This design comes from an exercise in tuning for small area on the open sky130 flow, not from production work. In this exercise RTL edits were held to simulation tests only and were not proved equivalent to the original. Not every run is shown, and edits may drop behaviour that the tests do not exercise. Power is estimated from default activity; no workload was simulated.

==> flow/run.sh <==
#!/bin/bash
# synth_recipe.tcl (not shown) runs the flow's synth.tcl, then flattens the netlist and writes it again
# the make line also repeats each setting of config.mk as NAME=value (left out here)
make -C /OpenROAD-flow-scripts/flow DESIGN_CONFIG=/design/flow/config.mk WORK_HOME=/design/flow/orfs CLKGATE_MAP_FILE= SYNTH_SCRIPT=/design/flow/synth_recipe.tcl finish
==> flow/config.mk <==
export PLATFORM = sky130hd
export DESIGN_NAME = SCALER_TOPv2
export DESIGN_NICKNAME = SCALER_TOPv2
export VERILOG_FILES = /design/flow/design.v
export SDC_FILE = /design/flow/constraint.sdc
export NUM_CORES = 4
export LEC_CHECK = 0
export CAP_MARGIN = 20
export CORE_MARGIN = 2
export CORE_UTILIZATION = 40
export PLACE_DENSITY = 0.6
export SLEW_MARGIN = 20
==> flow/constraint.sdc <==
create_clock -name core_clock -period 10.0 [get_ports {clk33_i}]
set_input_delay 2.0000 -clock core_clock [delete_from_list [all_inputs] [get_ports {clk33_i}]]
set_output_delay 2.0000 -clock core_clock [all_outputs]
set_load 0.01 [all_outputs]
==> flow/design.v <==
`timescale 1ns / 1ps
module SCALER_CLOCK_v2(
		input clk33_i,
		input rst_i,
		output khz_clk_o
    );
	localparam [15:0] MATCH = 33333;
	reg [15:0] counter;
	reg khz_clk;
	always @(posedge clk33_i) begin
		if (rst_i) begin
			counter <= {16{1'b0}};
			khz_clk <= 1'b0;
		end else begin
			if (khz_clk) counter <= {16{1'b0}};
			else counter <= counter + 1;
			khz_clk <= (counter == MATCH);
		end
	end
	assign khz_clk_o = khz_clk;
endmodule
`timescale 1ns / 1ps
module ANITA3_scaler(
		clk_i,
		rst_i,
		pps_i,
		count_i,
		scaler_o
    );
	parameter WIDTH = 8;
	parameter PRESCALE = 0;
	input clk_i;
	input rst_i;
	input pps_i;
	input count_i;
	output [WIDTH-1:0] scaler_o;
	reg [WIDTH+PRESCALE-1:0] counter;
	wire [WIDTH+PRESCALE:0] counter_plus_one = counter + 1;
	reg [WIDTH-1:0] scaler;
	always @(posedge clk_i) begin
		if (rst_i) begin
			counter <= {WIDTH+PRESCALE{1'b0}};
			scaler <= {WIDTH{1'b0}};
		end else begin
			if (pps_i) counter <= {WIDTH+PRESCALE{1'b0}};
			else if (count_i && !counter_plus_one[WIDTH+PRESCALE]) counter <= counter_plus_one;
			if (pps_i) scaler <= counter[PRESCALE +: WIDTH];
		end
	end
	assign scaler_o = scaler;
endmodule
`timescale 1ns / 1ps
module SCALER_TOPv2(
		input clk33_i,
		input rst_i,
		input [16:0] scal_i,
		input [4:0] scal_addr_i,
		input scal_rd_i,
		output [15:0] scal_dat_o,
		output [15:0] refpulse_cnt_o
    );
	localparam [15:0] MATCH = 33333;
	reg [15:0] tcnt;
	reg tick;
	always @(posedge clk33_i) begin
		if (rst_i) begin
			tcnt <= {16{1'b0}};
			tick <= 1'b0;
		end else begin
			if (tick) tcnt <= {16{1'b0}};
			else tcnt <= tcnt + 1;
			tick <= (tcnt == MATCH);
		end
	end
	wire pre_tick = (tcnt == MATCH);         
	wire at_e34 = (tcnt == 16'd32);
	wire at_e35 = (tcnt == 16'd33);
	reg reading;
	reg maybe_reading_too_slow;
	always @(posedge clk33_i) begin
		if (rst_i) begin
			reading <= 1'b0;
			maybe_reading_too_slow <= 1'b0;
		end else begin
			if ((scal_addr_i == {5{1'b0}}) && scal_rd_i)
				reading <= 1;
			else if ((scal_addr_i == {5{1'b1}}) && scal_rd_i)
				reading <= 0;
			else if (tick && maybe_reading_too_slow)
				reading <= 0;
			if (!reading) maybe_reading_too_slow <= 0;
			else if (tick && reading) maybe_reading_too_slow <= 1;
		end
	end
	reg swap;
	always @(posedge clk33_i) swap <= at_e34 && !reading;
	reg rp0;
	always @(posedge clk33_i) begin
		if (rst_i) rp0 <= 1'b0;
		else rp0 <= scal_i[0];
	end
	wire [32:0] cin;
	genvar k;
	generate
		for (k=0;k<16;k=k+1) begin : IN
			assign cin[k] = scal_i[1 + ((k+4) % 16)];
			assign cin[16+k] = scal_i[0] & scal_i[1 + ((k+4) % 16)];
		end
	endgenerate
	assign cin[32] = scal_i[0] && !rp0;
	wire clr_hi = rst_i | at_e35;
	wire clr_lo_u = rst_i | tick;
	wire clr_lo_g = rst_i | pre_tick;
	reg [15:0] rbuf [31:0];
	reg [15:0] rp_buf;
	generate
		for (k=0;k<33;k=k+1) begin : CNT
			wire grp_g = (k >= 16);
			wire clr_lo = grp_g ? clr_lo_g : clr_lo_u;
			wire snap = grp_g ? pre_tick : tick;
			reg [5:0] lo;
			reg [9:0] hi;
			reg [5:0] hold;
			wire [6:0] lo_inc = lo + cin[k];
			always @(posedge clk33_i) begin
				if (clr_lo) lo <= 6'd0;
				else lo <= lo_inc[5:0];
				if (clr_hi) hi <= 10'd0;
				else if (lo_inc[6] && !clr_lo) hi <= hi + 1;
				if (snap) hold <= lo;
			end
			if (k < 32) begin : RB
				always @(posedge clk33_i)
					if (swap) rbuf[k] <= {hi, hold};
			end else begin : RP
				always @(posedge clk33_i)
					if (swap) rp_buf <= {hi, hold};
			end
		end
	endgenerate
	reg [4:0] addr_q;
	always @(posedge clk33_i) addr_q <= scal_addr_i;
	assign scal_dat_o = rbuf[addr_q];
	assign refpulse_cnt_o = rp_buf;
endmodule
### Routing view, run 1

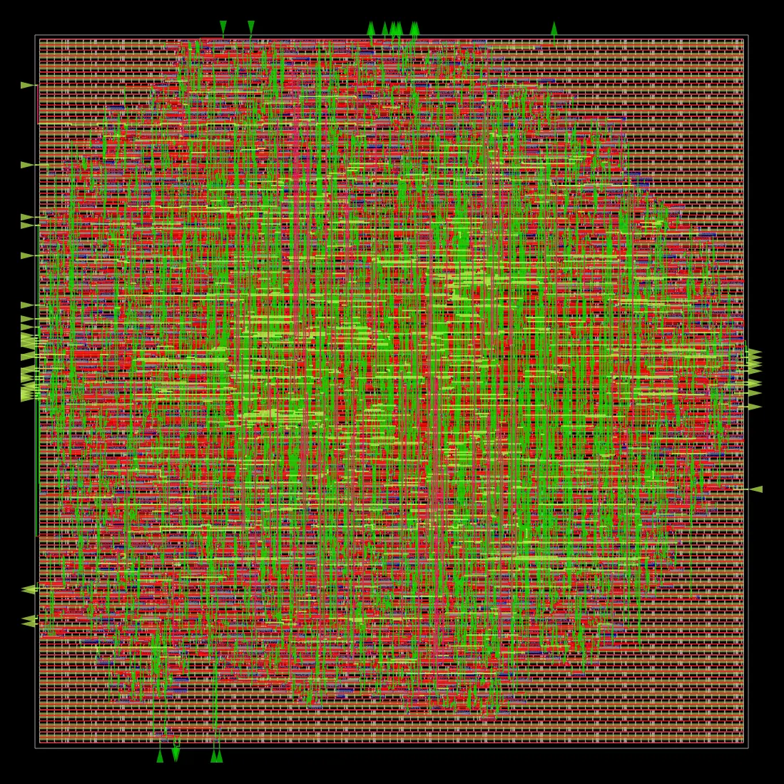
routed length on met2: 69100 um
Global Route Usage Sum: 0.243
Max Used Layer: met4
met3 wire length: 10000 um
wire length per cell: 26.9 um

### The clock network, run 1

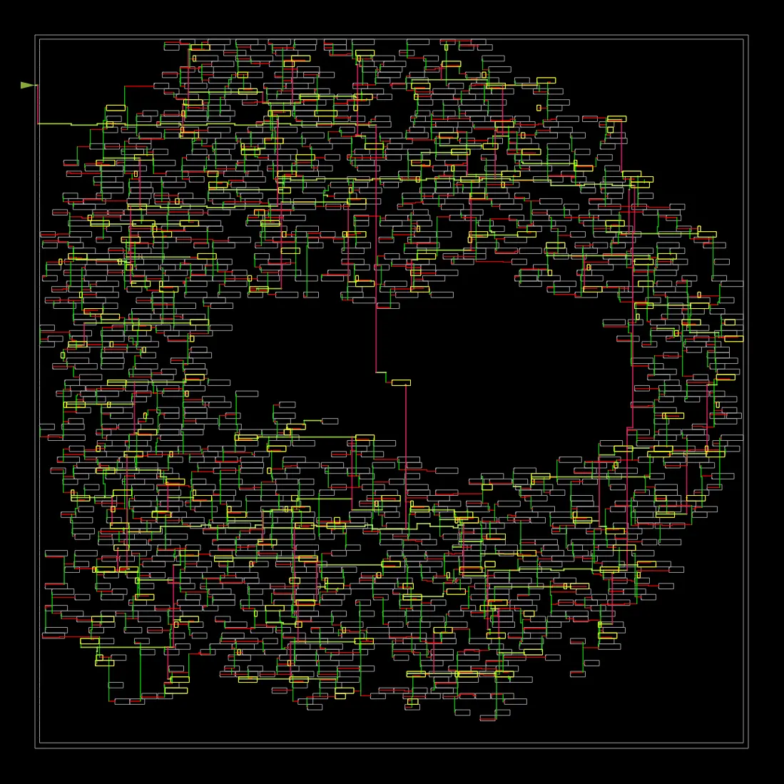
Clock Skews: 0.0443 ns
clk sinks: 1280
Clock buffer cells: 181
clk pwr: 4.87 mW
Seq cells: 1280

==> run_results.csv, run 1 <==
group,metric,value,unit
floorplan,core,121000,sq um
yosys,yosysUniqueCellTypes,65,
clock_tree,clkLatencyLatePin,0.78,ns
clock_tree,clkTransAtPathRegs,0.06,ns
global_route,grt_overflow_total,0,
placement,dp_hpwl,111000,um
clock_tree,post_cts_buffers,0,
critical_path,slowest_delay,1.03,ns
critical_path,crit_path_max_fanout,32,
drt,firstDrtPassIters,5,
yosys,synth_top_family_by_area,"simple AND/OR/NAND/NOR gates",
power_and_ir_drop,powerDensity,193,nW/um^2
placement,place_ws,3.86,ns
yosys,ys_seq_area_frac,0.675,
floorplan,start_util,0.402,
sta,slew_headroom,0.233,
critical_path,critPathSlowestCell,"nor2_1",
cells_and_area,nNetsFinal,4042,
sta,drv_slew,0,
yosys,synthXorXnorAreaFrac,0.0689,
sta,hold_viol,0,
sta,period_needed,7.11,ns
yosys,synthAdderAreaFrac,0.0262,
sta,worst_pin_slew,1.15,ns
critical_path,critPathKind,"reg2out",
sta,rsz0062_at_grt,"false",
yosys,synth-main-ff-cell,"edfxtp_1",
sta,fin_crit_sh,0.711,
yosys,netlist_area,48700,sq um
floorplan,pin_count,57,
placement,placed_cell_area,51200,sq um
placement,gp_congestion,1.00,
drt,drtIter0Drc,3156,
critical_path,critical_path.n_buffers_inverters,3,
critical_path,endpoint_kind,"primary output",
floorplan,rows,128,
critical_path,critPathTopFamily,"simple AND/OR/NAND/NOR gates",
clock_tree,htree_levels,4,
drt,wl,152000,um
cells_and_area,layout_commonest_cell,"edfxtp_1",
yosys,ys_seq_elements,1280,
drt,drcViolationCount,0,
clock_tree,cts_tree,"done",
sta,fmax,141,MHz
cells_and_area,fin_area,55600,sq um
critical_path,arrival,5.11,ns
clock_tree,numCtsBuffers,135,
yosys,synth_enable_flop_cells,726,
critical_path,start_kind,"flop",
cells_and_area,fin_cells,5654,
yosys,synthMuxAreaShare,0.0133,
clock_tree,cts_buffer_depth,3,
outcome,run_status,"no timing/DRC/antenna violations",
worst_hold_path,hold_class,"reg2reg",
power_and_ir_drop,p_total,10.7,mW
yosys,avgSynthCellArea,12.9,sq um
yosys,synthArstFlopShare,0,
power_and_ir_drop,vdd_drop_max,0.169,mV
critical_path,required,8.00,ns
global_route,grt_pass1_vias,29292,
clock_tree,holdBufCountCts,0,
global_route,antenna_found_initial,0,
yosys,yosys.area_share.simple,0.139,
sta,hold_ws,0.399,ns
yosys,synth_cells,3788,
sta,setup_tns,0,ns
drt,ant_nets,0,
drt,routed_via_density,5.49,
sta,layout_setup_ws,2.89,ns
drt,vias,31013,
cells_and_area,drive_gt1_frac,0.0809,
cells_and_area,area_growth,14.1,%
yosys,synth_compound_area_frac,0.0627,
cells_and_area,final_cell_mix,"edfxtp_1 (726), dfxtp_1 (547), nor2_1 (497), xor2_1 (267), nand2_1 (201)",
clock_tree,cts_resized,0,
power_and_ir_drop,power_leakage,18.2,nW
critical_path,path_cells,"buf_4, buf_4, nand2_1, nor2_1, a22oi_1, nand2_1, a2111oi_0, a21oi_1, clkdlybuf4s50_1",
flow_run,maxCapViolCount,0,
placement,dpl.cell_count,5403,
global_route,grt_max_degree,187,
global_route,grt_pass1_wl,216000,um
clock_tree,cts_root_buf,"clkbuf_16",
yosys,yosysWarningCount,2,
floorplan,die_area,125000,sq um
sta,setup_violations,0,
cells_and_area,n_fill_cell,10895,
yosys,syn_nets,3915,
### Sequential cells coloured by netlist name, run 1

The bar under the picture is 100 um long. Other sequential cells in the stronger grey, the rest of the logic in the fainter grey.
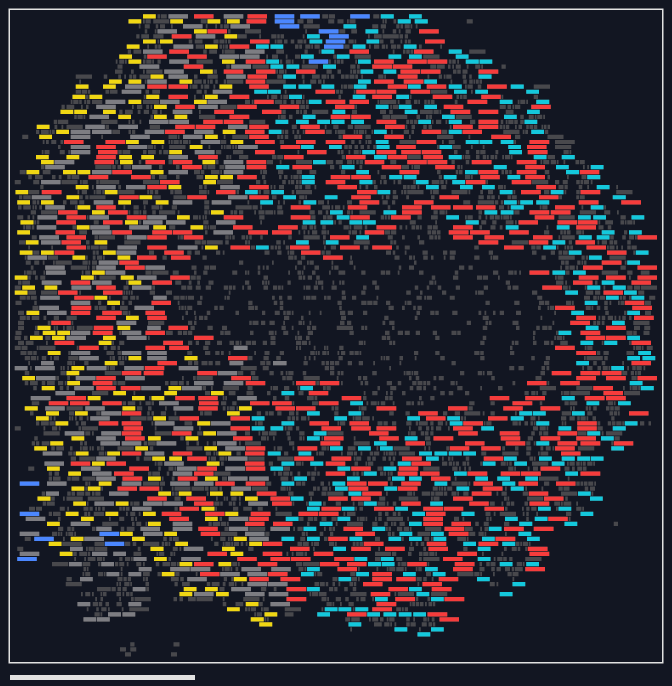
- CNT.hi: cyan (placed flops 330)
- rbuf: red (placed flops 512; where all over the die)
- CNT.lo: yellow (placed flops 198)
- rp_buf: blue (placed flops 16)
- not coloured: 224
Flop+latch power: 5.56 mW
final core occ: 0.459
fraction of area in registers: 0.592

### Ports around the boundary, run 1

The bar under the picture is 100 um long. Pins as bars across the die edge, other pins in grey.
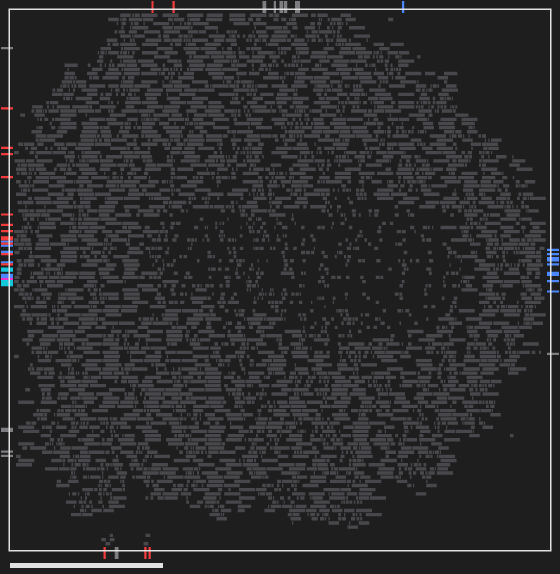
- scal_addr_i: cyan (pins 5; direction input; edge west)
- scal_i: red (pins 17; direction input; edge 12 west, 3 south, 2 north)
- scal_rd_i: magenta (pins 1; direction input; edge west)
- scal_dat_o: blue (pins 16; direction output; edge 9 east, 6 west, 1 north)
die span in y: 353 um
IO buf count: 56
DIE WIDTH: 353 um

-- run 1: layer usage --
metal,up-vias,GRT usage,share of wire
met4,0,0.113,0.050
met2,1133,0.378,0.45
met1,15435,0.328,0.43
li1,14151,-,-
met3,294,0.0467,0.066
met5,-,0,0
-- run 1: worst paths after layout --
check | startpoint | to | slack (ns) | depth (start not counted)
setup / recovery | addr_q[2]$_DFF_P_ | scal_dat_o[5] | 2.89 | 9
hold / removal | CNT[20].hold[0]$_DFFE_PP_ | rbuf[20][0]$_DFFE_PP_ | 0.40 | 0
setup reg to reg | tcnt[11]$_SDFF_PN0_ | CNT[26].hi[6]$_SDFFE_PP0P_ | 5.95 | 8
hold reg to reg | CNT[20].hold[0]$_DFFE_PP_ | rbuf[20][0]$_DFFE_PP_ | 0.40 | 0
-- run 1: report_power, final --
part | internal, mW | switching [mW]
Combinational | 0.105 | 0.207
Clock | 2.73 | 2.14
Sequential | 5.53 | 0.0228
Total | 8.37 | 2.37
-- run 1: final cells by class --
class,instances,area (sq um),share of cell area
Clock inverter,69,636,0.0114
Clock buffer,181,3710,0.0668
Tap cell,1625,2030,0.0366
Inverter,13,48.8,0.000878
Multi-Input combinational cell,2362,15200,0.273
Sequential cell,1280,32900,0.592
Timing Repair Buffer,123,1100,0.0197
Antenna cell,1,2.50,0.0000450
-- run 1: cells in the mapped netlist, types with 62 or more instances --
cell type / count / share of area
a21oi_1: 95 / 0.0098
a22oi_1: 108 / 0.017
and2_1: 93 / 0.012
and3_1: 91 / 0.012
clkbuf_1: 64 / 0.0049
dfxtp_1: 554 / 0.23
edfxtp_1: 726 / 0.45
ha_1: 102 / 0.026
nand2_1: 201 / 0.015
nand3_1: 172 / 0.018
nand4_1: 151 / 0.019
nor2_1: 504 / 0.039
o21ai_0: 79 / 0.0081
or3_1: 62 / 0.0080
xnor2_1: 116 / 0.021
xor2_1: 267 / 0.048
-- run 1: sequential cells by signal, indices dropped and copies added (netlist names), 5 cells and up --
| signal | count |
|---|---|
| addr_q | 5 |
| CNT.hi | 330 |
| CNT.lo | 198 |
| rp_buf | 16 |
| rbuf | 512 |
| CNT.hold | 198 |
| tcnt | 16 |
-- run 1: worst reg2reg max path, delay by kind of cell (launching register included) --
family / cells / cell delay (ns)
DFF: 1 / 0.35
AOI/OAI and AO/OA: 1 / 0.14
buffers and inverters: 3 / 2.03
and+or+nand+nor: 4 / 1.34
==> inputs of run 2 (changes only) <==
--- a/flow/design.v
+++ b/flow/design.v
@@ -119,15 +119,21 @@
 			wire clr_lo = grp_g ? clr_lo_g : clr_lo_u;
 			wire snap = grp_g ? pre_tick : tick;
-			reg [5:0] lo;
-			reg [9:0] hi;
+			reg [15:0] c;
 			reg [5:0] hold;
-			wire [6:0] lo_inc = lo + cin[k];
-			always @(posedge clk33_i) begin
-				if (clr_lo) lo <= 6'd0;
-				else lo <= lo_inc[5:0];
-				if (clr_hi) hi <= 10'd0;
-				else if (lo_inc[6] && !clr_lo) hi <= hi + 1;
-				if (snap) hold <= lo;
+			wire [16:0] t;
+			assign t[0] = cin[k];
+			genvar i;
+			for (i=0;i<16;i=i+1) begin : B
+				if (i == 5) begin : C5
+					assign t[i+1] = t[i] & c[i] & !clr_lo;
+				end else begin : CI
+					assign t[i+1] = t[i] & c[i];
+				end
+				wire clr = (i < 6) ? clr_lo : clr_hi;
+				always @(posedge clk33_i) c[i] <= !clr & (c[i] ^ t[i]);
 			end
+			always @(posedge clk33_i)
+				if (snap) hold <= c[5:0];
+			wire [9:0] hi = c[15:6];
 			if (k < 32) begin : RB
 				always @(posedge clk33_i)
--- a/flow/config.mk
+++ b/flow/config.mk
@@ -8,5 +8,8 @@
 export CAP_MARGIN = 20
 export CORE_MARGIN = 2
-export CORE_UTILIZATION = 40
-export PLACE_DENSITY = 0.6
+export CORE_UTILIZATION = 60
+export CTS_BUF_LIST = sky130_fd_sc_hd__clkbuf_8
+export CTS_CLUSTER_DIAMETER = 40
+export CTS_CLUSTER_SIZE = 14
+export PLACE_DENSITY = 0.75
 export SLEW_MARGIN = 20
### Routing view, run 2

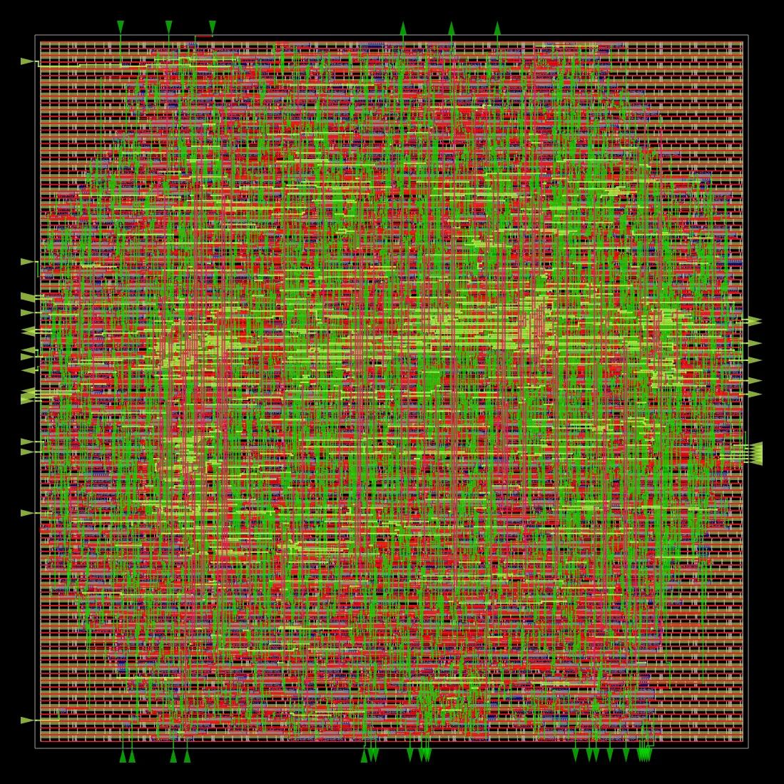
routed length on met2: 53700 um
met3 wire length: 8350 um

### The clock network, run 2

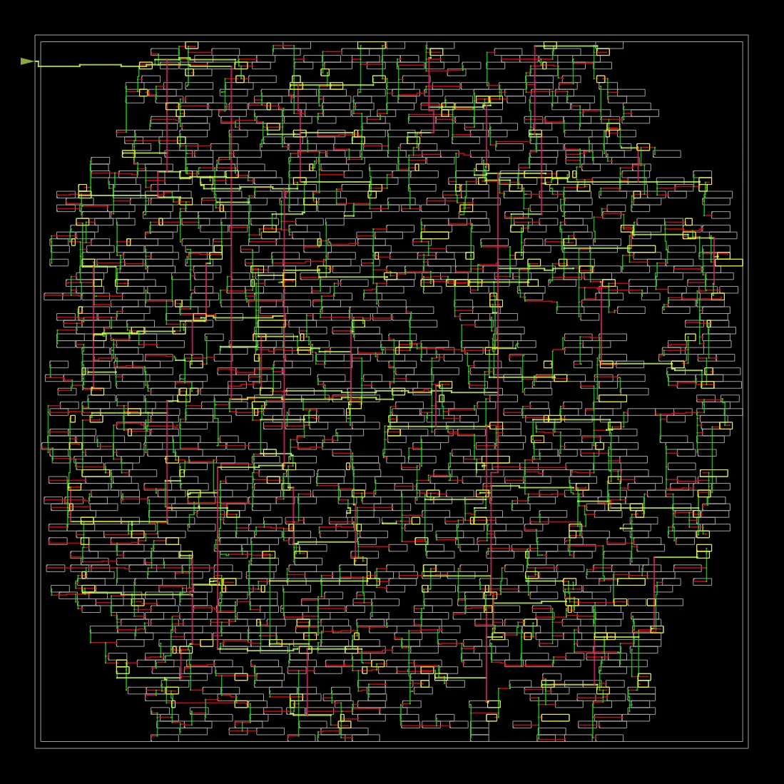
latest clock arrival within the worst-skew pair: 0.82 ns
Clock Skews: 0.0394 ns
CTS buffer count: 142

==> run 2 against run 1 <==
Compared with the run above:
- worst setup slack improved by 0.13 ns
- non-clock buffer count decreased by 18
- clock-buffer cell count decreased by 29
- critical path depth decreased by 1
- sequential share of layout area increased by 3.5 points
- routed wire length decreased by 25%
- maximum frequency increased by 1.9%
- global-route usage increased by 3.9 points
- sequential cell count unchanged
- register-to-register slack got worse by 0.90 ns
- clock skew decreased by 0.0049 ns
- clock power decreased by 24%
- highest routed layer unchanged
==> run_results.csv, run 2 <==
group,metric,value,unit
outcome,run_status,"no timing/DRC/antenna violations",
yosys,netlist_area,47600,sq um
drt,vias,26340,
drt,ant_nets,0,
power_and_ir_drop,vdd_drop_max,0.118,mV
sta,setup_tns,0,ns
yosys,syn_nets,3710,
yosys,synth_cells,3187,
yosys,yosysWarningCount,2,
clock_tree,holdBufCountCts,0,
cells_and_area,largest_register_ff_count,528,
clock_tree,cts_buffer_depth,3,
floorplan,die_h,286,um
cells_and_area,final_cell_mix,"edfxtp_1 (726), dfxtp_1 (552), and2_1 (549), ha_1 (498), nand3_1 (214)",
sta,fin_crit_sh,0.698,
global_route,grt_pass1_wl,167000,um
sta,layout_setup_ws,3.02,ns
drt,firstDrtPassIters,7,
yosys,yosysUniqueCellTypes,58,
yosys,synth_top_cell_area_share,0.458,
sta,drv_slew,0,
drt,routed_via_density,5.90,
floorplan,core,78700,sq um
clock_tree,cts.sinks,1280,
drt,drtIter0Drc,2474,
yosys,synth_top_cell_by_area,"edfxtp_1",
cells_and_area,n_fill_cell,5424,
yosys,synth-main-ff-cell,"edfxtp_1",
placement,numPortBuffers,56,
global_route,grt_max_degree,298,
cells_and_area,fin_cells,4462,
global_route,grt_pass1_vias,26638,
cells_and_area,area_growth,10.3,%
drt,wl_per_cell,25.5,um
clock_tree,htree_levels,4,
critical_path,arrival,4.98,ns
clock_tree,post_cts_buffers,0,
placement,dpl.cell_count,4201,
global_route,antenna_found_initial,3,
cells_and_area,top_regs,"CNT.c x528, rbuf x512, CNT.hold x198",
sta,period_needed,6.98,ns
drt,wl,114000,um
yosys,ys_top_cells_by_count,"edfxtp_1 (726), dfxtp_1 (554), and2_1 (550)",
critical_path,critPathKind,"reg2out",
power_and_ir_drop,powerDensity,181,nW/um^2
placement,gp_congestion,1.01,
floorplan,die_x,286,um
floorplan,rows,103,
cells_and_area,largest-register,"CNT.c",
critical_path,endpoint_kind,"primary output",
global_route,grt_overflow_total,0,
sta,fmax,143,MHz
clock_tree,cts_resized,0,
sta,rsz0062_at_grt,"false",
yosys,ys_seq_area_frac,0.691,
cells_and_area,drive_gt1_frac,0.0874,
sta,hold_viol,0,
clock_tree,clkTransAtPathRegs,0.08,ns
floorplan,die_area,81600,sq um
worst_hold_path,hold_class,"reg2reg",
critical_path,crit_path_max_fanout,18,
cells_and_area,nNetsFinal,3819,
yosys,synth_enable_flop_cells,726,
drt,drcViolationCount,0,
sta,slew_headroom,0.210,
sta,setup_violations,0,
critical_path,start_kind,"flop",
placement,dp_hpwl,76600,um
yosys,synthArstFlopShare,0,
yosys,ys_seq_elements,1280,
sta,worst_pin_slew,1.18,ns
placement,place_ws,3.25,ns
flow_run,maxCapViolCount,0,
clock_tree,cts_tree,"done",
yosys,avgSynthCellArea,14.9,sq um
yosys,synth_most_common_cell,"edfxtp_1",
global_route,grt.total_usage,0.282,
floorplan,start_util,0.604,
clock_tree,cts_root_buf,"clkbuf_8",
cells_and_area,layout_commonest_cell,"edfxtp_1",
yosys,synth_area_leaders,"edfxtp_1 (46%), dfxtp_1 (23%), ha_1 (13%)",
power_and_ir_drop,power_leakage,22.7,nW
critical_path,required,8.00,ns
### Nets reached from selected ports, run 2

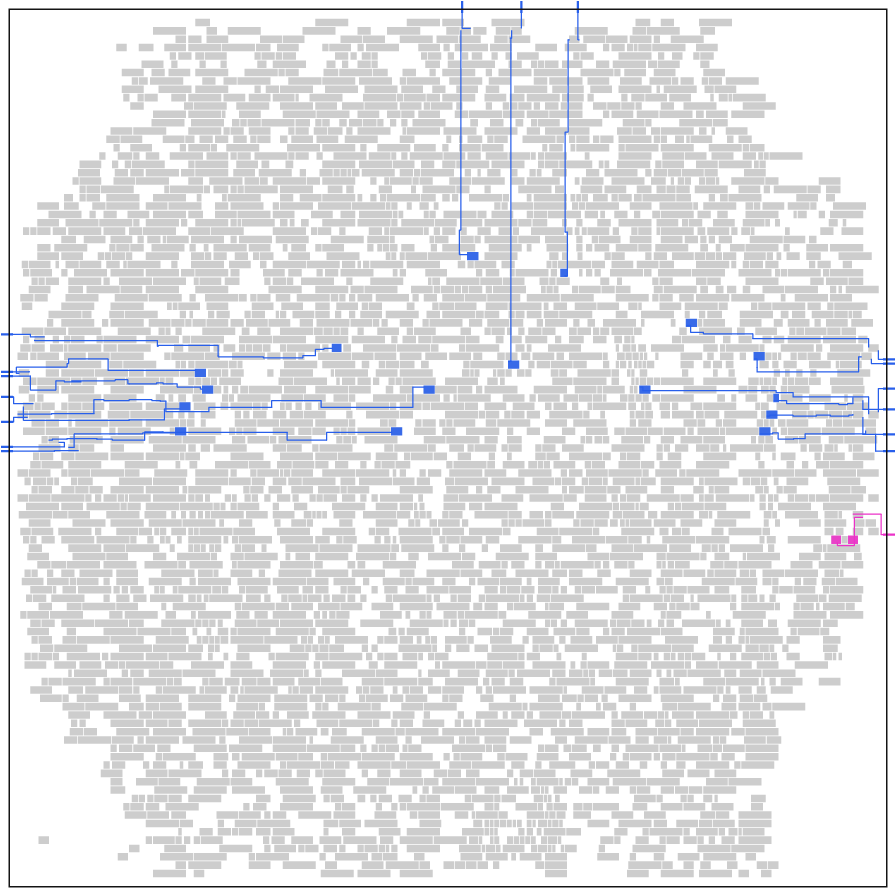
- scal_rd_i: magenta (bits 1; direction input; edge east; end cells 2; wire 35.5 um)
- scal_dat_o: blue (bits 16; direction output; edge 7 west, 6 east, 3 north; end cells 16; wire 1340 um)
num ports: 57

==> run 2: kinds of logic after synthesis <==
| logic type | synth area share |
|---|---|
| and+or+nand+nor | 0.128 |
| muxes | 0.00218 |
| xor gates and xnor gates | 0.00791 |
| adders and majority gates | 0.131 |
| DFF | 0.691 |
| AOI/OAI and AO/OA | 0.0272 |
| buffers and inverters | 0.0120 |
==> run 2: power breakdown <==
part | switching (mW) | total, mW | leakage (nW) | internal [mW]
Combinational | 0.157 | 0.225 | 9.23 | 0.0682
Sequential | 0.0193 | 5.55 | 11.8 | 5.53
Clock | 1.93 | 3.71 | 1.65 | 1.79
==> run 2: final cells by class <==
cell class,count,area (sq um),area share
flip-flops and latches,1280,32900,0.627
multi-input cells,1763,14200,0.271
clock buffers,152,2090,0.0399
well taps,1050,1310,0.0250
clock inverters,107,977,0.0186
repair buffers,105,973,0.0185
inverters,4,15.0,0.000286
diodes,1,2.50,0.0000477
==> run 2: worst max-delay path, stage by stage (launching register included) <==
cell	delay (ns)
dfxtp_1	0.91
buf_4	0.47
nand3b_1	0.25
nor2_1	0.91
buf_4	0.31
a222oi_1	0.14
nand3_1	0.26
o32a_1	0.31
clkdlybuf4s50_1	0.60
==> run 2: path summary, 6_finish.rpt <==
| kind | start | end | slack [ns] | cells after the start |
|---|---|---|---|---|
| min reg2reg | CNT[32].hold[1]$_DFFE_PP_ | rp_buf[1]$_DFFE_PP_ | 0.41 | 0 |
| max | addr_q[1]$_DFF_P_ | scal_dat_o[5] | 3.02 | 8 |
| max reg2reg | tcnt[7]$_SDFF_PN0_ | CNT[28].c[15]$_DFF_P_ | 5.05 | 18 |
| min | CNT[32].hold[1]$_DFFE_PP_ | rp_buf[1]$_DFFE_PP_ | 0.41 | 0 |
==> run 2: stage by stage <==
stage | instance area (sq um) | hold slack (ns) | util | power, mW
4_1_cts | 52500 | 0.404 | 0.666 | 9.54
3_3_place_gp | 49400 | 0.402 | 0.627 | 5.88
6_report | 52500 | 0.413 | 0.667 | 9.48
5_1_grt | 52500 | 0.411 | 0.667 | 9.77
3_5_place_dp | 49400 | 0.405 | 0.627 | 5.89
2_1_floorplan | 47600 | 0.400 | - | 5.77
==> run 2: per-layer routing <==
metal  wire [um]  global-route usage  vias up
met5           0                   0        -
met4        7940               0.178        0
met3        8350              0.0528      341
met1       43700               0.348    12861
li1            -                   -    11927
met2       53700               0.460     1211
==> inputs of run 3 (changes only) <==
--- a/flow/config.mk
+++ b/flow/config.mk
@@ -9,7 +9,7 @@
 export CORE_MARGIN = 2
 export CORE_UTILIZATION = 60
-export CTS_BUF_LIST = sky130_fd_sc_hd__clkbuf_8
-export CTS_CLUSTER_DIAMETER = 40
-export CTS_CLUSTER_SIZE = 14
+export CTS_BUF_LIST = sky130_fd_sc_hd__clkbuf_16
+export CTS_CLUSTER_DIAMETER = 60
+export CTS_CLUSTER_SIZE = 24
 export PLACE_DENSITY = 0.75
 export SLEW_MARGIN = 20
### Nets reached from selected ports, run 3

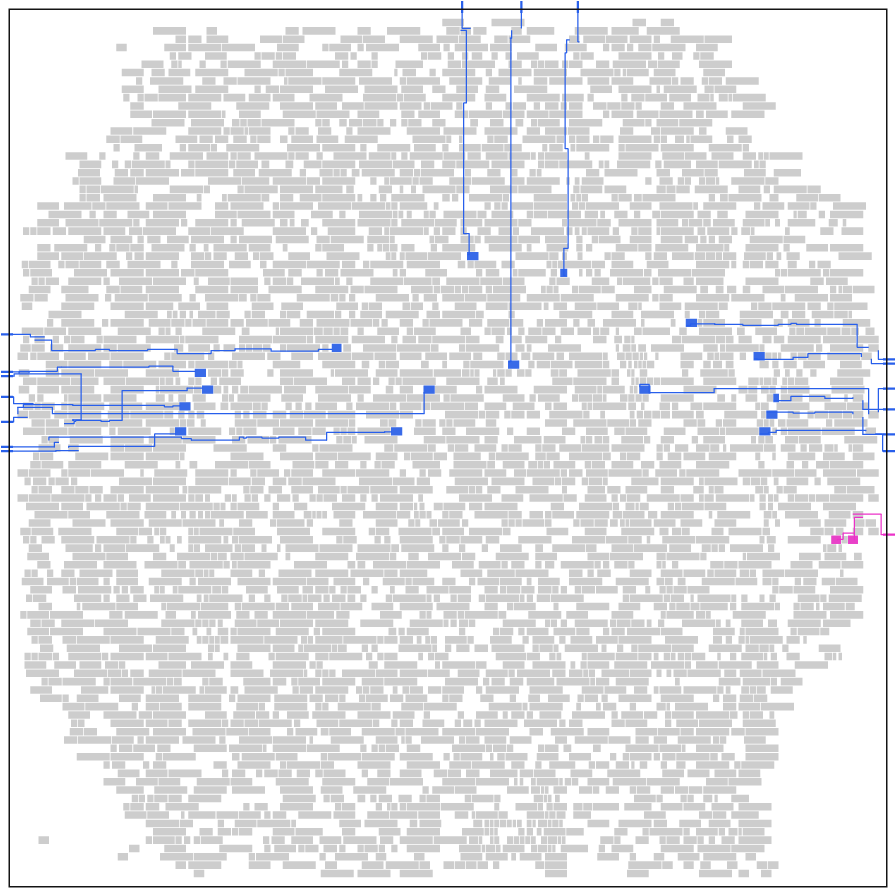
- scal_rd_i: magenta (bits 1; direction input; edge east; end cells 2; wire 35.1 um)
- scal_dat_o: blue (bits 16; direction output; edge 7 west, 6 east, 3 north; end cells 16; wire 1330 um)

### Sequential cells coloured by netlist name, run 3

The bar under the picture is 100 um long. Other sequential cells in the stronger grey, the rest of the logic in the fainter grey.
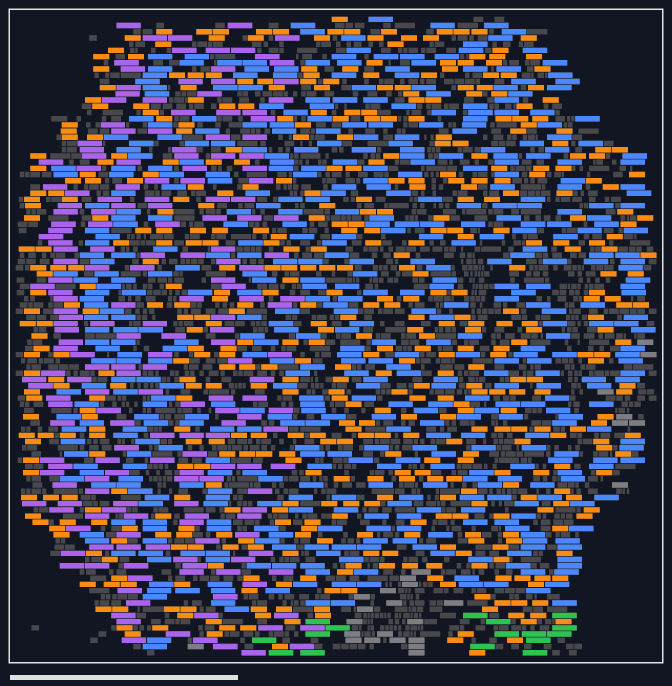
- rbuf: blue (placed flops 512; where all over the die)
- CNT.c: orange (placed flops 528; where all over the die)
- rp_buf: green (placed flops 16)
- CNT.hold: purple (placed flops 198)
- not coloured: 26

==> run 3 against run 2 <==
Compared with the run above:
- global-route usage shrank 0.35 points
- final cell count shrank 2.8%
- sequential cell count is the same
- non-clock buffer count is the same
- first-iteration DRC count grew 15%
- sequential share of layout area grew 0.82 points
- die area is the same
- routed wire length shrank 0.82%
- critical endpoint is now scal_dat_o[4]
- largest power group unchanged
==> run_results.csv, run 3 <==
group,metric,value,unit
drt,vias,25862,
floorplan,die_area,81600,sq um
yosys,synth_most_common_cell,"edfxtp_1",
clock_tree,numCtsBuffers,74,
sta,drv_slew,0,
worst_hold_path,hold_class,"reg2reg",
worst_hold_path,hp-start,"CNT[5].hold[0]$_DFFE_PP_",
cells_and_area,diodes,0,
clock_tree,htree_levels,3,
cells_and_area,fin_cells,4337,
yosys,ys_seq_elements,1280,
global_route,grt_max_degree,298,
cells_and_area,nNetsFinal,3751,
yosys,yosysWarningCount,2,
yosys,ys_seq_area_frac,0.691,
cells_and_area,utilization,0.658,
power_and_ir_drop,vdd_drop_max,0.141,mV
drt,ant_nets,0,
yosys,synthArstFlopShare,0,
floorplan,core,78700,sq um
global_route,antenna_found_initial,4,
floorplan,pin_count,57,
cells_and_area,largest-register,"CNT.c",
cells_and_area,top_regs,"CNT.c x528, rbuf x512, CNT.hold x198",
sta,setup_violations,0,
global_route,grt_pass1_wl,166000,um
critical_path,startpoint,"addr_q[1]$_DFF_P_",
critical_path,start_kind,"flop",
cells_and_area,layout_commonest_cell,"edfxtp_1",
yosys,yosysUniqueCellTypes,58,
floorplan,start_util,0.604,
placement,gp_congestion,1.01,
placement,place_ws,3.25,ns
drt,wl,113000,um
clock_tree,cts_buffer_depth,3,
cells_and_area,area_growth,8.87,%
critical_path,critPathKind,"reg2out",
power_and_ir_drop,powerDensity,174,nW/um^2
sta,setup_tns,0,ns
drt,routed_via_density,5.96,
yosys,synth_top_cell_area_share,0.458,
cells_and_area,n_fill_cell,5486,
global_route,grt.total_usage,0.278,
yosys,netlist_area,47600,sq um
critical_path,required,8.00,ns
yosys,synth_cells,3187,
clock_tree,clkTransAtPathRegs,0.09,ns
power_and_ir_drop,power_leakage,22.3,nW
placement,dpl.cell_count,4201,
floorplan,die_h,286,um
cells_and_area,drive_gt1_frac,0.0566,
yosys,syn_nets,3710,
clock_tree,cts.sinks,1280,
outcome,run_status,"no timing/DRC/antenna violations",
clock_tree,cts_tree,"done",
floorplan,rows,103,
clock_tree,cts_root_buf,"clkbuf_16",
global_route,grt_overflow_total,0,
sta,period_needed,6.81,ns
cells_and_area,largest_register_ff_count,528,
cells_and_area,final_cell_mix,"edfxtp_1 (726), dfxtp_1 (552), and2_1 (549), ha_1 (498), nand3_1 (214)",
cells_and_area,fin_area,51800,sq um
sta,hold_ws,0.404,ns
sta,layout_setup_ws,3.19,ns
placement,dp_hpwl,76600,um
sta,rsz0062_at_grt,"false",
yosys,synth_area_leaders,"edfxtp_1 (46%), dfxtp_1 (23%), ha_1 (13%)",
yosys,synth_top_cell_by_area,"edfxtp_1",
floorplan,die_x,286,um
drt,firstDrtPassIters,5,
clock_tree,holdBufCountCts,0,
flow_run,maxCapViolCount,0,
critical_path,endpoint_kind,"primary output",
sta,hold_viol,0,
critical_path,crit_path_max_fanout,23,
placement,numPortBuffers,56,
drt,drcViolationCount,0,
global_route,grt_pass1_vias,25996,
sta,worst_pin_slew,1.20,ns
sta,clock_skew,0.0293,ns
clock_tree,cts_resized,0,
sta,fin_crit_sh,0.681,
yosys,avgSynthCellArea,14.9,sq um
clock_tree,clkLatencyLatePin,0.65,ns
clock_tree,post_cts_buffers,0,
drt,wl_per_cell,26.0,um
yosys,synth-main-ff-cell,"edfxtp_1",
drt,drtIter0Drc,2834,
power_and_ir_drop,p_total,9.03,mW
sta,fmax,147,MHz
yosys,ys_top_cells_by_count,"edfxtp_1 (726), dfxtp_1 (554), and2_1 (550)",
placement,placed_cell_area,49400,sq um
yosys,synth_enable_flop_cells,726,
### The clock network, run 3

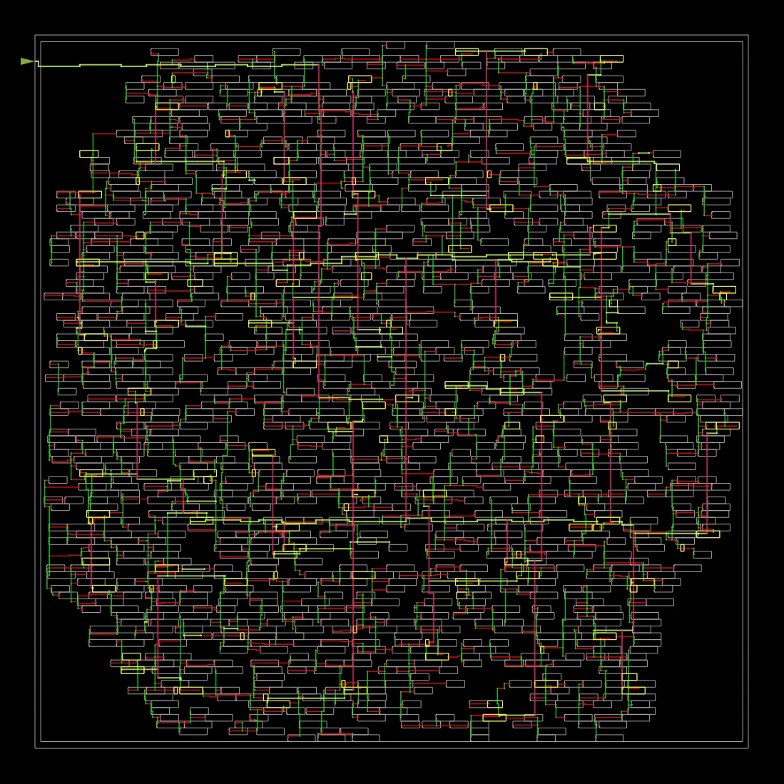
clk pwr: 3.26 mW
Clock buffer cells: 76

run 3: cell count changes in the layout (fill, tap and decap cells not counted), moves of 2 or more:
cell        change
bufinv_16      -11
clkbuf_16      +76
clkbuf_8      -152
clkinv_1        -5
clkinv_2        -5
clkinv_4       -10
clkinv_8        +5
clkinvlp_4      -6
inv_1           -7
inv_12          +2
inv_16          +2
inv_6          -13
run 3: logic make-up after synthesis:
kind of cell / count (synthesis) / share of synthesized area
xor+xnor: 43 / 0.00791
simple gates: 1050 / 0.128
fa+ha+maj: 498 / 0.131
buf+inv: 144 / 0.0120
mux: 10 / 0.00218
flops: 1280 / 0.691
compound gates: 162 / 0.0272
run 3: per-layer routing:
metal / track usage / up-vias / routed length (um)
li1: - / 11752 / -
met1: 0.352 / 12656 / 43300
met4: 0.162 / 2 / 7650
met2: 0.461 / 1147 / 53600
met3: 0.0413 / 305 / 8200
met5: 0 / - / 10
run 3: path summary, 6_finish.rpt:
check                               end  slack (ns)  cells after the start
setup / recovery          scal_dat_o[4]        3.19                      8
hold / removal     rbuf[5][0]$_DFFE_PP_        0.40                      0
setup reg to reg  CNT[30].c[15]$_DFF_P_        5.04                     18
hold reg to reg    rbuf[5][0]$_DFFE_PP_        0.40                      0
run 3: power by group:
group	switching [mW]	total, mW	internal (mW)	leakage (nW)
clock	1.78	3.26	1.48	1.24
sequential	0.0193	5.55	5.53	11.8
combinational	0.157	0.225	0.0681	9.23
run 3: critical path, cell delays in order, from the launching register on:
cell and delay (ns):
dfxtp_1 0.90, buf_4 0.47, nor3b_2 0.10, buf_4 0.26, and3_1 0.25, a2111oi_0 0.81, nand4_1 0.38, o31a_1 0.43
clkdlybuf4s50_1 0.52
run 3: final cells by class:
class                      count  area (sq um)  share of cell area
timing repair buffer         105           973              0.0188
sequential                  1280         32900               0.635
clock buffer                  76          1900              0.0367
clock inverter                59           489             0.00944
inverter                       4          15.0            0.000290
tap                         1050          1310              0.0254
multi-input combinational   1763         14200               0.274
==> inputs of run 4 (changes only) <==
==> flow/flow/run.sh (new file) <==
#!/bin/bash
# The standard layout (standard.sh), with three changes:
#  - synthesis maps the logic with flow/abc_speed.script (same passes as
#    ORFS's speed script, with delay relaxation so the mapper favours area);
#    registers are mapped before abc, so they are the standard synthesis's;
#  - port buffers are buf_1;
#  - the clock tree is built without dummy loads.
set -e
here=$(pwd)
rm -rf scripts_mod
cp -r "$FLOW_HOME/scripts" scripts_mod
cp flow/abc_speed.script scripts_mod/abc_speed.script
export SCRIPTS_DIR="$here/scripts_mod"
export BUFFER_PORTS_ARGS="-buffer_cell sky130_fd_sc_hd__buf_1"
export CTS_ARGS="-sink_clustering_enable -repair_clock_nets -dont_use_dummy_load -buf_list sky130_fd_sc_hd__clkbuf_16 -sink_clustering_size 24 -sink_clustering_max_diameter 60"
bash standard.sh finish > standard.log 2>&1
==> flow/flow/abc_speed.script (new file) <==
&get -n
&st
&dch
&nf -R 1000
&st
&syn2
&if -g -K 6
&synch2
&nf -R 1000
&put
buffer -c
topo
stime -c
upsize -c
dnsize -c
==> flow/standard.sh (new file) <==
#!/bin/bash
# synth_recipe.tcl (not shown) runs the flow's synth.tcl, then flattens the netlist and writes it again
# the make line also repeats each setting of config.mk as NAME=value (left out here)
make -C /OpenROAD-flow-scripts/flow DESIGN_CONFIG=/design/flow/config.mk WORK_HOME=/design/flow/orfs CLKGATE_MAP_FILE= SYNTH_SCRIPT=/design/flow/synth_recipe.tcl "${@:-finish}"
removed: flow/run.sh
### Routing view, run 4

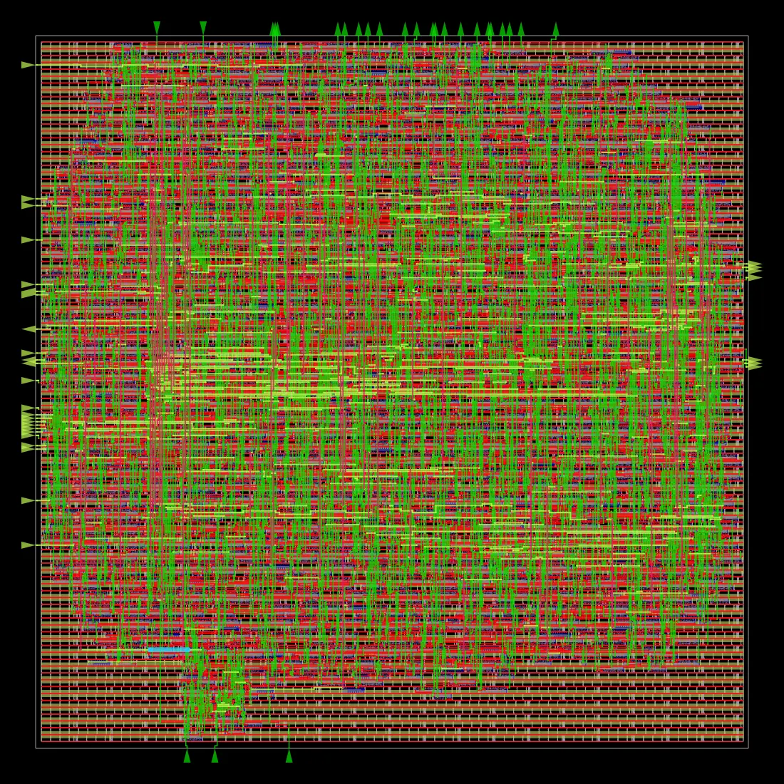
vias: 23590
met3 wire length: 6180 um

### Sequential cells coloured by netlist name, run 4

The bar under the picture is 100 um long. Other sequential cells in the stronger grey, the rest of the logic in the fainter grey.
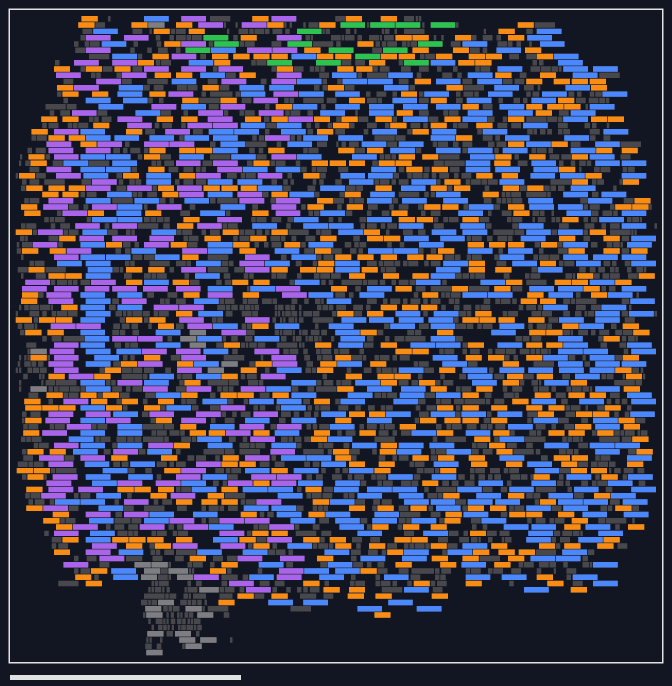
- CNT.c: orange (placed flops 528; where all over the die)
- rp_buf: green (placed flops 16; where north)
- rbuf: blue (placed flops 512; where all over the die)
- CNT.hold: purple (placed flops 198)
- not coloured: 26

==> run 4 against run 3 <==
Compared with the run above:
- combinational power down 29%
- power down 4.3%
- largest power group unchanged
- critical endpoint is now scal_dat_o[12]
- still clean
- highest routed layer unchanged
- core utilization down 0.90 points
- via count down 8.8%
==> run_results.csv, run 4 <==
group,metric,value,unit
outcome,run_status,"no timing/DRC/antenna violations",
cells_and_area,seqCellArea,32900,sq um
cells_and_area,largest-register,"CNT.c",
floorplan,pin_count,57,
cells_and_area,largest_register_ff_count,528,
drt,wl_per_cell,24.6,um
drt,firstDrtPassIters,5,
cells_and_area,fin_area,50100,sq um
critical_path,endpoint_kind,"primary output",
critical_path,critical_path.n_buffers_inverters,2,
clock_tree,cts_tree,"done",
yosys,ys_seq_area_frac,0.706,
drt,drtIter0Drc,2326,
sta,slew_headroom,0.271,
clock_tree,numCtsBuffers,77,
global_route,antenna_found_initial,2,
sta,hold_ws,0.377,ns
yosys,netlist_area,46600,sq um
cells_and_area,drive_gt1_frac,0.0484,
critical_path,slowest_delay,0.71,ns
worst_hold_path,hold_class,"reg2reg",
power_and_ir_drop,power_leakage,21.3,nW
sta,fmax,173,MHz
yosys,syn_nets,3463,
cells_and_area,top_regs,"CNT.c x528, rbuf x512, CNT.hold x198",
floorplan,die_area,79900,sq um
cells_and_area,utilization,0.649,
placement,place_ws,3.76,ns
placement,numPortBuffers,56,
critical_path,critPathSlowestCell,"nor2_1",
sta,drv_slew,0,
critical_path,arrival,3.78,ns
critical_path,crit_path_max_fanout,13,
clock_tree,cts_root_buf,"clkbuf_16",
drt,ant_nets,0,
yosys,synth-main-ff-cell,"edfxtp_1",
clock_tree,clkTransAtPathRegs,0.09,ns
cells_and_area,fin_cells,4057,
sta,setup_violations,0,
drt,wl,99800,um
critical_path,critPathTopFamily,"simple AND/OR/NAND/NOR gates",
critical_path,path_cells,"or3_1, nor2_1, buf_4, a21oi_1, o31ai_1, a221oi_1, nand4_1, o22a_1, buf_1",
yosys,synth_cells,2940,
placement,dp_hpwl,67300,um
yosys,synthMuxAreaShare,0,
flow_run,maxCapViolCount,0,
yosys,synthXorXnorAreaFrac,0.00809,
clock_tree,htree_levels,3,
yosys,yosys.area_share.simple,0.0937,
floorplan,rows,102,
critical_path,required,8.00,ns
yosys,synthAdderAreaFrac,0.134,
worst_hold_path,hp-start,"CNT[5].hold[2]$_DFFE_PP_",
critical_path,critPathKind,"reg2out",
sta,period_needed,5.78,ns
placement,dpl.cell_count,3975,
cells_and_area,final_cell_mix,"edfxtp_1 (726), dfxtp_1 (552), and2_1 (546), ha_1 (498), a22oi_1 (90)",
sta,fin_crit_sh,0.578,
yosys,synth_top_family_by_area,"adder cells",
yosys,ys_seq_elements,1280,
### Ports around the boundary, run 4

The bar under the picture is 100 um long. Pins as bars across the die edge, other pins in grey.
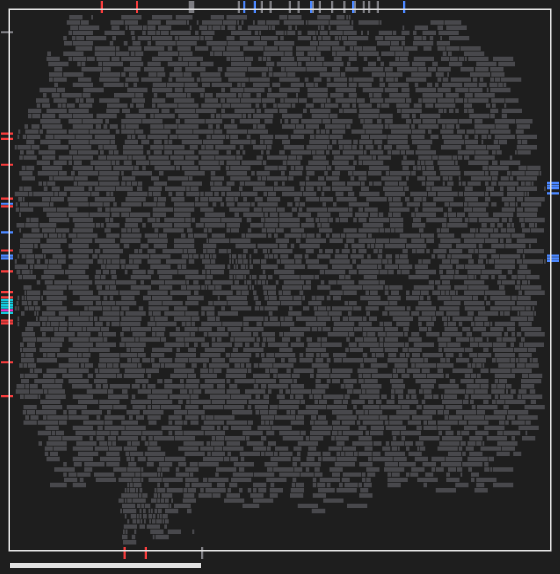
- scal_rd_i: magenta (pins 1; direction input; edge west)
- scal_addr_i: cyan (pins 5; direction input; edge west)
- scal_dat_o: blue (pins 16; direction output; edge 7 east, 5 north, 4 west)
- scal_i: red (pins 17; direction input; edge 13 west, 2 north, 2 south)
- all pins by edge: 24 west, 23 north, 7 east, 3 south
die span in y: 283 um
DIE WIDTH: 283 um

run 4: cell count changes after synthesis, moves of 12 or more:
cell,previous run,this run
a221oi_1,8,73
or4_1,12,0
a22o_1,3,69
a32oi_1,13,1
a2111oi_0,15,0
buf_2,9,25
and3_1,51,3
a22oi_1,68,90
nand4_1,72,39
clkbuf_1,123,76
nand3_1,214,17
run 4: where the power goes:
part | switching (mW) | internal, mW
sequential | 0.0174 | 5.53
combinational | 0.111 | 0.0488
clock | 1.57 | 1.37
run 4: cell families after synthesis:
logic type | after synthesis
AOI/OAI and AO/OA | 279
and+or+nand+nor | 734
DFF | 1280
buffers and inverters | 106
adders and majority gates | 498
xor gates and xnor gates | 43
run 4: layout make-up:
| cell class | instances | area share |
|---|---|---|
| multi-input cells | 1554 | 0.266 |
| well taps | 1040 | 0.0260 |
| clock buffers | 77 | 0.0385 |
| diodes | 2 | 0.0000999 |
| repair buffers | 100 | 0.0126 |
| flip-flops and latches | 1280 | 0.657 |
| inverters | 4 | 0.000300 |
run 4: worst paths after layout:
path,endpoint,slack [ns],cells after the start
setup / recovery,scal_dat_o[12],4.22,9
hold / removal,rbuf[5][2]$_DFFE_PP_,0.38,0
setup reg to reg,CNT[18].c[15]$_DFF_P_,5.73,17
hold reg to reg,rbuf[5][2]$_DFFE_PP_,0.38,0
run 4: metal layers:
metal	part of all wire	global-route usage
met3	0.062	0.0395
met2	0.50	0.438
met4	0.051	0.121
met1	0.39	0.313
met5	0.00014	0
==> inputs of run 5 (changes only) <==
==> flow/flow/run.sh (replaced) <==
#!/bin/bash
# The standard layout (standard.sh), with these changes:
#  - synthesis maps the logic with flow/abc_speed.script (area-oriented
#    mapping with relaxed delay, no buffering; the layout buffers later) and
#    without the half/full-adder extraction step (ADDER_MAP_FILE empty), so
#    abc maps the counters' adders together with their clears. Registers
#    are mapped before abc, so they are the standard synthesis's;
#  - port buffers are buf_1;
#  - the clock tree is built without dummy loads.
set -e
here=$(pwd)
rm -rf scripts_mod
cp -r "$FLOW_HOME/scripts" scripts_mod
cp flow/abc_speed.script scripts_mod/abc_speed.script
export SCRIPTS_DIR="$here/scripts_mod"
export ADDER_MAP_FILE=
export BUFFER_PORTS_ARGS="-buffer_cell sky130_fd_sc_hd__buf_1"
export CTS_ARGS="-sink_clustering_enable -repair_clock_nets -dont_use_dummy_load -buf_list sky130_fd_sc_hd__clkbuf_16 -sink_clustering_size 24 -sink_clustering_max_diameter 60"
bash standard.sh finish > standard.log 2>&1
==> flow/flow/abc_speed.script (replaced) <==
&get -n
&st
&dch -f
&nf -R 1000 -F 8 -A 4 -a
&put
topo
dnsize -c
### Routed metal per tile, run 5

The bar under the picture is 100 um long. The die is cut into 27 by 27 equal tiles; white is low, dark blue is high, scaled to the fullest tile. Values are wire area over tile area, all layers added.
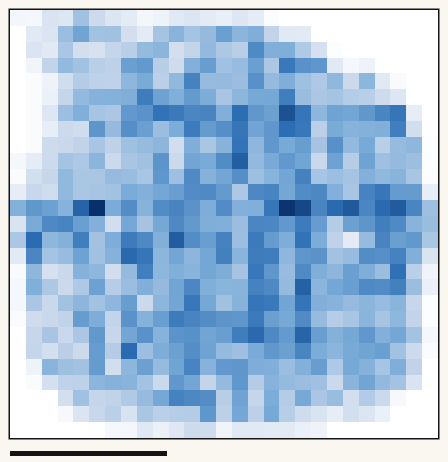
- emptiest ninth of the die: north-east
- fullest tile: 0.55
- mean over tiles: 0.21
- densest ninth of the die: centre

### The clock network, run 5

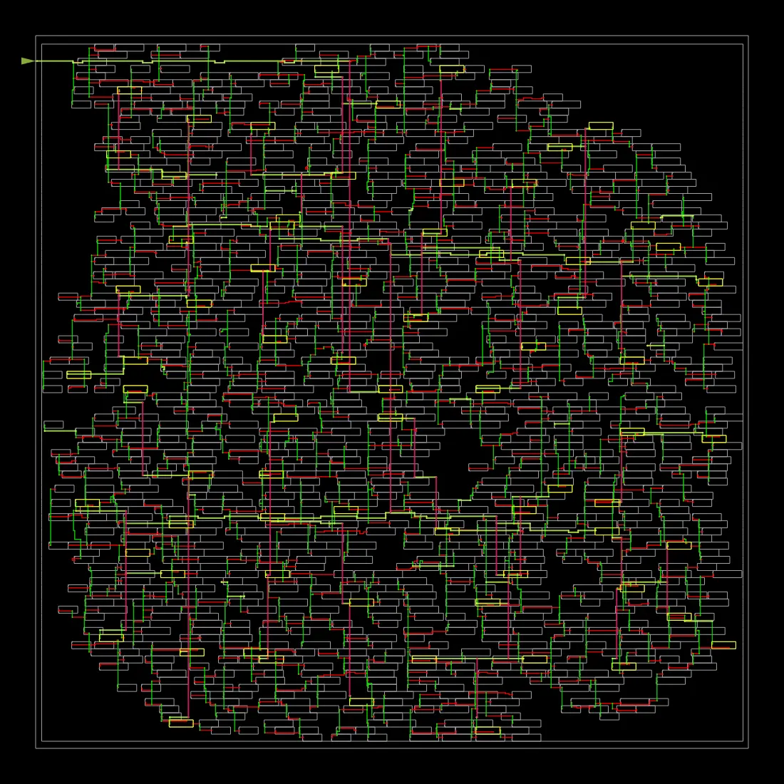
CTS buffer count: 72
clk pwr: 2.83 mW

==> run 5 against run 4 <==
Compared with the run above:
- core utilization grew 0.72 points
- critical path depth is the same
- synthesized area shrank 7.1%
- first-iteration DRC count grew 36%
- highest routed layer unchanged
- largest power group unchanged
- die area shrank 7.0%
- global-route usage shrank 0.41 points
- critical path type unchanged
- critical endpoint is now scal_dat_o[10]
- sequential cell count is the same
- clock skew shrank 0.019 ns
- via count grew 13%
- power shrank 1.4%
==> run_results.csv, run 5 <==
group,metric,value,unit
outcome,run_status,"no timing/DRC/antenna violations",
sta,fmax,163,MHz
drt,vias,26749,
cells_and_area,nNetsFinal,3298,
critical_path,arrival,4.12,ns
global_route,grt_max_degree,162,
critical_path,r2r_start,"tcnt[8]$_SDFF_PN0_",
sta,period_needed,6.12,ns
drt,firstDrtPassIters,8,
yosys,synth_top_cell_by_area,"edfxtp_1",
sta,worst_pin_slew,1.13,ns
worst_hold_path,hp-start,"CNT[0].hold[2]$_DFFE_PP_",
sta,drv_slew,0,
cells_and_area,drive_gt1_frac,0.0400,
clock_tree,htree_levels,3,
worst_hold_path,hold_class,"reg2reg",
yosys,yosysWarningCount,2,
floorplan,die_h,273,um
floorplan,pin_count,57,
floorplan,die_x,273,um
floorplan,core,71500,sq um
yosys,synthArstFlopShare,0,
worst_hold_path,hold_depth,0,
cells_and_area,largest_register_ff_count,528,
cells_and_area,top_regs,"CNT.c x528, rbuf x512, CNT.hold x198",
clock_tree,clkLatencyLatePin,0.64,ns
sta,setup_violations,0,
cells_and_area,fin_cells,4222,
drt,highest_layer,"met5",
flow_run,maxCapViolCount,0,
global_route,antenna_found_initial,5,
floorplan,die_area,74300,sq um
power_and_ir_drop,power_leakage,17.1,nW
sta,clock_skew,0.0515,ns
drt,dr_wl_met3,6880,um
placement,dp_hpwl,60400,um
drt,wl_met2,45400,um
critical_path,endpoint_kind,"primary output",
power_and_ir_drop,p_total,8.52,mW
sta,hold_viol,0,
yosys,synth_area_leaders,"edfxtp_1 (50%), dfxtp_1 (26%), a21oi_1 (4.8%)",
drt,ant_nets,0,
cells_and_area,largest-register,"CNT.c",
drt,wl,93600,um
yosys,ys_top_cells_by_count,"edfxtp_1 (726), dfxtp_1 (554), a21oi_1 (419)",
power_and_ir_drop,vdd_drop_max,0.146,mV
yosys,synth-main-ff-cell,"edfxtp_1",
placement,gp_congestion,0.852,
placement,dpl.cell_count,4148,
clock_tree,cts_resized,0,
floorplan,start_util,0.605,
clock_tree,post_cts_buffers,0,
floorplan,rows,98,
critical_path,crit_path_max_fanout,26,
power_and_ir_drop,powerDensity,182,nW/um^2
drt,wl_per_cell,22.2,um
yosys,synth_enable_flop_cells,726,
clock_tree,cts_tree,"done",
drt,wl_met1,38200,um
cells_and_area,final_cell_mix,"edfxtp_1 (726), dfxtp_1 (552), a21oi_1 (419), o21ai_0 (249), nor3_1 (243)",
yosys,ys_seq_elements,1280,
drt,drtIter0Drc,3169,
critical_path,critPathSlowestCell,"dfxtp_1",
global_route,grt_pass1_wl,144000,um
sta,setup_tns,0,ns
critical_path,r2r_end,"CNT[31].c[15]$_DFF_P_",
yosys,netlist_area,43300,sq um
critical_path,reg2reg_depth,13,
critical_path,required,8.00,ns
clock_tree,clkTransAtPathRegs,0.09,ns
yosys,avgSynthCellArea,13.9,sq um
drt,routed_via_density,6.34,
cells_and_area,area_growth,8.42,%
clock_tree,cts_root_buf,"clkbuf_16",
clock_tree,cts_buffer_depth,3,
yosys,yosysUniqueCellTypes,34,
placement,numPortBuffers,56,
drt,drcViolationCount,0,
global_route,grt_pass1_vias,25955,
global_route,grt_overflow_total,0,
yosys,synth_cells,3106,
yosys,synth_top_cell_area_share,0.504,
critical_path,start_kind,"flop",
yosys,ys_seq_area_frac,0.760,
global_route,grt.total_usage,0.250,
critical_path,slowest_delay,0.99,ns
cells_and_area,layout_commonest_cell,"edfxtp_1",
clock_tree,cts.sinks,1280,
critical_path,path_cells,"or3_1, nor2_1, buf_4, a222oi_1, clkinv_1, a221oi_1, nand4_1, o22a_1, buf_1",
sta,slew_headroom,0.247,
sta,fin_crit_sh,0.612,
critical_path,reg2reg_slack,6.15,ns
worst_hold_path,min_to,"rbuf[0][2]$_DFFE_PP_",
clock_tree,holdBufCountCts,0,
sta,rsz0062_at_grt,"false",
yosys,syn_nets,3131,
critical_path,critPathKind,"reg2out",
yosys,synth_most_common_cell,"edfxtp_1",
### Sequential cells coloured by netlist name, run 5

The bar under the picture is 100 um long. Other sequential cells in the stronger grey, the rest of the logic in the fainter grey.
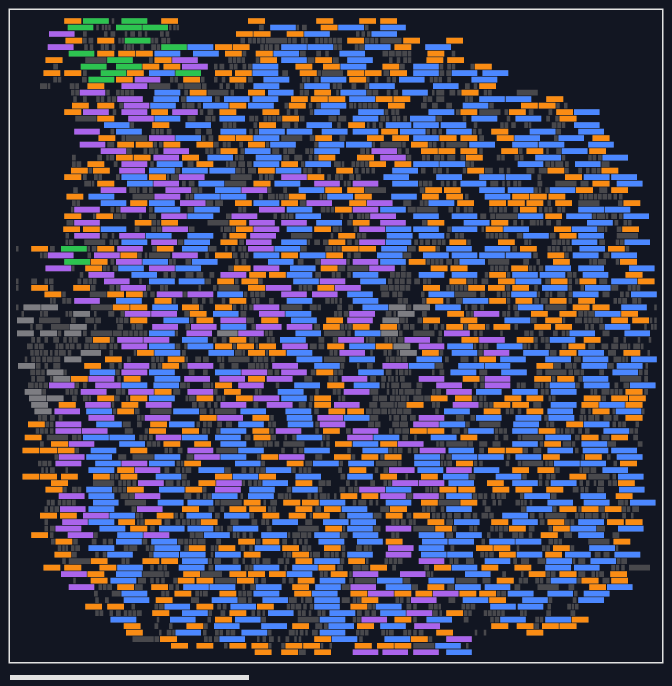
- rbuf: blue (placed flops 512; where all over the die)
- CNT.c: orange (placed flops 528; where all over the die)
- rp_buf: green (placed flops 16; where north-west)
- CNT.hold: purple (placed flops 198)
- not coloured: 26
fraction of area in registers: 0.701
final core occ: 0.656
flip-flop and latch area: 32900 sq um

## run 5: changes by cell type after synthesis, moves of 23 or more
cell	change
o21ai_0	+247
buf_2	-25
nand2_1	+23
and2_1	-546
and2_0	+101
and3_1	+231
a222oi_1	+70
a22o_1	-55
clkbuf_1	-76
a221oi_1	-52
a21oi_1	+403
nor2_1	+78
ha_1	-498
nor3_1	+250
## run 5: worst max path at each step
stage                                    from               endpoint  slack, ns  cells after the start
after CTS                   addr_q[4]$_DFF_P_         scal_dat_o[10]       3.92                      9
after detailed placement    addr_q[4]$_DFF_P_         scal_dat_o[10]       4.61                      9
after floorplan           tcnt[10]$_SDFF_PN0_  CNT[16].c[15]$_DFF_P_       2.32                     11
after global routing        addr_q[4]$_DFF_P_         scal_dat_o[10]       3.68                      9
after global placement      addr_q[4]$_DFF_P_         scal_dat_o[10]       4.67                      9
final                       addr_q[4]$_DFF_P_         scal_dat_o[10]       3.88                      9
## run 5: cell families (layout without fill, tap and decap cells)
kind of cell,after synthesis,in the layout,share of synthesized area
flip-flops,1280,1280,0.760
AND/OR/NAND/NOR,905,905,0.112
AO/OA/AOI/OAI,883,883,0.120
other,0,1,0
buffers and inverters,3,168,0.000260
XOR/XNOR,35,35,0.00709
## run 5: layout make-up
class	instances	area, sq um
multi-input combinational	1823	10500
clock buffer	72	1800
timing repair buffer	93	520
antenna	1	2.50
sequential	1280	32900
tap	950	1190
fill	5002	24600
inverter	3	11.3
## run 5: critical path, delay by kind of cell, from the launching register on
kind | cells | cell delay, ns
flops | 1 | 0.99
buf+inv | 3 | 0.55
compound gates | 3 | 1.28
simple gates | 3 | 0.67
## run 5: power breakdown
part | total [mW] | switching [mW] | internal (mW)
clock network | 2.83 | 1.54 | 1.28
logic | 0.149 | 0.112 | 0.0366
registers | 5.54 | 0.0206 | 5.52
## run 5: metal layers
layer | track usage | up-vias
met2 | 0.416 | 988
met5 | 0 | -
met4 | 0.0859 | 8
li1 | - | 12447
met1 | 0.338 | 13132
met3 | 0.0380 | 174
## run 5: stage by stage
step / worst slack (ns) / hold WS (ns) / area [sq um]
finish: 3.88 / 0.391 / 46900
global route: 3.68 / 0.387 / 46900
CTS: 3.92 / 0.389 / 46900
detailed placement: 4.61 / 0.405 / 45100
global placement: 4.67 / 0.401 / 45100
floorplan: 2.32 / 0.400 / 43300
==> inputs of run 6 (changes only) <==
--- a/flow/flow/run.sh
+++ b/flow/flow/run.sh
@@ -16,4 +16,4 @@
 export ADDER_MAP_FILE=
 export BUFFER_PORTS_ARGS="-buffer_cell sky130_fd_sc_hd__buf_1"
-export CTS_ARGS="-sink_clustering_enable -repair_clock_nets -dont_use_dummy_load -buf_list sky130_fd_sc_hd__clkbuf_16 -sink_clustering_size 24 -sink_clustering_max_diameter 60"
+export CTS_ARGS="-sink_clustering_enable -repair_clock_nets -dont_use_dummy_load -buf_list sky130_fd_sc_hd__clkbuf_16 -sink_clustering_size 30 -sink_clustering_max_diameter 50"
 bash standard.sh finish > standard.log 2>&1
### The clock network, run 6

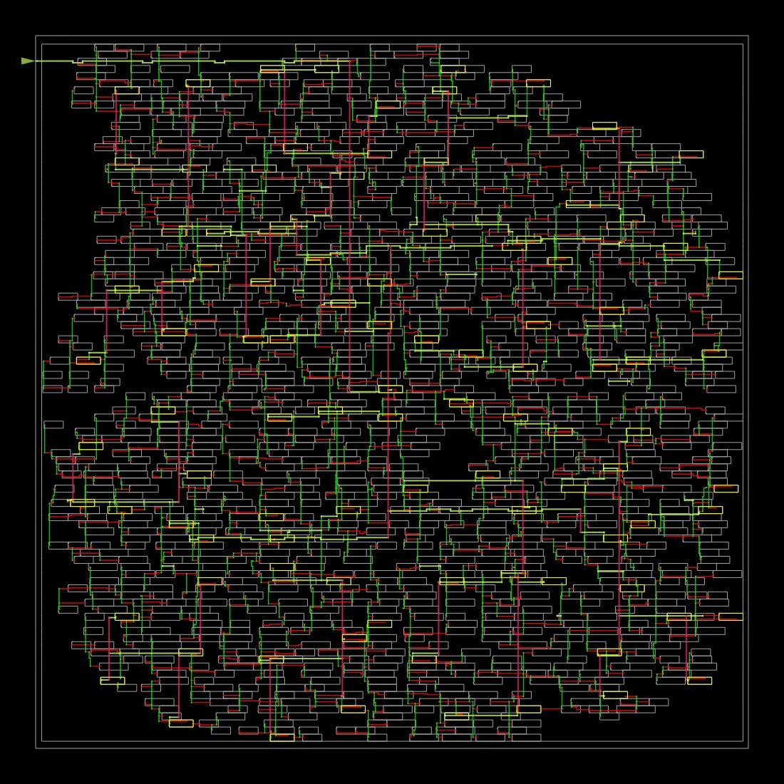
latest clock arrival within the worst-skew pair: 0.66 ns
clk pwr: 3.44 mW
Clock Skews: 0.0456 ns
Clock buffer cells: 102
CTS buffer count: 102

### Nets reached from selected ports, run 6

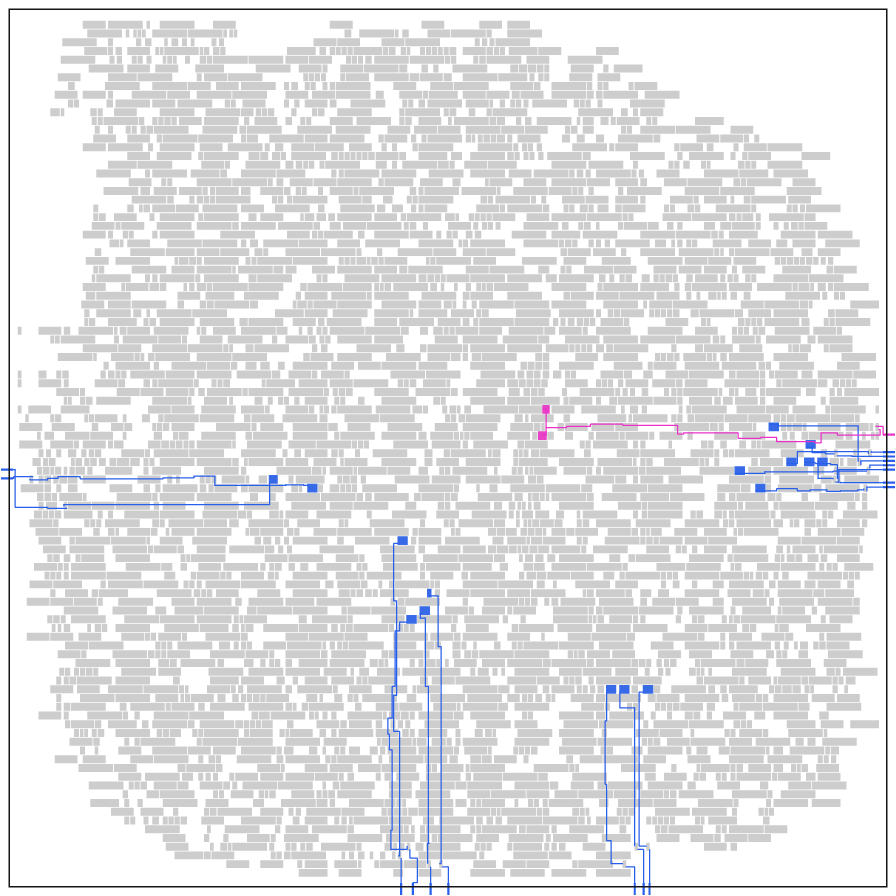
- scal_dat_o: blue (bits 16; direction output; edge 7 east, 7 south, 2 west; end cells 16; wire 1040 um)
- scal_rd_i: magenta (bits 1; direction input; edge east; end cells 2; wire 133 um)

==> run 6 against run 5 <==
Compared with the run above:
- still clean
- core utilization increased by 1.0 points
- combinational power about the same
- clock-buffer cell count increased by 30
- synthesized cell count unchanged
- final cell count increased by 0.73%
- clock power increased by 22%
- hold slack got worse by 0.0085 ns
- critical endpoint unchanged
- highest routed layer unchanged
==> run_results.csv, run 6 <==
group,metric,value,unit
yosys,ys_top_cells_by_count,"edfxtp_1 (726), dfxtp_1 (554), a21oi_1 (419)",
sta,setup_tns,0,ns
cells_and_area,final_cell_mix,"edfxtp_1 (726), dfxtp_1 (552), a21oi_1 (419), o21ai_0 (249), nor3_1 (243)",
floorplan,start_util,0.605,
critical_path,required,8.00,ns
critical_path,crit_path_max_fanout,26,
drt,routed_via_density,6.35,
floorplan,rows,98,
yosys,netlist_area,43300,sq um
cells_and_area,fin_area,47600,sq um
yosys,avgSynthCellArea,13.9,sq um
clock_tree,htree_levels,3,
floorplan,die_x,273,um
yosys,yosysWarningCount,2,
cells_and_area,fin_cells,4253,
clock_tree,cts_resized,0,
sta,period_needed,6.06,ns
clock_tree,cts_root_buf,"clkbuf_16",
sta,slew_headroom,0.241,
sta,layout_setup_ws,3.94,ns
sta,rsz0062_at_grt,"false",
yosys,synth_top_cell_by_area,"edfxtp_1",
cells_and_area,largest-register,"CNT.c",
cells_and_area,largest_register_ff_count,528,
clock_tree,holdBufCountCts,0,
critical_path,endpoint_kind,"primary output",
sta,setup_violations,0,
yosys,syn_nets,3131,
sta,drv_slew,0,
clock_tree,post_cts_buffers,0,
global_route,antenna_found_initial,5,
global_route,grt_max_degree,162,
placement,dpl.cell_count,4148,
power_and_ir_drop,power_leakage,17.4,nW
yosys,yosysUniqueCellTypes,34,
power_and_ir_drop,powerDensity,192,nW/um^2
drt,firstDrtPassIters,6,
cells_and_area,nNetsFinal,3328,
yosys,synthArstFlopShare,0,
placement,numPortBuffers,56,
yosys,synth_cells,3106,
clock_tree,clkTransAtPathRegs,0.06,ns
drt,vias,27021,
clock_tree,cts_tree,"done",
drt,dr_wl_met3,7210,um
sta,fin_crit_sh,0.606,
global_route,grt_pass1_wl,146000,um
global_route,grt_overflow_total,0,
critical_path,critPathKind,"reg2out",
drt,drcViolationCount,0,
yosys,ys_seq_area_frac,0.760,
yosys,synth_most_common_cell,"edfxtp_1",
placement,dp_hpwl,60400,um
clock_tree,cts.sinks,1280,
outcome,run_status,"no timing/DRC/antenna violations",
worst_hold_path,hold_class,"reg2reg",
placement,gp_congestion,0.852,
floorplan,die_area,74300,sq um
floorplan,die_h,273,um
power_and_ir_drop,vdd_drop_max,0.139,mV
power_and_ir_drop,p_total,9.13,mW
critical_path,start_kind,"flop",
drt,ant_nets,0,
yosys,synth-main-ff-cell,"edfxtp_1",
sta,worst_pin_slew,1.14,ns
flow_run,maxCapViolCount,0,
floorplan,pin_count,57,
yosys,ys_seq_elements,1280,
critical_path,arrival,4.06,ns
yosys,synth_top_cell_area_share,0.504,
cells_and_area,drive_gt1_frac,0.0488,
drt,wl,95000,um
sta,hold_viol,0,
floorplan,core,71500,sq um
cells_and_area,top_regs,"CNT.c x528, rbuf x512, CNT.hold x198",
clock_tree,cts_buffer_depth,3,
sta,hold_ws,0.383,ns
cells_and_area,area_growth,10.1,%
drt,drtIter0Drc,3329,
drt,wl_per_cell,22.3,um
sta,fmax,165,MHz
yosys,synth_area_leaders,"edfxtp_1 (50%), dfxtp_1 (26%), a21oi_1 (4.8%)",
placement,placed_cell_area,45100,sq um
cells_and_area,utilization,0.667,
cells_and_area,layout_commonest_cell,"edfxtp_1",
global_route,grt_pass1_vias,26351,
yosys,synth_enable_flop_cells,726,
placement,place_ws,4.61,ns
### Routing view, run 6

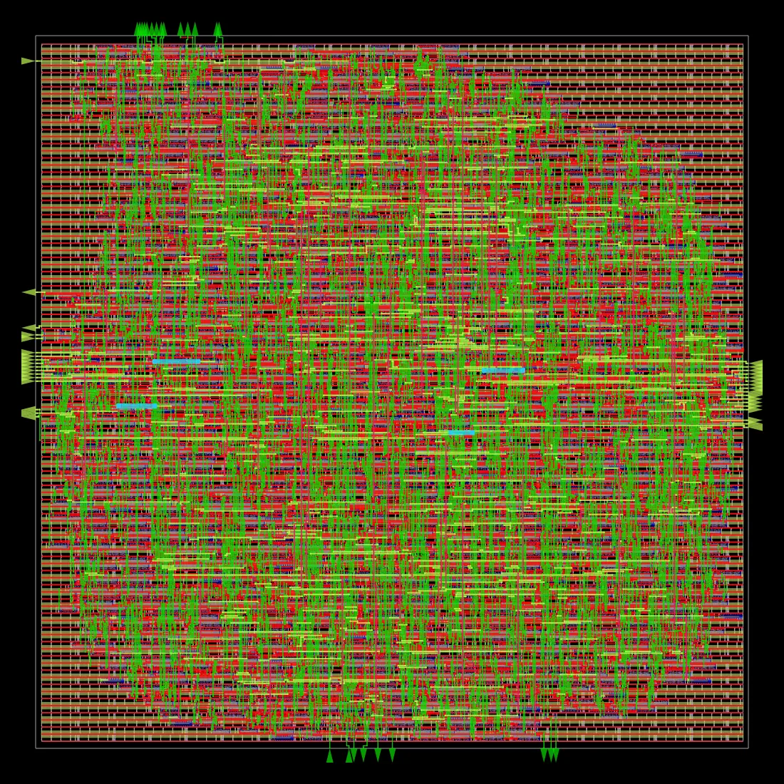
routed length on met2: 46300 um
Global Route Usage Sum: 0.254
met1 wire length: 38600 um
Max Used Layer: met5

==> run 6: changes by cell type in the layout (fill, tap and decap cells not counted), sizes merged <==
cell / delta
diode: +1
clkbuf: +31
buf: -1
==> run 6: cell type report <==
cell class,count,area [sq um]
Sequential cell,1280,32900
Fill cell,4930,23800
Multi-Input combinational cell,1823,10500
Clock buffer,102,2550
Tap cell,950,1190
Timing Repair Buffer,93,512
Inverter,3,11.3
Antenna cell,2,5.00
==> run 6: kinds of logic after synthesis <==
family	count (synthesis)	synth area share
flip-flops	1280	0.760
AO/OA/AOI/OAI	883	0.120
XOR/XNOR	35	0.00709
buffers and inverters	3	0.000260
AND/OR/NAND/NOR	905	0.112
==> run 6: worst paths after layout <==
path | from | end | slack [ns] | depth (start not counted)
max | addr_q[4]$_DFF_P_ | scal_dat_o[10] | 3.94 | 9
min | CNT[24].hold[0]$_DFFE_PP_ | rbuf[24][0]$_DFFE_PP_ | 0.38 | 0
max reg2reg | tcnt[6]$_SDFF_PN0_ | CNT[31].c[15]$_DFF_P_ | 6.17 | 13
min reg2reg | CNT[24].hold[0]$_DFFE_PP_ | rbuf[24][0]$_DFFE_PP_ | 0.38 | 0
==> run 6: power by group <==
part	switching (mW)	internal [mW]	leakage (nW)
sequential	0.0208	5.53	12.0
combinational	0.113	0.0366	4.17
clock	1.65	1.79	1.26
total	1.78	7.35	17.4
==> run 6: per-layer routing <==
layer,vias to the layer above,GRT usage
met5,-,0
met4,8,0.0905
met3,181,0.0463
met2,1070,0.421
met1,13236,0.339
li1,12526,-
==> run 6: critical path, stage by stage, from the launching register on <==
cell and delay (ns):
dfxtp_1 0.97, or3_1 0.27, nor2_1 0.07, buf_4 0.22, a222oi_1 0.31, clkinv_1 0.18
a221oi_1 0.65, nand4_1 0.32, o22a_1 0.28, buf_1 0.14
==> inputs of run 7 (changes only) <==
--- a/flow/design.v
+++ b/flow/design.v
@@ -131,5 +131,9 @@
 				end
 				wire clr = (i < 6) ? clr_lo : clr_hi;
-				always @(posedge clk33_i) c[i] <= !clr & (c[i] ^ t[i]);
+				if (k == 32 && i == 15) begin : Z
+					always @(posedge clk33_i) c[i] <= 1'b0;
+				end else begin : U
+					always @(posedge clk33_i) c[i] <= !clr & (c[i] ^ t[i]);
+				end
 			end
 			always @(posedge clk33_i)
--- a/flow/flow/run.sh
+++ b/flow/flow/run.sh
@@ -16,4 +16,4 @@
 export ADDER_MAP_FILE=
 export BUFFER_PORTS_ARGS="-buffer_cell sky130_fd_sc_hd__buf_1"
-export CTS_ARGS="-sink_clustering_enable -repair_clock_nets -dont_use_dummy_load -buf_list sky130_fd_sc_hd__clkbuf_16 -sink_clustering_size 30 -sink_clustering_max_diameter 50"
+export CTS_ARGS="-sink_clustering_enable -repair_clock_nets -dont_use_dummy_load -buf_list sky130_fd_sc_hd__clkbuf_16 -sink_clustering_size 28 -sink_clustering_max_diameter 70"
 bash standard.sh finish > standard.log 2>&1
==> flow/flow/abc_speed.script (replaced) <==
&get -n
&st
&dch -f
&nf -R 1000 -F 8 -A 4 -a
&st
&dch -f
&nf -R 1000 -F 8 -A 4 -a
&put
topo
dnsize -c
### Routed metal per tile, run 7

The bar under the picture is 100 um long. The die is cut into 27 by 27 equal tiles; white is low, dark blue is high, scaled to the fullest tile. Values are wire area over tile area, all layers added.
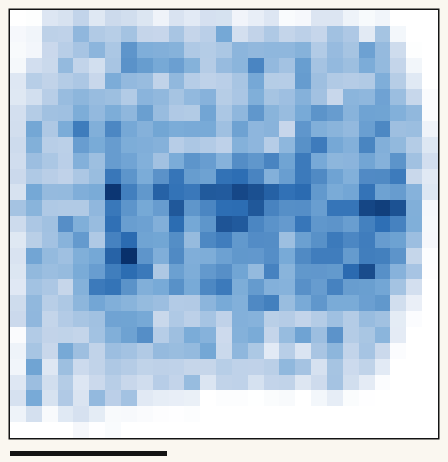
- tiles over half the peak: 28%
- mean over tiles: 0.25
- densest ninth of the die: centre
- emptiest ninth of the die: south-east

### Ports around the boundary, run 7

The bar under the picture is 100 um long. Pins as bars across the die edge, other pins in grey.
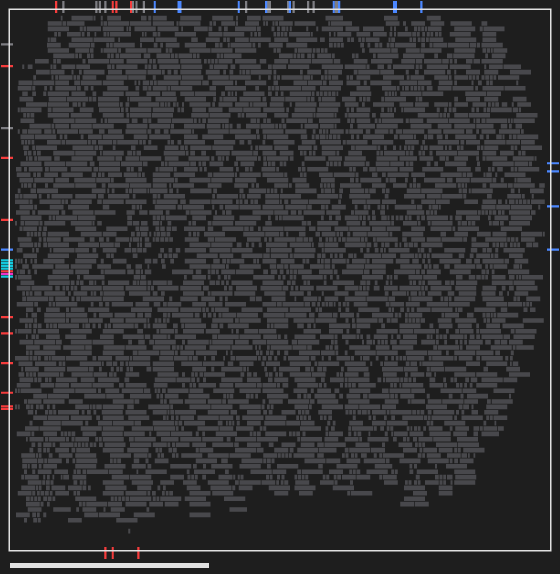
- scal_i: red (pins 17; direction input; edge 10 west, 4 north, 3 south)
- scal_dat_o: blue (pins 16; direction output; edge 11 north, 4 east, 1 west)
- scal_rd_i: magenta (pins 1; direction input; edge west)
- scal_addr_i: cyan (pins 5; direction input; edge west)
- all pins by edge: 31 north, 19 west, 4 east, 3 south
IO buf count: 55
die span in y: 272 um
DIE WIDTH: 272 um

==> run 7 against run 6 <==
Compared with the run above:
- core utilization decreased by 1.5 points
- sequential cell count is 2 lower
- critical path type unchanged
- final area fell by 2.6%
- clock power fell by 29%
- synthesized area down 0.38%
- critical endpoint is now scal_dat_o[6]
==> run_results.csv, run 7 <==
group,metric,value,unit
drt,wl_per_cell,26.1,um
sta,hold_viol,0,
clock_tree,clkTransAtPathRegs,0.10,ns
outcome,run_status,"no timing/DRC/antenna violations",
placement,gp_congestion,0.922,
power_and_ir_drop,power_leakage,15.4,nW
critical_path,start_kind,"flop",
yosys,synth_enable_flop_cells,725,
yosys,ys_top_cells_by_count,"edfxtp_1 (725), dfxtp_1 (553), a21oi_1 (476)",
sta,setup_violations,0,
clock_tree,holdBufCountCts,0,
drt,drcViolationCount,0,
sta,setup_tns,0,ns
power_and_ir_drop,internal-power,6.54,mW
floorplan,die_area,74000,sq um
drt,drtIter0Drc,3862,
power_and_ir_drop,share_comb_of_total_power,0.027,
floorplan,start_util,0.605,
drt,wl,110000,um
clock_tree,clkLatencyLatePin,0.66,ns
sta,rsz0062_at_grt,"false",
yosys,ys_seq_elements,1278,
clock_tree,numCtsBuffers,54,
cells_and_area,area_growth,7.65,%
clock_tree,cts_tree,"done",
critical_path,r2r_start,"tcnt[10]$_SDFF_PN0_",
sta,period_needed,6.13,ns
yosys,synthXorXnorAreaFrac,0.00671,
yosys,yosysWarningCount,2,
drt,firstDrtPassIters,8,
yosys,synthArstFlopShare,0,
cells_and_area,largest_register_ff_count,527,
drt,wl_met2,52600,um
global_route,grt_pass1_vias,26527,
yosys,synth_top_family_by_area,"compound AO/OA/AOI/OAI gates",
global_route,antenna_found_initial,1,
global_route,grt.total_usage,0.295,
drt,wl_met1,41100,um
drt,vias,27791,
yosys,synthMuxAreaShare,0,
yosys,synth-main-ff-cell,"edfxtp_1",
critical_path,arrival,4.13,ns
drt,highest_layer,"met4",
cells_and_area,top_regs,"CNT.c x527, rbuf x512, CNT.hold x198",
floorplan,core,71200,sq um
cells_and_area,layout_commonest_cell,"edfxtp_1",
global_route,grt_overflow_total,0,
yosys,ys_seq_area_frac,0.762,
power_and_ir_drop,swShare,0.203,
cells_and_area,diodes,0,
clock_tree,cts_root_buf,"clkbuf_16",
critical_path,endpoint_kind,"primary output",
clock_tree,post_cts_buffers,0,
yosys,synth_top_cell_by_area,"edfxtp_1",
yosys,yosys.area_share.simple,0.109,
cells_and_area,utilization,0.651,
worst_hold_path,hold_class,"reg2reg",
yosys,syn_nets,3121,
critical_path,critPathKind,"reg2out",
power_and_ir_drop,seqPwrFrac,0.674,
flow_run,maxCapViolCount,0,
floorplan,pin_count,57,
critical_path,reg2reg_depth,13,
### The clock network, run 7

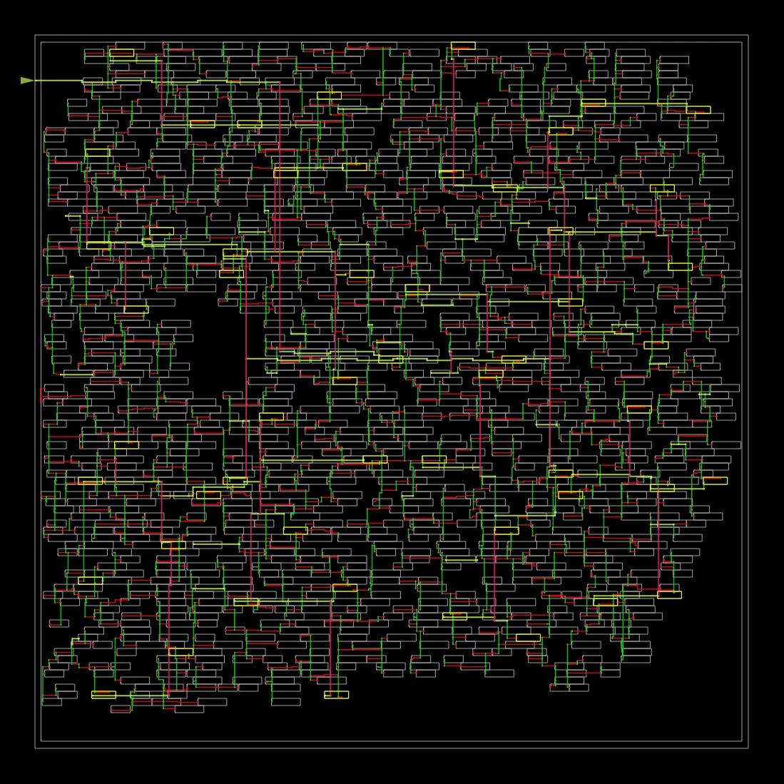
Seq cells: 1278
clk sinks: 1278

-- run 7: worst max-delay path by stage --
stage	to	slack, ns	cells past startpoint
floorplan	CNT[16].c[15]$_DFF_P_	2.14	11
detailed placement	CNT[6].c[15]$_DFF_P_	4.51	11
finish	scal_dat_o[6]	3.87	9
global placement	scal_dat_o[6]	4.68	9
CTS	scal_dat_o[6]	3.92	9
global route	scal_dat_o[6]	3.79	9
-- run 7: power by group through the flow --
| stage | Sequential (mW) | Clock, mW | Combinational [mW] |
|---|---|---|---|
| after floorplan | 5.65 | 0 | 0.109 |
| after global placement | 5.65 | 0 | 0.211 |
| after detailed placement | 5.65 | 0 | 0.217 |
| after CTS | 5.53 | 2.47 | 0.218 |
| after global routing | 5.54 | 2.64 | 0.231 |
| final | 5.53 | 2.45 | 0.219 |
-- run 7: stage by stage --
step / total power [mW] / cells / hold WS, ns / setup slack [ns]
5_1_grt: 8.41 / 4207 / 0.417 / 3.79
3_5_place_dp: 5.87 / 4153 / 0.405 / 4.51
6_report: 8.21 / 4207 / 0.410 / 3.87
4_1_cts: 8.22 / 4207 / 0.410 / 3.92
2_1_floorplan: 5.76 / 3096 / 0.400 / 2.14
3_3_place_gp: 5.86 / 4151 / 0.400 / 4.68
-- run 7: routing by layer --
| metal | vias to the layer above | track usage |
|---|---|---|
| met2 | 1472 | 0.486 |
| met1 | 13574 | 0.388 |
| li1 | 12461 | - |
| met4 | 0 | 0.148 |
| met3 | 284 | 0.0402 |
| met5 | - | 0 |
-- run 7: worst max-delay path, stage by stage (launching register included) --
cell and delay (ns):
dfxtp_1 0.96, or3_1 0.30, or3_1 0.12, buf_4 0.44, nand2_1 0.26, a221oi_1 0.52, nand4_1 0.17, nor3_1 0.42
nor2_1 0.13, buf_1 0.15
-- run 7: layout make-up --
type / instances / area (sq um)
Multi-Input combinational cell: 1816 / 10400
Sequential cell: 1278 / 32800
Fill cell: 5165 / 24800
Clock buffer: 54 / 1350
Tap cell: 950 / 1190
Inverter: 1 / 3.75
Timing Repair Buffer: 108 / 634
-- run 7: logic make-up after synthesis --
group           count (synthesis)
simple gates                  882
other cells                     1
compound gates                900
xor+xnor                       33
buf+inv                         2
flops                        1278
==> inputs of run 8 (changes only) <==
==> flow/flow/abc_speed.script (replaced) <==
&get -n
&st
&dch -f
&nf -R 1000 -F 8 -A 4 -a
&put
topo
dnsize -c
### Routing view, run 8

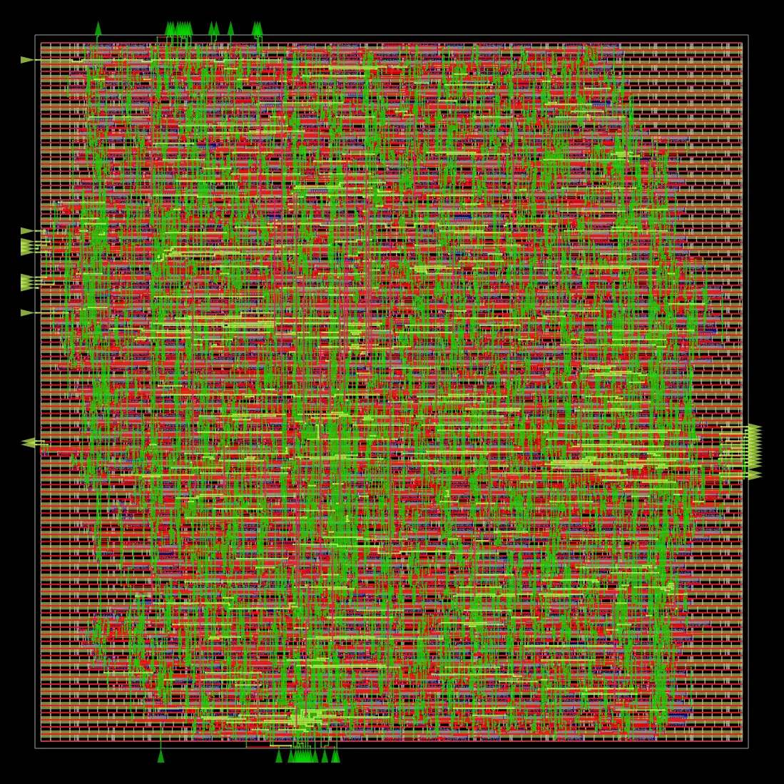
Global Route Usage Sum: 0.238
vias: 26157
routed length on met2: 43400 um
drt total wl: 89500 um

### Ports around the boundary, run 8

The bar under the picture is 100 um long. Pins as bars across the die edge, other pins in grey.
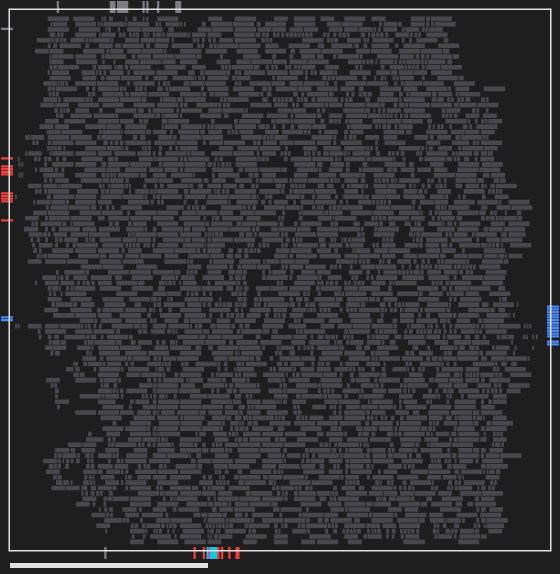
- scal_rd_i: magenta (pins 1; direction input; edge south)
- scal_i: red (pins 17; direction input; edge 10 west, 7 south)
- scal_dat_o: blue (pins 16; direction output; edge 14 east, 2 west)
- scal_addr_i: cyan (pins 5; direction input; edge south)
- all pins by edge: 16 north, 14 south, 14 east, 13 west

==> run 8 against run 7 <==
Compared with the run above:
- still clean
- combinational power is 32% lower
- non-clock buffer count shrank 14
- register-to-register slack improved by 0.18 ns
- first-iteration DRC count shrank 19%
- maximum frequency up 2.5%
- largest cell class unchanged
- highest routed layer unchanged
==> run_results.csv, run 8 <==
group,metric,value,unit
critical_path,start_kind,"flop",
sta,fin_crit_sh,0.598,
clock_tree,clkLatencyLatePin,0.65,ns
critical_path,reg2reg_depth,7,
yosys,ys_top_cells_by_count,"edfxtp_1 (725), dfxtp_1 (553), a21oi_1 (419)",
yosys,yosysUniqueCellTypes,35,
floorplan,die_h,272,um
power_and_ir_drop,power_leakage,16.8,nW
worst_hold_path,hold_class,"reg2reg",
critical_path,arrival,3.98,ns
critical_path,slowest_delay,1.09,ns
yosys,synthXorXnorAreaFrac,0.00730,
sta,slew_headroom,0.202,
yosys,synth_most_common_cell,"edfxtp_1",
placement,dp_hpwl,58600,um
yosys,ys_seq_elements,1278,
sta,fmax,167,MHz
critical_path,crit_path_max_fanout,26,
cells_and_area,layout_commonest_cell,"edfxtp_1",
sta,worst_pin_slew,1.20,ns
placement,numPortBuffers,55,
yosys,synth_top_cell_by_area,"edfxtp_1",
power_and_ir_drop,powerDensity,175,nW/um^2
critical_path,critPathSlowestCell,"and3_1",
cells_and_area,seqCellArea,32800,sq um
yosys,yosys.area_share.simple,0.111,
yosys,synth_cells,3097,
floorplan,rows,98,
yosys,yosysWarningCount,2,
worst_hold_path,hold_depth,0,
critical_path,reg2reg_slack,5.76,ns
global_route,grt_pass1_vias,25019,
cells_and_area,utilization,0.650,
cells_and_area,multi_input_area,10500,sq um
yosys,synth-main-ff-cell,"edfxtp_1",
cells_and_area,drive_gt1_frac,0.0355,
clock_tree,htree_levels,2,
critical_path,critPathKind,"reg2out",
drt,routed_via_density,6.24,
flow_run,maxCapViolCount,0,
sta,rsz0062_at_grt,"false",
clock_tree,holdBufCountCts,0,
placement,place_ws,4.69,ns
yosys,synth_top_cell_area_share,0.504,
cells_and_area,area_growth,7.36,%
cells_and_area,n_fill_cell,5100,
clock_tree,cts_buffer_depth,3,
clock_tree,cts_resized,0,
sta,hold_viol,0,
clock_tree,cts.sinks,1278,
sta,clock_skew,0.0515,ns
power_and_ir_drop,vdd_drop_max,0.143,mV
yosys,synth_top_family_by_area,"compound AO/OA/AOI/OAI gates",
cells_and_area,top_regs,"CNT.c x527, rbuf x512, CNT.hold x198",
global_route,grt_pass1_wl,138000,um
drt,wl_per_cell,21.3,um
drt,drcViolationCount,0,
yosys,synthMuxAreaShare,0,
global_route,grt_overflow_total,0,
outcome,run_status,"no timing/DRC/antenna violations",
clock_tree,cts_tree,"done",
yosys,syn_nets,3122,
placement,gp_congestion,0.857,
floorplan,pin_count,57,
global_route,grt_max_degree,157,
sta,setup_tns,0,ns
global_route,antenna_found_initial,0,
clock_tree,numCtsBuffers,54,
cells_and_area,nNetsFinal,3271,
clock_tree,clkTransAtPathRegs,0.10,ns
cells_and_area,largest-register,"CNT.c",
sta,layout_setup_ws,4.02,ns
sta,setup_violations,0,
clock_tree,cts_root_buf,"clkbuf_16",
critical_path,endpoint_kind,"primary output",
critical_path,critPathTopFamily,"simple AND/OR/NAND/NOR gates",
yosys,netlist_area,43200,sq um
yosys,synthAdderAreaFrac,0,
drt,firstDrtPassIters,8,
critical_path,crit_cells,7,
floorplan,start_util,0.605,
sta,period_needed,5.98,ns
yosys,synth_enable_flop_cells,725,
yosys,avgSynthCellArea,13.9,sq um
yosys,synthArstFlopShare,0,
cells_and_area,largest_register_ff_count,527,
drt,ant_nets,0,
critical_path,critical_path.n_buffers_inverters,1,
floorplan,die_x,272,um
sta,drv_slew,0,
yosys,ys_seq_area_frac,0.760,
yosys,synth_area_leaders,"edfxtp_1 (50%), dfxtp_1 (26%), a21oi_1 (4.9%)",
drt,drtIter0Drc,3110,
floorplan,die_area,74200,sq um
cells_and_area,final_cell_mix,"edfxtp_1 (725), dfxtp_1 (551), a21oi_1 (419), o21ai_0 (248), nor3_1 (238)",
critical_path,path_cells,"and3_1, a221oi_1, nand4_1, nor2_1, nand3_1, o22a_1, buf_1",
critical_path,required,8.00,ns
clock_tree,post_cts_buffers,0,
floorplan,core,71400,sq um
cells_and_area,diodes,0,
yosys,synth_compound_area_frac,0.121,
### Nets reached from selected ports, run 8

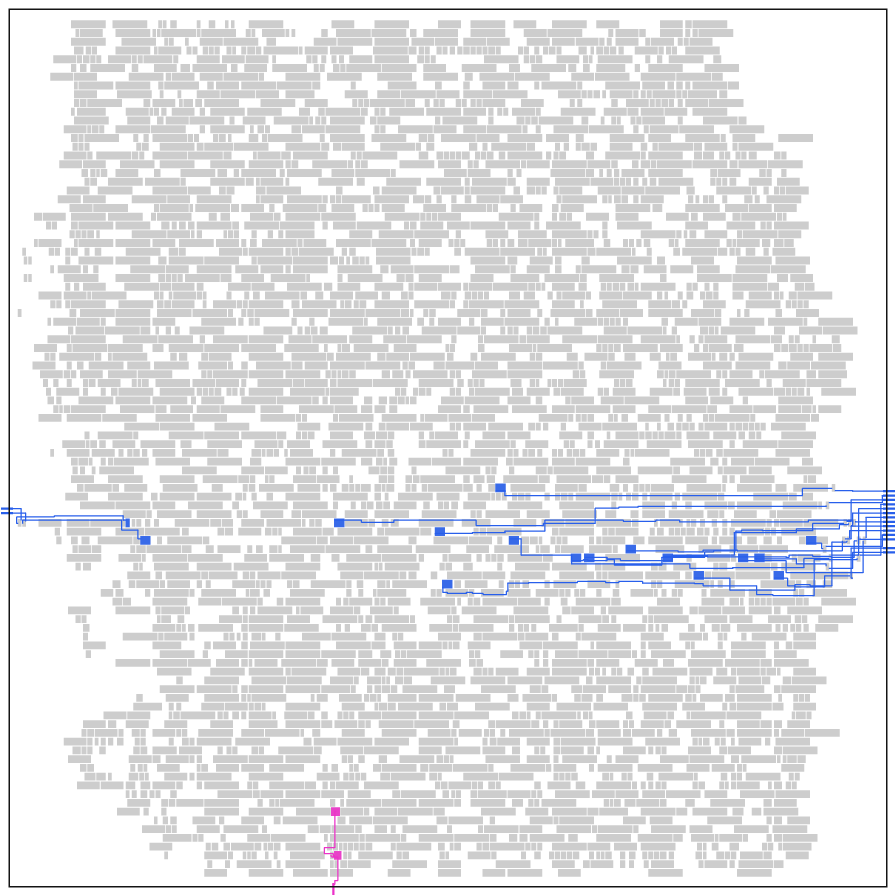
- scal_rd_i: magenta (bits 1; direction input; edge south; end cells 2; wire 33.5 um)
- scal_dat_o: blue (bits 16; direction output; edge 14 east, 2 west; end cells 16; wire 1520 um)

run 8: cell count changes in the layout (fill, tap and decap cells not counted), sizes merged, moves of 27 or more:
| cell | previous run | this run |
|---|---|---|
| and2 | 37 | 101 |
| nand3 | 5 | 32 |
| and3 | 283 | 232 |
| nand2 | 75 | 37 |
| nor3 | 306 | 248 |
| nor2 | 104 | 154 |
| a21oi | 476 | 419 |
run 8: power by group:
| group | leakage [nW] | total [mW] | switching [mW] | internal, mW |
|---|---|---|---|---|
| clock | 0.665 | 2.42 | 1.46 | 0.968 |
| combinational | 4.15 | 0.149 | 0.112 | 0.0369 |
| sequential | 12.0 | 5.53 | 0.0207 | 5.51 |
run 8: worst register-to-register path: stages (launching register included):
cell and delay [ns]:
dfxtp_1 0.35, nor4_1 0.40, nand3_1 0.18, nor4_1 0.87
or2_4 0.57, buf_4 0.78, buf_4 0.78, nor3_1 0.21
run 8: final timing paths:
path,start,to
max,addr_q[4]$_DFF_P_,scal_dat_o[4]
min,CNT[4].hold[1]$_DFFE_PP_,rbuf[4][1]$_DFFE_PP_
min reg2reg,CNT[4].hold[1]$_DFFE_PP_,rbuf[4][1]$_DFFE_PP_
max reg2reg,tcnt[12]$_SDFF_PN0_,CNT[28].c[13]$_DFF_P_
run 8: cell families after synthesis:
| family | count (synthesis) |
|---|---|
| flops | 1278 |
| xor+xnor | 36 |
| other cells | 1 |
| compound gates | 884 |
| buf+inv | 2 |
| simple gates | 896 |
run 8: final cells by class:
type / instances / share of cell area
sequential: 1278 / 0.708
multi-input combinational: 1817 / 0.226
tap: 950 / 0.0256
inverter: 1 / 0.0000809
clock buffer: 54 / 0.0291
timing repair buffer: 94 / 0.0113
run 8: layer usage:
layer,track usage,up-vias,wire length (um)
met5,0,-,0
met3,0.0282,109,6020
li1,-,12384,-
met1,0.340,12828,38300
met4,0.0555,0,1810
met2,0.395,836,43400
run 8: metrics by stage:
| step | hold WS (ns) | cells | cell area (sq um) | power [mW] |
|---|---|---|---|---|
| after floorplan | 0.400 | 3097 | 43200 | 5.72 |
| final | 0.411 | 4194 | 46400 | 8.11 |
| after detailed placement | 0.405 | 4140 | 45000 | 5.80 |
| after global routing | 0.409 | 4194 | 46400 | 8.32 |
| after global placement | 0.400 | 4140 | 45000 | 5.79 |
| after CTS | 0.415 | 4194 | 46400 | 8.14 |
==> inputs of run 9 (changes only) <==
==> flow/config.mk (replaced) <==
export PLATFORM = sky130hd
export DESIGN_NAME = SCALER_TOPv2
export DESIGN_NICKNAME = SCALER_TOPv2
export VERILOG_FILES = /design/flow/design.v
export SDC_FILE = /design/flow/constraint.sdc
export NUM_CORES = 4
export LEC_CHECK = 0
export CAP_MARGIN = 5
export CORE_MARGIN = 2
export CORE_UTILIZATION = 60
export PLACE_DENSITY = 0.75
export SLEW_MARGIN = 5
### The clock network, run 9

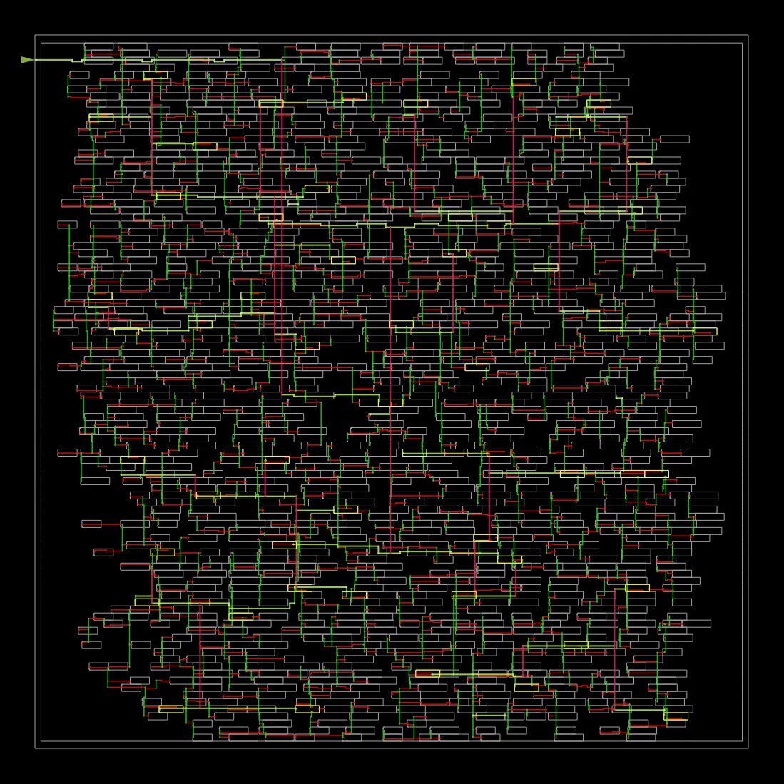
clk pwr: 2.42 mW
CTS buffer count: 54
Clock Skews: 0.0514 ns
latest clock arrival within the worst-skew pair: 0.65 ns

### Ports around the boundary, run 9

The bar under the picture is 100 um long. Pins as bars across the die edge, other pins in grey.
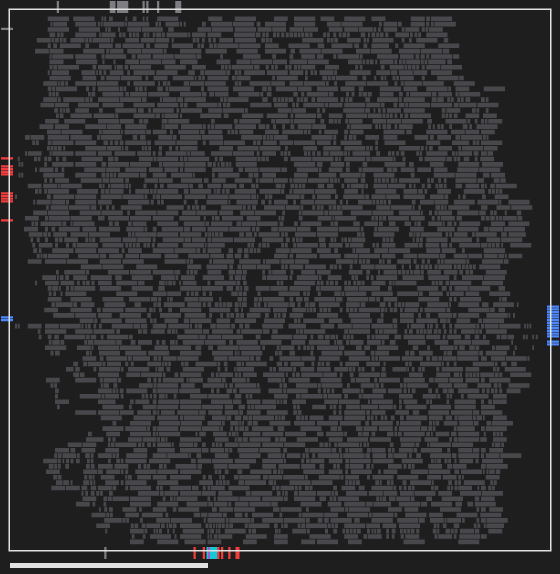
- scal_rd_i: magenta (pins 1; direction input; edge south)
- scal_i: red (pins 17; direction input; edge 10 west, 7 south)
- scal_addr_i: cyan (pins 5; direction input; edge south)
- scal_dat_o: blue (pins 16; direction output; edge 14 east, 2 west)
- all pins by edge: 16 north, 14 south, 14 east, 13 west
die span in y: 272 um
DIE WIDTH: 272 um

==> run 9 against run 8 <==
Compared with the run above:
- clock-buffer cell count did not move
- global-route usage did not move
- sequential power hardly changed
- worst setup slack barely moved
- die area unchanged
- sequential cell count unchanged
==> run_results.csv, run 9 <==
group,metric,value,unit
critical_path,critPathKind,"reg2out",
floorplan,pin_count,57,
critical_path,path_cells,"and3_1, a221oi_1, nand4_1, nor2_1, nand3_1, o22a_1, buf_1",
cells_and_area,top_regs,"CNT.c x527, rbuf x512, CNT.hold x198",
global_route,grt_pass1_vias,25019,
global_route,grt_overflow_total,0,
placement,numPortBuffers,55,
yosys,synth_cells,3097,
cells_and_area,diodes,0,
sta,rsz0062_at_grt,"false",
clock_tree,cts.sinks,1278,
yosys,synthArstFlopShare,0,
floorplan,die_area,74200,sq um
yosys,synth_enable_flop_cells,725,
critical_path,endpoint_kind,"primary output",
critical_path,endpoint,"scal_dat_o[4]",
yosys,synth_area_leaders,"edfxtp_1 (50%), dfxtp_1 (26%), a21oi_1 (4.9%)",
placement,gp_congestion,0.857,
drt,wl_met1,38400,um
yosys,ys_seq_area_frac,0.760,
critical_path,crit_path_max_fanout,26,
power_and_ir_drop,power_leakage,16.8,nW
yosys,synth-main-ff-cell,"edfxtp_1",
clock_tree,cts_resized,0,
floorplan,rows,98,
cells_and_area,largest-register,"CNT.c",
clock_tree,htree_levels,2,
sta,slew_headroom,0.202,
drt,drtIter0Drc,3110,
yosys,netlist_area,43200,sq um
drt,vias,26154,
floorplan,start_util,0.605,
global_route,grt_util_met1,0.340,
global_route,grt_use_met2,0.395,
critical_path,reg2reg_depth,7,
yosys,synth_most_common_cell,"edfxtp_1",
sta,drv_slew,0,
cells_and_area,largest_register_ff_count,527,
clock_tree,post_cts_buffers,0,
yosys,yosysWarningCount,2,
critical_path,critPathSlowestCell,"and3_1",
sta,period_needed,5.98,ns
drt,routed_via_density,6.24,
clock_tree,cts_buffer_depth,3,
sta,worst_pin_slew,1.20,ns
global_route,antenna_found_initial,0,
global_route,grt.total_usage,0.238,
sta,fin_crit_sh,0.598,
cells_and_area,n_fill_cell,5100,
cells_and_area,nNetsFinal,3271,
clock_tree,cts_tree,"done",
clock_tree,cts_root_buf,"clkbuf_16",
sta,fmax,167,MHz
critical_path,reg2reg_slack,5.76,ns
drt,firstDrtPassIters,9,
floorplan,core,71400,sq um
drt,wl,89500,um
yosys,yosysUniqueCellTypes,35,
yosys,ys_seq_elements,1278,
clock_tree,clkTransAtPathRegs,0.10,ns
critical_path,startpoint,"addr_q[4]$_DFF_P_",
yosys,ys_top_cells_by_count,"edfxtp_1 (725), dfxtp_1 (553), a21oi_1 (419)",
yosys,avgSynthCellArea,13.9,sq um
drt,ant_nets,0,
placement,dp_hpwl,58600,um
critical_path,required,8.00,ns
cells_and_area,multi_input_area,10500,sq um
power_and_ir_drop,powerDensity,175,nW/um^2
cells_and_area,area_growth,7.35,%
drt,drcViolationCount,0,
yosys,synth_top_cell_by_area,"edfxtp_1",
sta,hold_viol,0,
power_and_ir_drop,p_total,8.11,mW
drt,dr_wl_met3,5990,um
yosys,syn_nets,3122,
global_route,grt_max_degree,157,
yosys,synth_top_cell_area_share,0.504,
critical_path,slowest_delay,1.09,ns
sta,setup_violations,0,
critical_path,arrival,3.98,ns
cells_and_area,drive_gt1_frac,0.0355,
cells_and_area,final_cell_mix,"edfxtp_1 (725), dfxtp_1 (551), a21oi_1 (419), o21ai_0 (248), nor3_1 (238)",
drt,wl_met2,43400,um
critical_path,r2r_end,"CNT[28].c[13]$_DFF_P_",
cells_and_area,seqCellArea,32800,sq um
global_route,globalRouteMet3Util,0.0282,
clock_tree,holdBufCountCts,0,
global_route,grt_busiest_layer,"met2",
outcome,run_status,"no timing/DRC/antenna violations",
flow_run,maxCapViolCount,0,
worst_hold_path,hold_class,"reg2reg",
power_and_ir_drop,vdd_drop_max,0.143,mV
drt,wl_per_cell,21.3,um
drt,highest_layer,"met4",
cells_and_area,layout_commonest_cell,"edfxtp_1",
sta,setup_tns,0,ns
critical_path,start_kind,"flop",
critical_path,r2r_start,"tcnt[12]$_SDFF_PN0_",
global_route,grt_pass1_wl,138000,um
### Nets reached from selected ports, run 9

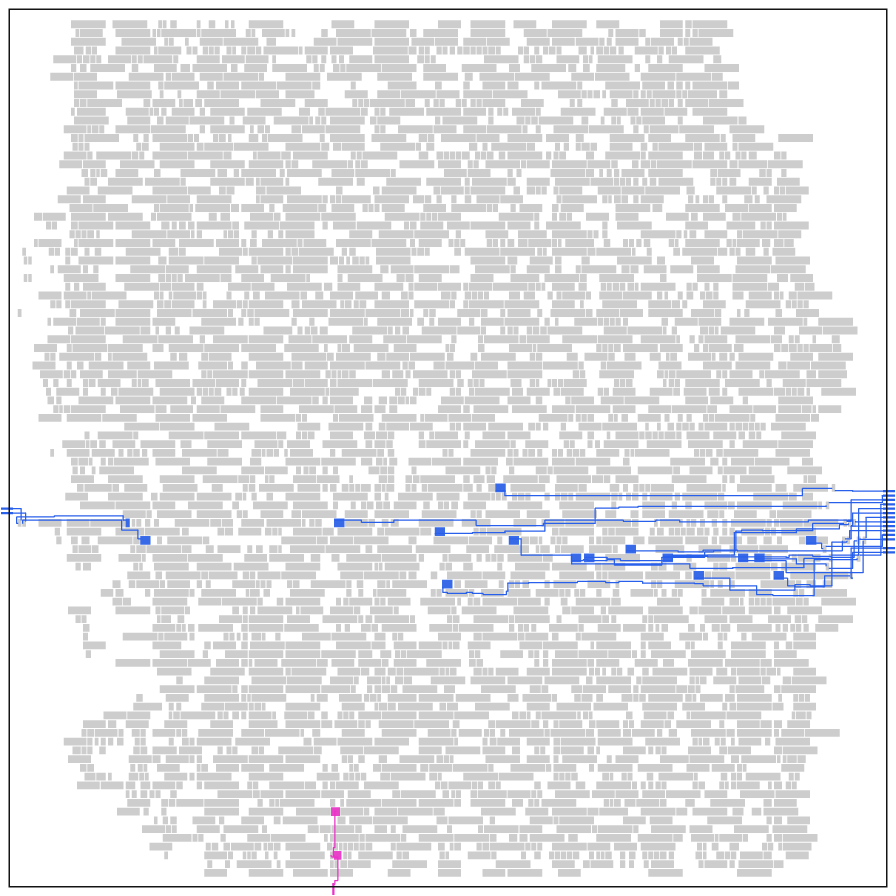
- scal_rd_i: magenta (bits 1; direction input; edge south; end cells 2; wire 28.0 um)
- scal_dat_o: blue (bits 16; direction output; edge 14 east, 2 west; end cells 16; wire 1520 um)

## run 9: cell counts after synthesis
Identical to the previous run, type by type.
## run 9: how the worst min path moves through the flow
stage	startpoint	to	slack, ns	depth (start not counted)
floorplan	CNT[0].hold[0]$_DFFE_PP_	rbuf[0][0]$_DFFE_PP_	0.40	0
global placement	CNT[28].hold[2]$_DFFE_PP_	rbuf[28][2]$_DFFE_PP_	0.40	0
detailed placement	CNT[16].hold[0]$_DFFE_PP_	rbuf[16][0]$_DFFE_PP_	0.40	0
CTS	CNT[4].hold[1]$_DFFE_PP_	rbuf[4][1]$_DFFE_PP_	0.41	0
global route	CNT[4].hold[1]$_DFFE_PP_	rbuf[4][1]$_DFFE_PP_	0.41	0
finish	CNT[4].hold[1]$_DFFE_PP_	rbuf[4][1]$_DFFE_PP_	0.41	0
## run 9: kinds of logic after synthesis
| family | after synthesis | synth area share |
|---|---|---|
| other cells | 1 | 0.0000868 |
| compound gates | 884 | 0.121 |
| xor+xnor | 36 | 0.00730 |
| flops | 1278 | 0.760 |
| simple gates | 896 | 0.111 |
| buf+inv | 2 | 0.000261 |
## run 9: final cells by class
| cell class | count | share of cell area |
|---|---|---|
| sequential | 1278 | 0.708 |
| tap | 950 | 0.0256 |
| clock buffer | 54 | 0.0291 |
| inverter | 1 | 0.0000809 |
| multi-input combinational | 1817 | 0.226 |
| timing repair buffer | 94 | 0.0113 |
## run 9: stage by stage
stage | instances | hold slack [ns] | util | cell area (sq um) | setup WS [ns]
detailed placement | 4140 | 0.405 | 0.631 | 45000 | 4.69
floorplan | 3097 | 0.400 | - | 43200 | 2.32
global route | 4194 | 0.409 | 0.650 | 46400 | 3.85
finish | 4194 | 0.411 | 0.650 | 46400 | 4.02
CTS | 4194 | 0.415 | 0.650 | 46400 | 3.99
global placement | 4140 | 0.400 | 0.631 | 45000 | 4.71
## run 9: worst max-delay path, delay by kind of cell, from the launching register on
| family | cells | cell delay [ns] |
|---|---|---|
| buffers and inverters | 1 | 0.20 |
| AOI/OAI and AO/OA | 2 | 0.68 |
| and+or+nand+nor | 4 | 1.48 |
| DFF | 1 | 0.97 |
## run 9: where the power goes
part	switching (mW)	internal, mW	leakage, nW	total, mW
combinational	0.111	0.0368	4.15	0.148
clock	1.46	0.968	0.665	2.42
sequential	0.0207	5.51	12.0	5.53
==> inputs of run 10 (changes only) <==
--- a/flow/flow/run.sh
+++ b/flow/flow/run.sh
@@ -16,4 +16,4 @@
 export ADDER_MAP_FILE=
 export BUFFER_PORTS_ARGS="-buffer_cell sky130_fd_sc_hd__buf_1"
-export CTS_ARGS="-sink_clustering_enable -repair_clock_nets -dont_use_dummy_load -buf_list sky130_fd_sc_hd__clkbuf_16 -sink_clustering_size 28 -sink_clustering_max_diameter 70"
+export CTS_ARGS="-sink_clustering_enable -repair_clock_nets -dont_use_dummy_load -buf_list sky130_fd_sc_hd__clkbuf_16 -sink_clustering_size 32 -sink_clustering_max_diameter 60"
 bash standard.sh finish > standard.log 2>&1
--- a/flow/config.mk
+++ b/flow/config.mk
@@ -6,7 +6,7 @@
 export NUM_CORES = 4
 export LEC_CHECK = 0
-export CAP_MARGIN = 5
+export CAP_MARGIN = 20
 export CORE_MARGIN = 2
-export CORE_UTILIZATION = 60
-export PLACE_DENSITY = 0.75
-export SLEW_MARGIN = 5
+export CORE_UTILIZATION = 75
+export PLACE_DENSITY = 0.85
+export SLEW_MARGIN = 20
### The clock network, run 10

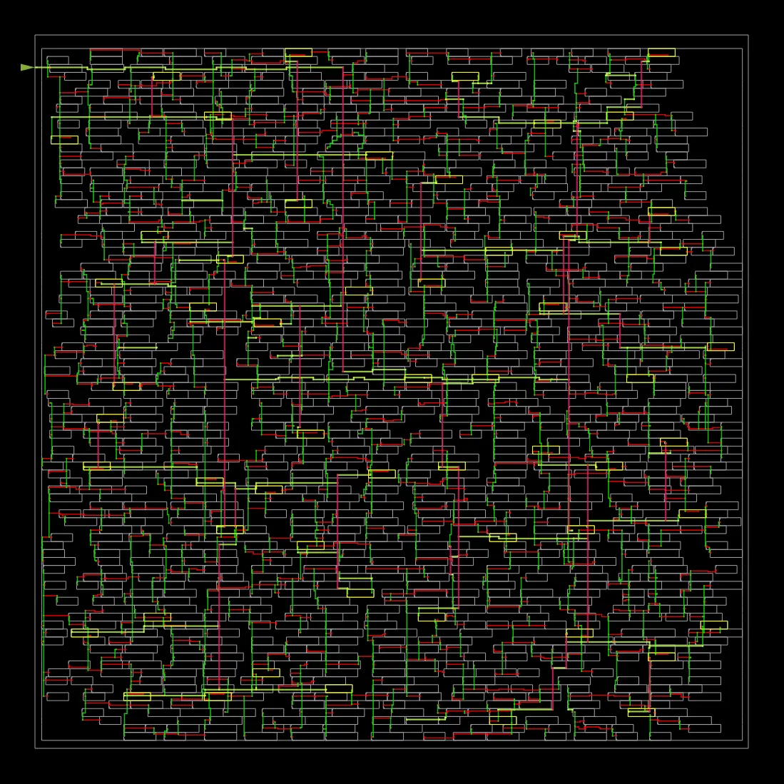
Clock buffer cells: 56
latest clock arrival within the worst-skew pair: 0.67 ns
clk pwr: 2.46 mW
Clock Skews: 0.0615 ns
CTS buffer count: 56

### Ports around the boundary, run 10

The bar under the picture is 50 um long. Pins as bars across the die edge, other pins in grey.
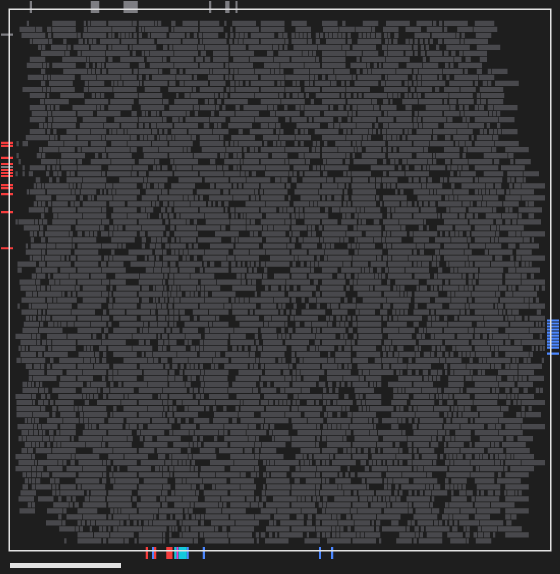
- scal_i: red (pins 17; direction input; edge 12 west, 5 south)
- scal_rd_i: magenta (pins 1; direction input; edge south)
- scal_dat_o: blue (pins 16; direction output; edge 11 east, 5 south)
- scal_addr_i: cyan (pins 5; direction input; edge south)
- all pins by edge: 16 north, 16 south, 14 west, 11 east

==> run 10 against run 9 <==
Compared with the run above:
- still clean
- hold slack worse by 0.021 ns
- combinational power about the same
- critical path depth up 2
- non-clock buffer count down 3
- worst setup slack worse by 0.066 ns
==> run_results.csv, run 10 <==
group,metric,value,unit
critical_path,crit_path_max_fanout,26,
floorplan,die_area,59500,sq um
yosys,synthArstFlopShare,0,
clock_tree,cts_tree,"done",
sta,hold_viol,0,
yosys,yosysUniqueCellTypes,35,
clock_tree,post_cts_buffers,0,
cells_and_area,layout_commonest_cell,"edfxtp_1",
cells_and_area,utilization,0.814,
yosys,synth_most_common_cell,"edfxtp_1",
cells_and_area,largest-register,"CNT.c",
clock_tree,cts_buffer_depth,3,
sta,slew_headroom,0.239,
flow_run,maxCapViolCount,0,
yosys,synth_enable_flop_cells,725,
power_and_ir_drop,vdd_drop_max,0.168,mV
yosys,netlist_area,43200,sq um
drt,firstDrtPassIters,8,
drt,wl,92100,um
cells_and_area,fin_cells,3999,
sta,setup_tns,0,ns
clock_tree,cts.sinks,1278,
yosys,synth_top_cell_area_share,0.504,
clock_tree,cts_resized,0,
floorplan,die_x,244,um
sta,rsz0062_at_grt,"false",
power_and_ir_drop,power_leakage,16.8,nW
sta,fin_crit_sh,0.605,
placement,dpl.cell_count,3943,
sta,drv_slew,0,
yosys,synth_top_cell_by_area,"edfxtp_1",
sta,period_needed,6.05,ns
critical_path,endpoint_kind,"primary output",
clock_tree,clkTransAtPathRegs,0.11,ns
floorplan,rows,87,
yosys,synth_cells,3097,
yosys,ys_seq_area_frac,0.760,
sta,setup_violations,0,
yosys,avgSynthCellArea,13.9,sq um
sta,worst_pin_slew,1.14,ns
drt,ant_nets,0,
cells_and_area,area_growth,6.86,%
placement,numPortBuffers,55,
cells_and_area,drive_gt1_frac,0.0348,
floorplan,die_h,244,um
cells_and_area,diodes,0,
yosys,synth-main-ff-cell,"edfxtp_1",
clock_tree,cts_root_buf,"clkbuf_16",
cells_and_area,final_cell_mix,"edfxtp_1 (725), dfxtp_1 (551), a21oi_1 (419), o21ai_0 (248), nor3_1 (238)",
floorplan,core,56700,sq um
clock_tree,htree_levels,2,
yosys,synth_area_leaders,"edfxtp_1 (50%), dfxtp_1 (26%), a21oi_1 (4.9%)",
drt,routed_via_density,6.76,
yosys,ys_seq_elements,1278,
global_route,grt_overflow_total,0,
drt,drcViolationCount,0,
cells_and_area,top_regs,"CNT.c x527, rbuf x512, CNT.hold x198",
clock_tree,holdBufCountCts,0,
placement,placed_cell_area,44800,sq um
yosys,syn_nets,3122,
critical_path,start_kind,"flop",
placement,dp_hpwl,59600,um
drt,wl_per_cell,23.0,um
placement,gp_congestion,0.951,
critical_path,critPathKind,"reg2out",
global_route,grt_max_degree,193,
outcome,run_status,"no timing/DRC/antenna violations",
### Routing view, run 10

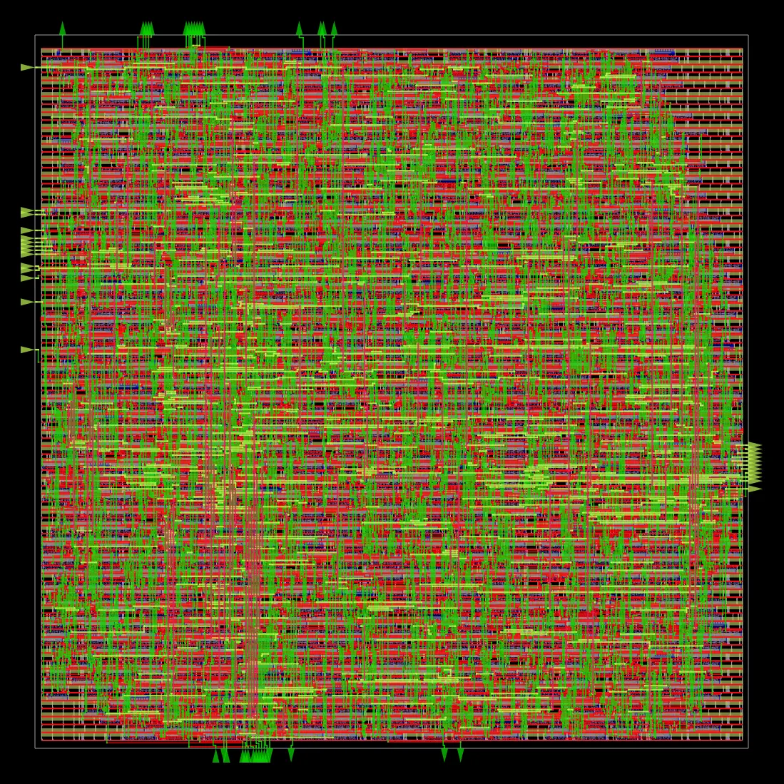
met3 wire length: 7380 um
vias: 27033
Global Route Usage Sum: 0.309
Max Used Layer: met4
routed length on met2: 44400 um

==> run 10: cell types whose count changed in the layout (fill, tap and decap cells not counted), sizes merged <==
| cell | change |
|---|---|
| buf | -3 |
| clkbuf | +2 |
==> run 10: where the power goes <==
part	internal, mW	switching, mW
Sequential	5.51	0.0209
Clock	1.00	1.46
Combinational	0.0363	0.111
Total	6.55	1.59
==> run 10: logic make-up (layout without fill, tap and decap cells) <==
family | count (synthesis) | after routing | share of synthesized area
other cells | 1 | 1 | 0.0000868
flops | 1278 | 1278 | 0.760
buf+inv | 2 | 148 | 0.000261
compound gates | 884 | 884 | 0.121
simple gates | 896 | 896 | 0.111
xor+xnor | 36 | 36 | 0.00730
==> run 10: area by class of cell <==
cell class / count / area (sq um)
flip-flops and latches: 1278 / 32800
fillers: 2983 / 10600
multi-input cells: 1817 / 10500
clock buffers: 56 / 1400
well taps: 756 / 946
repair buffers: 91 / 505
inverters: 1 / 3.75
==> run 10: worst paths after layout <==
| check | to | cells past startpoint | startpoint |
|---|---|---|---|
| setup / recovery | scal_dat_o[3] | 9 | addr_q[4]$_DFF_P_ |
| hold / removal | rbuf[19][4]$_DFFE_PP_ | 0 | CNT[19].hold[4]$_DFFE_PP_ |
| setup reg to reg | CNT[6].c[15]$_DFF_P_ | 10 | tick$_SDFF_PP0_ |
| hold reg to reg | rbuf[19][4]$_DFFE_PP_ | 0 | CNT[19].hold[4]$_DFFE_PP_ |
==> run 10: stage by stage <==
step | worst slack [ns] | total power, mW
global route | 3.83 | 8.33
floorplan | 2.32 | 5.72
finish | 3.95 | 8.14
global placement | 4.64 | 5.79
CTS | 3.91 | 8.16
detailed placement | 4.36 | 5.80
==> run 10: metal layers <==
| layer | up-vias | track usage | share of wire |
|---|---|---|---|
| met5 | - | 0 | 0 |
| met2 | 1222 | 0.503 | 0.48 |
| li1 | 12350 | - | - |
| met1 | 13233 | 0.432 | 0.40 |
| met3 | 228 | 0.0375 | 0.080 |
| met4 | 0 | 0.125 | 0.041 |
==> run 10: worst max-delay path, stage by stage (launching register included) <==
cell and delay, ns:
dfxtp_1 0.98, or3_1 0.28, nor2_1 0.07, buf_4 0.22, a222oi_1 0.38, nand4_1 0.15
a211oi_1 0.52, nand4_1 0.35, o22a_1 0.32, buf_1 0.15

==> screenshots <==
Routed metal per tile.
picture 1
The bar under the picture is 100 um long. The die is cut into 27 by 27 equal tiles; white is low, dark blue is high, scaled to the fullest tile. Values are wire area over tile area, all layers added.
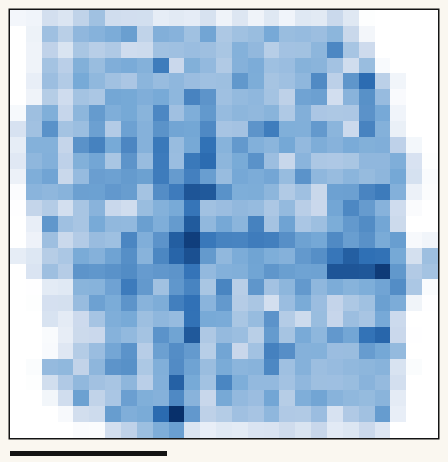
picture 2
The bar under the picture is 100 um long. The die is cut into 28 by 28 equal tiles; white is low, dark blue is high, scaled to the fullest tile. Values are wire area over tile area, all layers added.
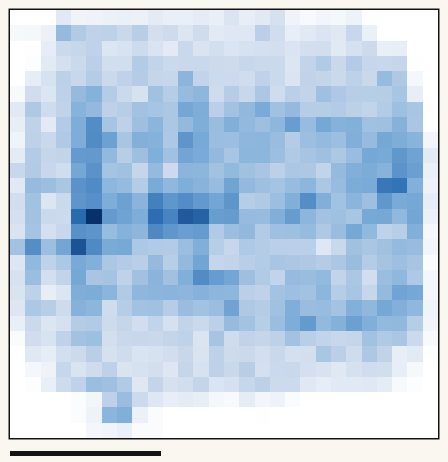
picture 3
The bar under the picture is 50 um long. The die is cut into 24 by 24 equal tiles; white is low, dark blue is high, scaled to the fullest tile. Values are wire area over tile area, all layers added.
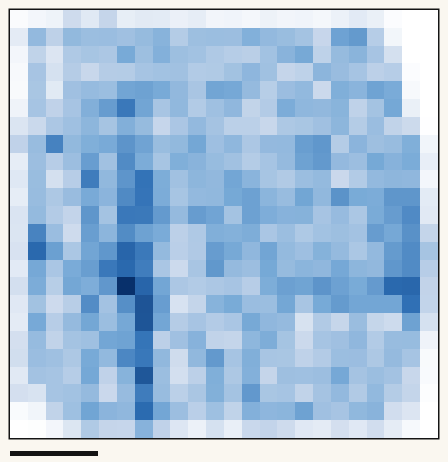
picture 4
The bar under the picture is 100 um long. The die is cut into 29 by 29 equal tiles; white is low, dark blue is high, scaled to the fullest tile. Values are wire area over tile area, all layers added.
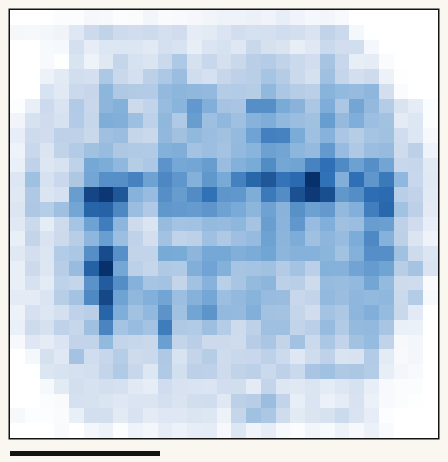
picture 5
The bar under the picture is 100 um long. The die is cut into 27 by 27 equal tiles; white is low, dark blue is high, scaled to the fullest tile. Values are wire area over tile area, all layers added.
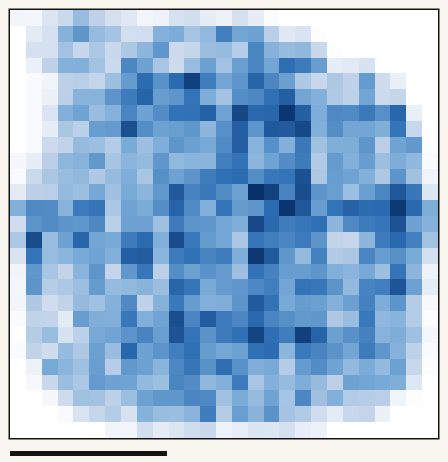
picture 6
The bar under the picture is 100 um long. The die is cut into 35 by 35 equal tiles; white is low, dark blue is high, scaled to the fullest tile. Values are wire area over tile area, all layers added.
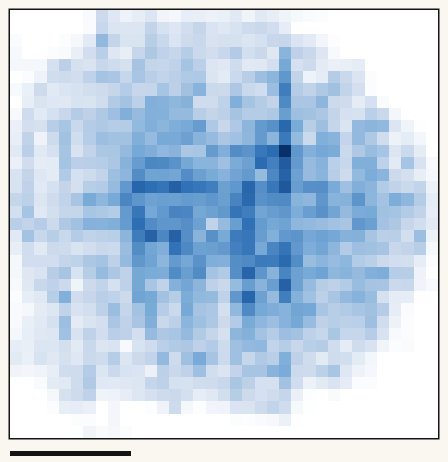
The one with the smallest die is picture 3.
Picture 4 is run 3.
Picture 1 is run 8.
Picture 3 is run 10.
Picture 2 is run 4.
Picture 5 is run 6.
Picture 6 is run 1.


## Gallery

Sequential cells coloured by netlist name.
image #1
The bar under the picture is 100 um long. Other sequential cells in the stronger grey, the rest of the logic in the fainter grey.
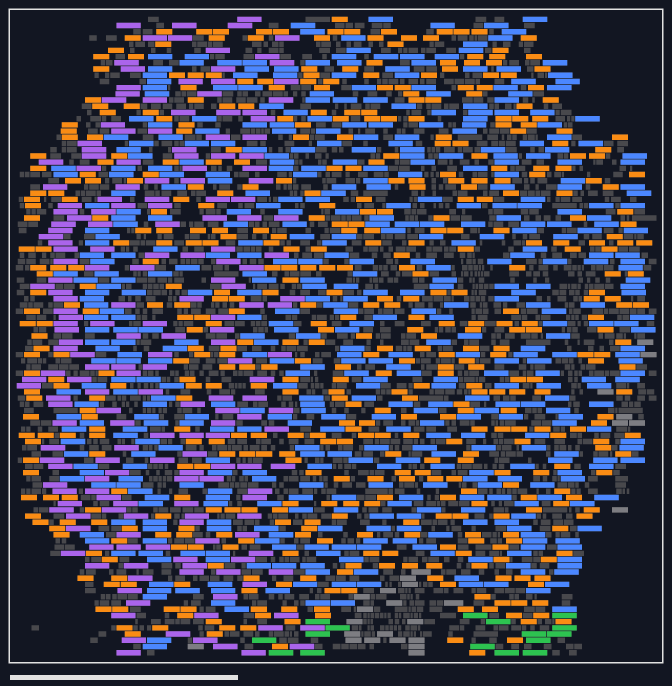
image #2
The bar under the picture is 100 um long. Other sequential cells in the stronger grey, the rest of the logic in the fainter grey.
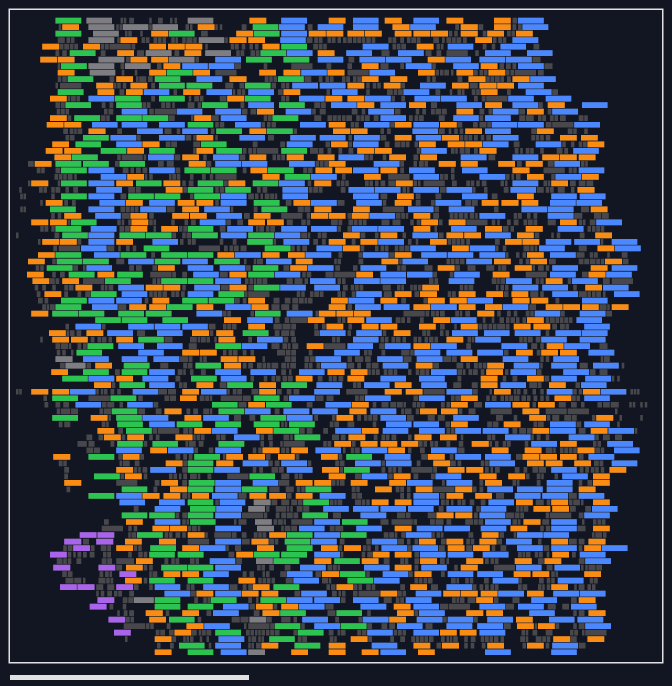
Image #2 is run 8.
Image #1 is run 2.

## what the ideal ports hide
The flow's constraints put no driver on any port. The routed layouts listed below were extracted and timed again, unchanged, in two steps. Step 1: set_driving_cell puts a clkbuf_16 on clk33_i and a buf_2 on each other input, an assumption about the parent block. Step 2, shift: input delay + t, output delay - t, t = (earliest + latest rising clock arrival at the registers) / 2. This alone moves slack from input paths to output paths. Slacks: ideal / step 1 / step 2; pairs: ideal / step 1.
run	t (ns)	setup slack, ns	worst setup path after step 2	worst register clock-pin slew, ns	worst slew at a driven data input, ns
run 1	0.838	2.886 / 2.812 / 3.649	register to output	0.07 / 0.07	0.07
run 2	0.862	3.017 / 2.952 / 3.251	input to register	0.09 / 0.09	0.03
run 3	0.707	3.187 / 3.116 / 3.249	input to register	0.10 / 0.10	0.03
run 4	0.684	4.224 / 4.158 / 3.755	input to register	0.09 / 0.09	0.03
run 5	0.678	3.882 / 3.818 / 4.496	register to output	0.09 / 0.09	0.13
run 6	0.708	3.938 / 3.872 / 4.547	input to register	0.09 / 0.09	0.14
run 7	0.682	3.867 / 3.804 / 4.459	input to register	0.11 / 0.11	0.10
run 8	0.687	4.017 / 3.952 / 4.639	register to output	0.11 / 0.11	0.07
run 9	0.686	4.017 / 3.952 / 4.639	register to output	0.11 / 0.11	0.07
run 10	0.709	3.951 / 3.884 / 4.299	input to register	0.12 / 0.12	0.06
After both steps setup and hold are still met in every run listed. For run 4, which loses most, drivers alone change the setup slack by -0.066 ns; drivers and shift together by -0.469 ns.
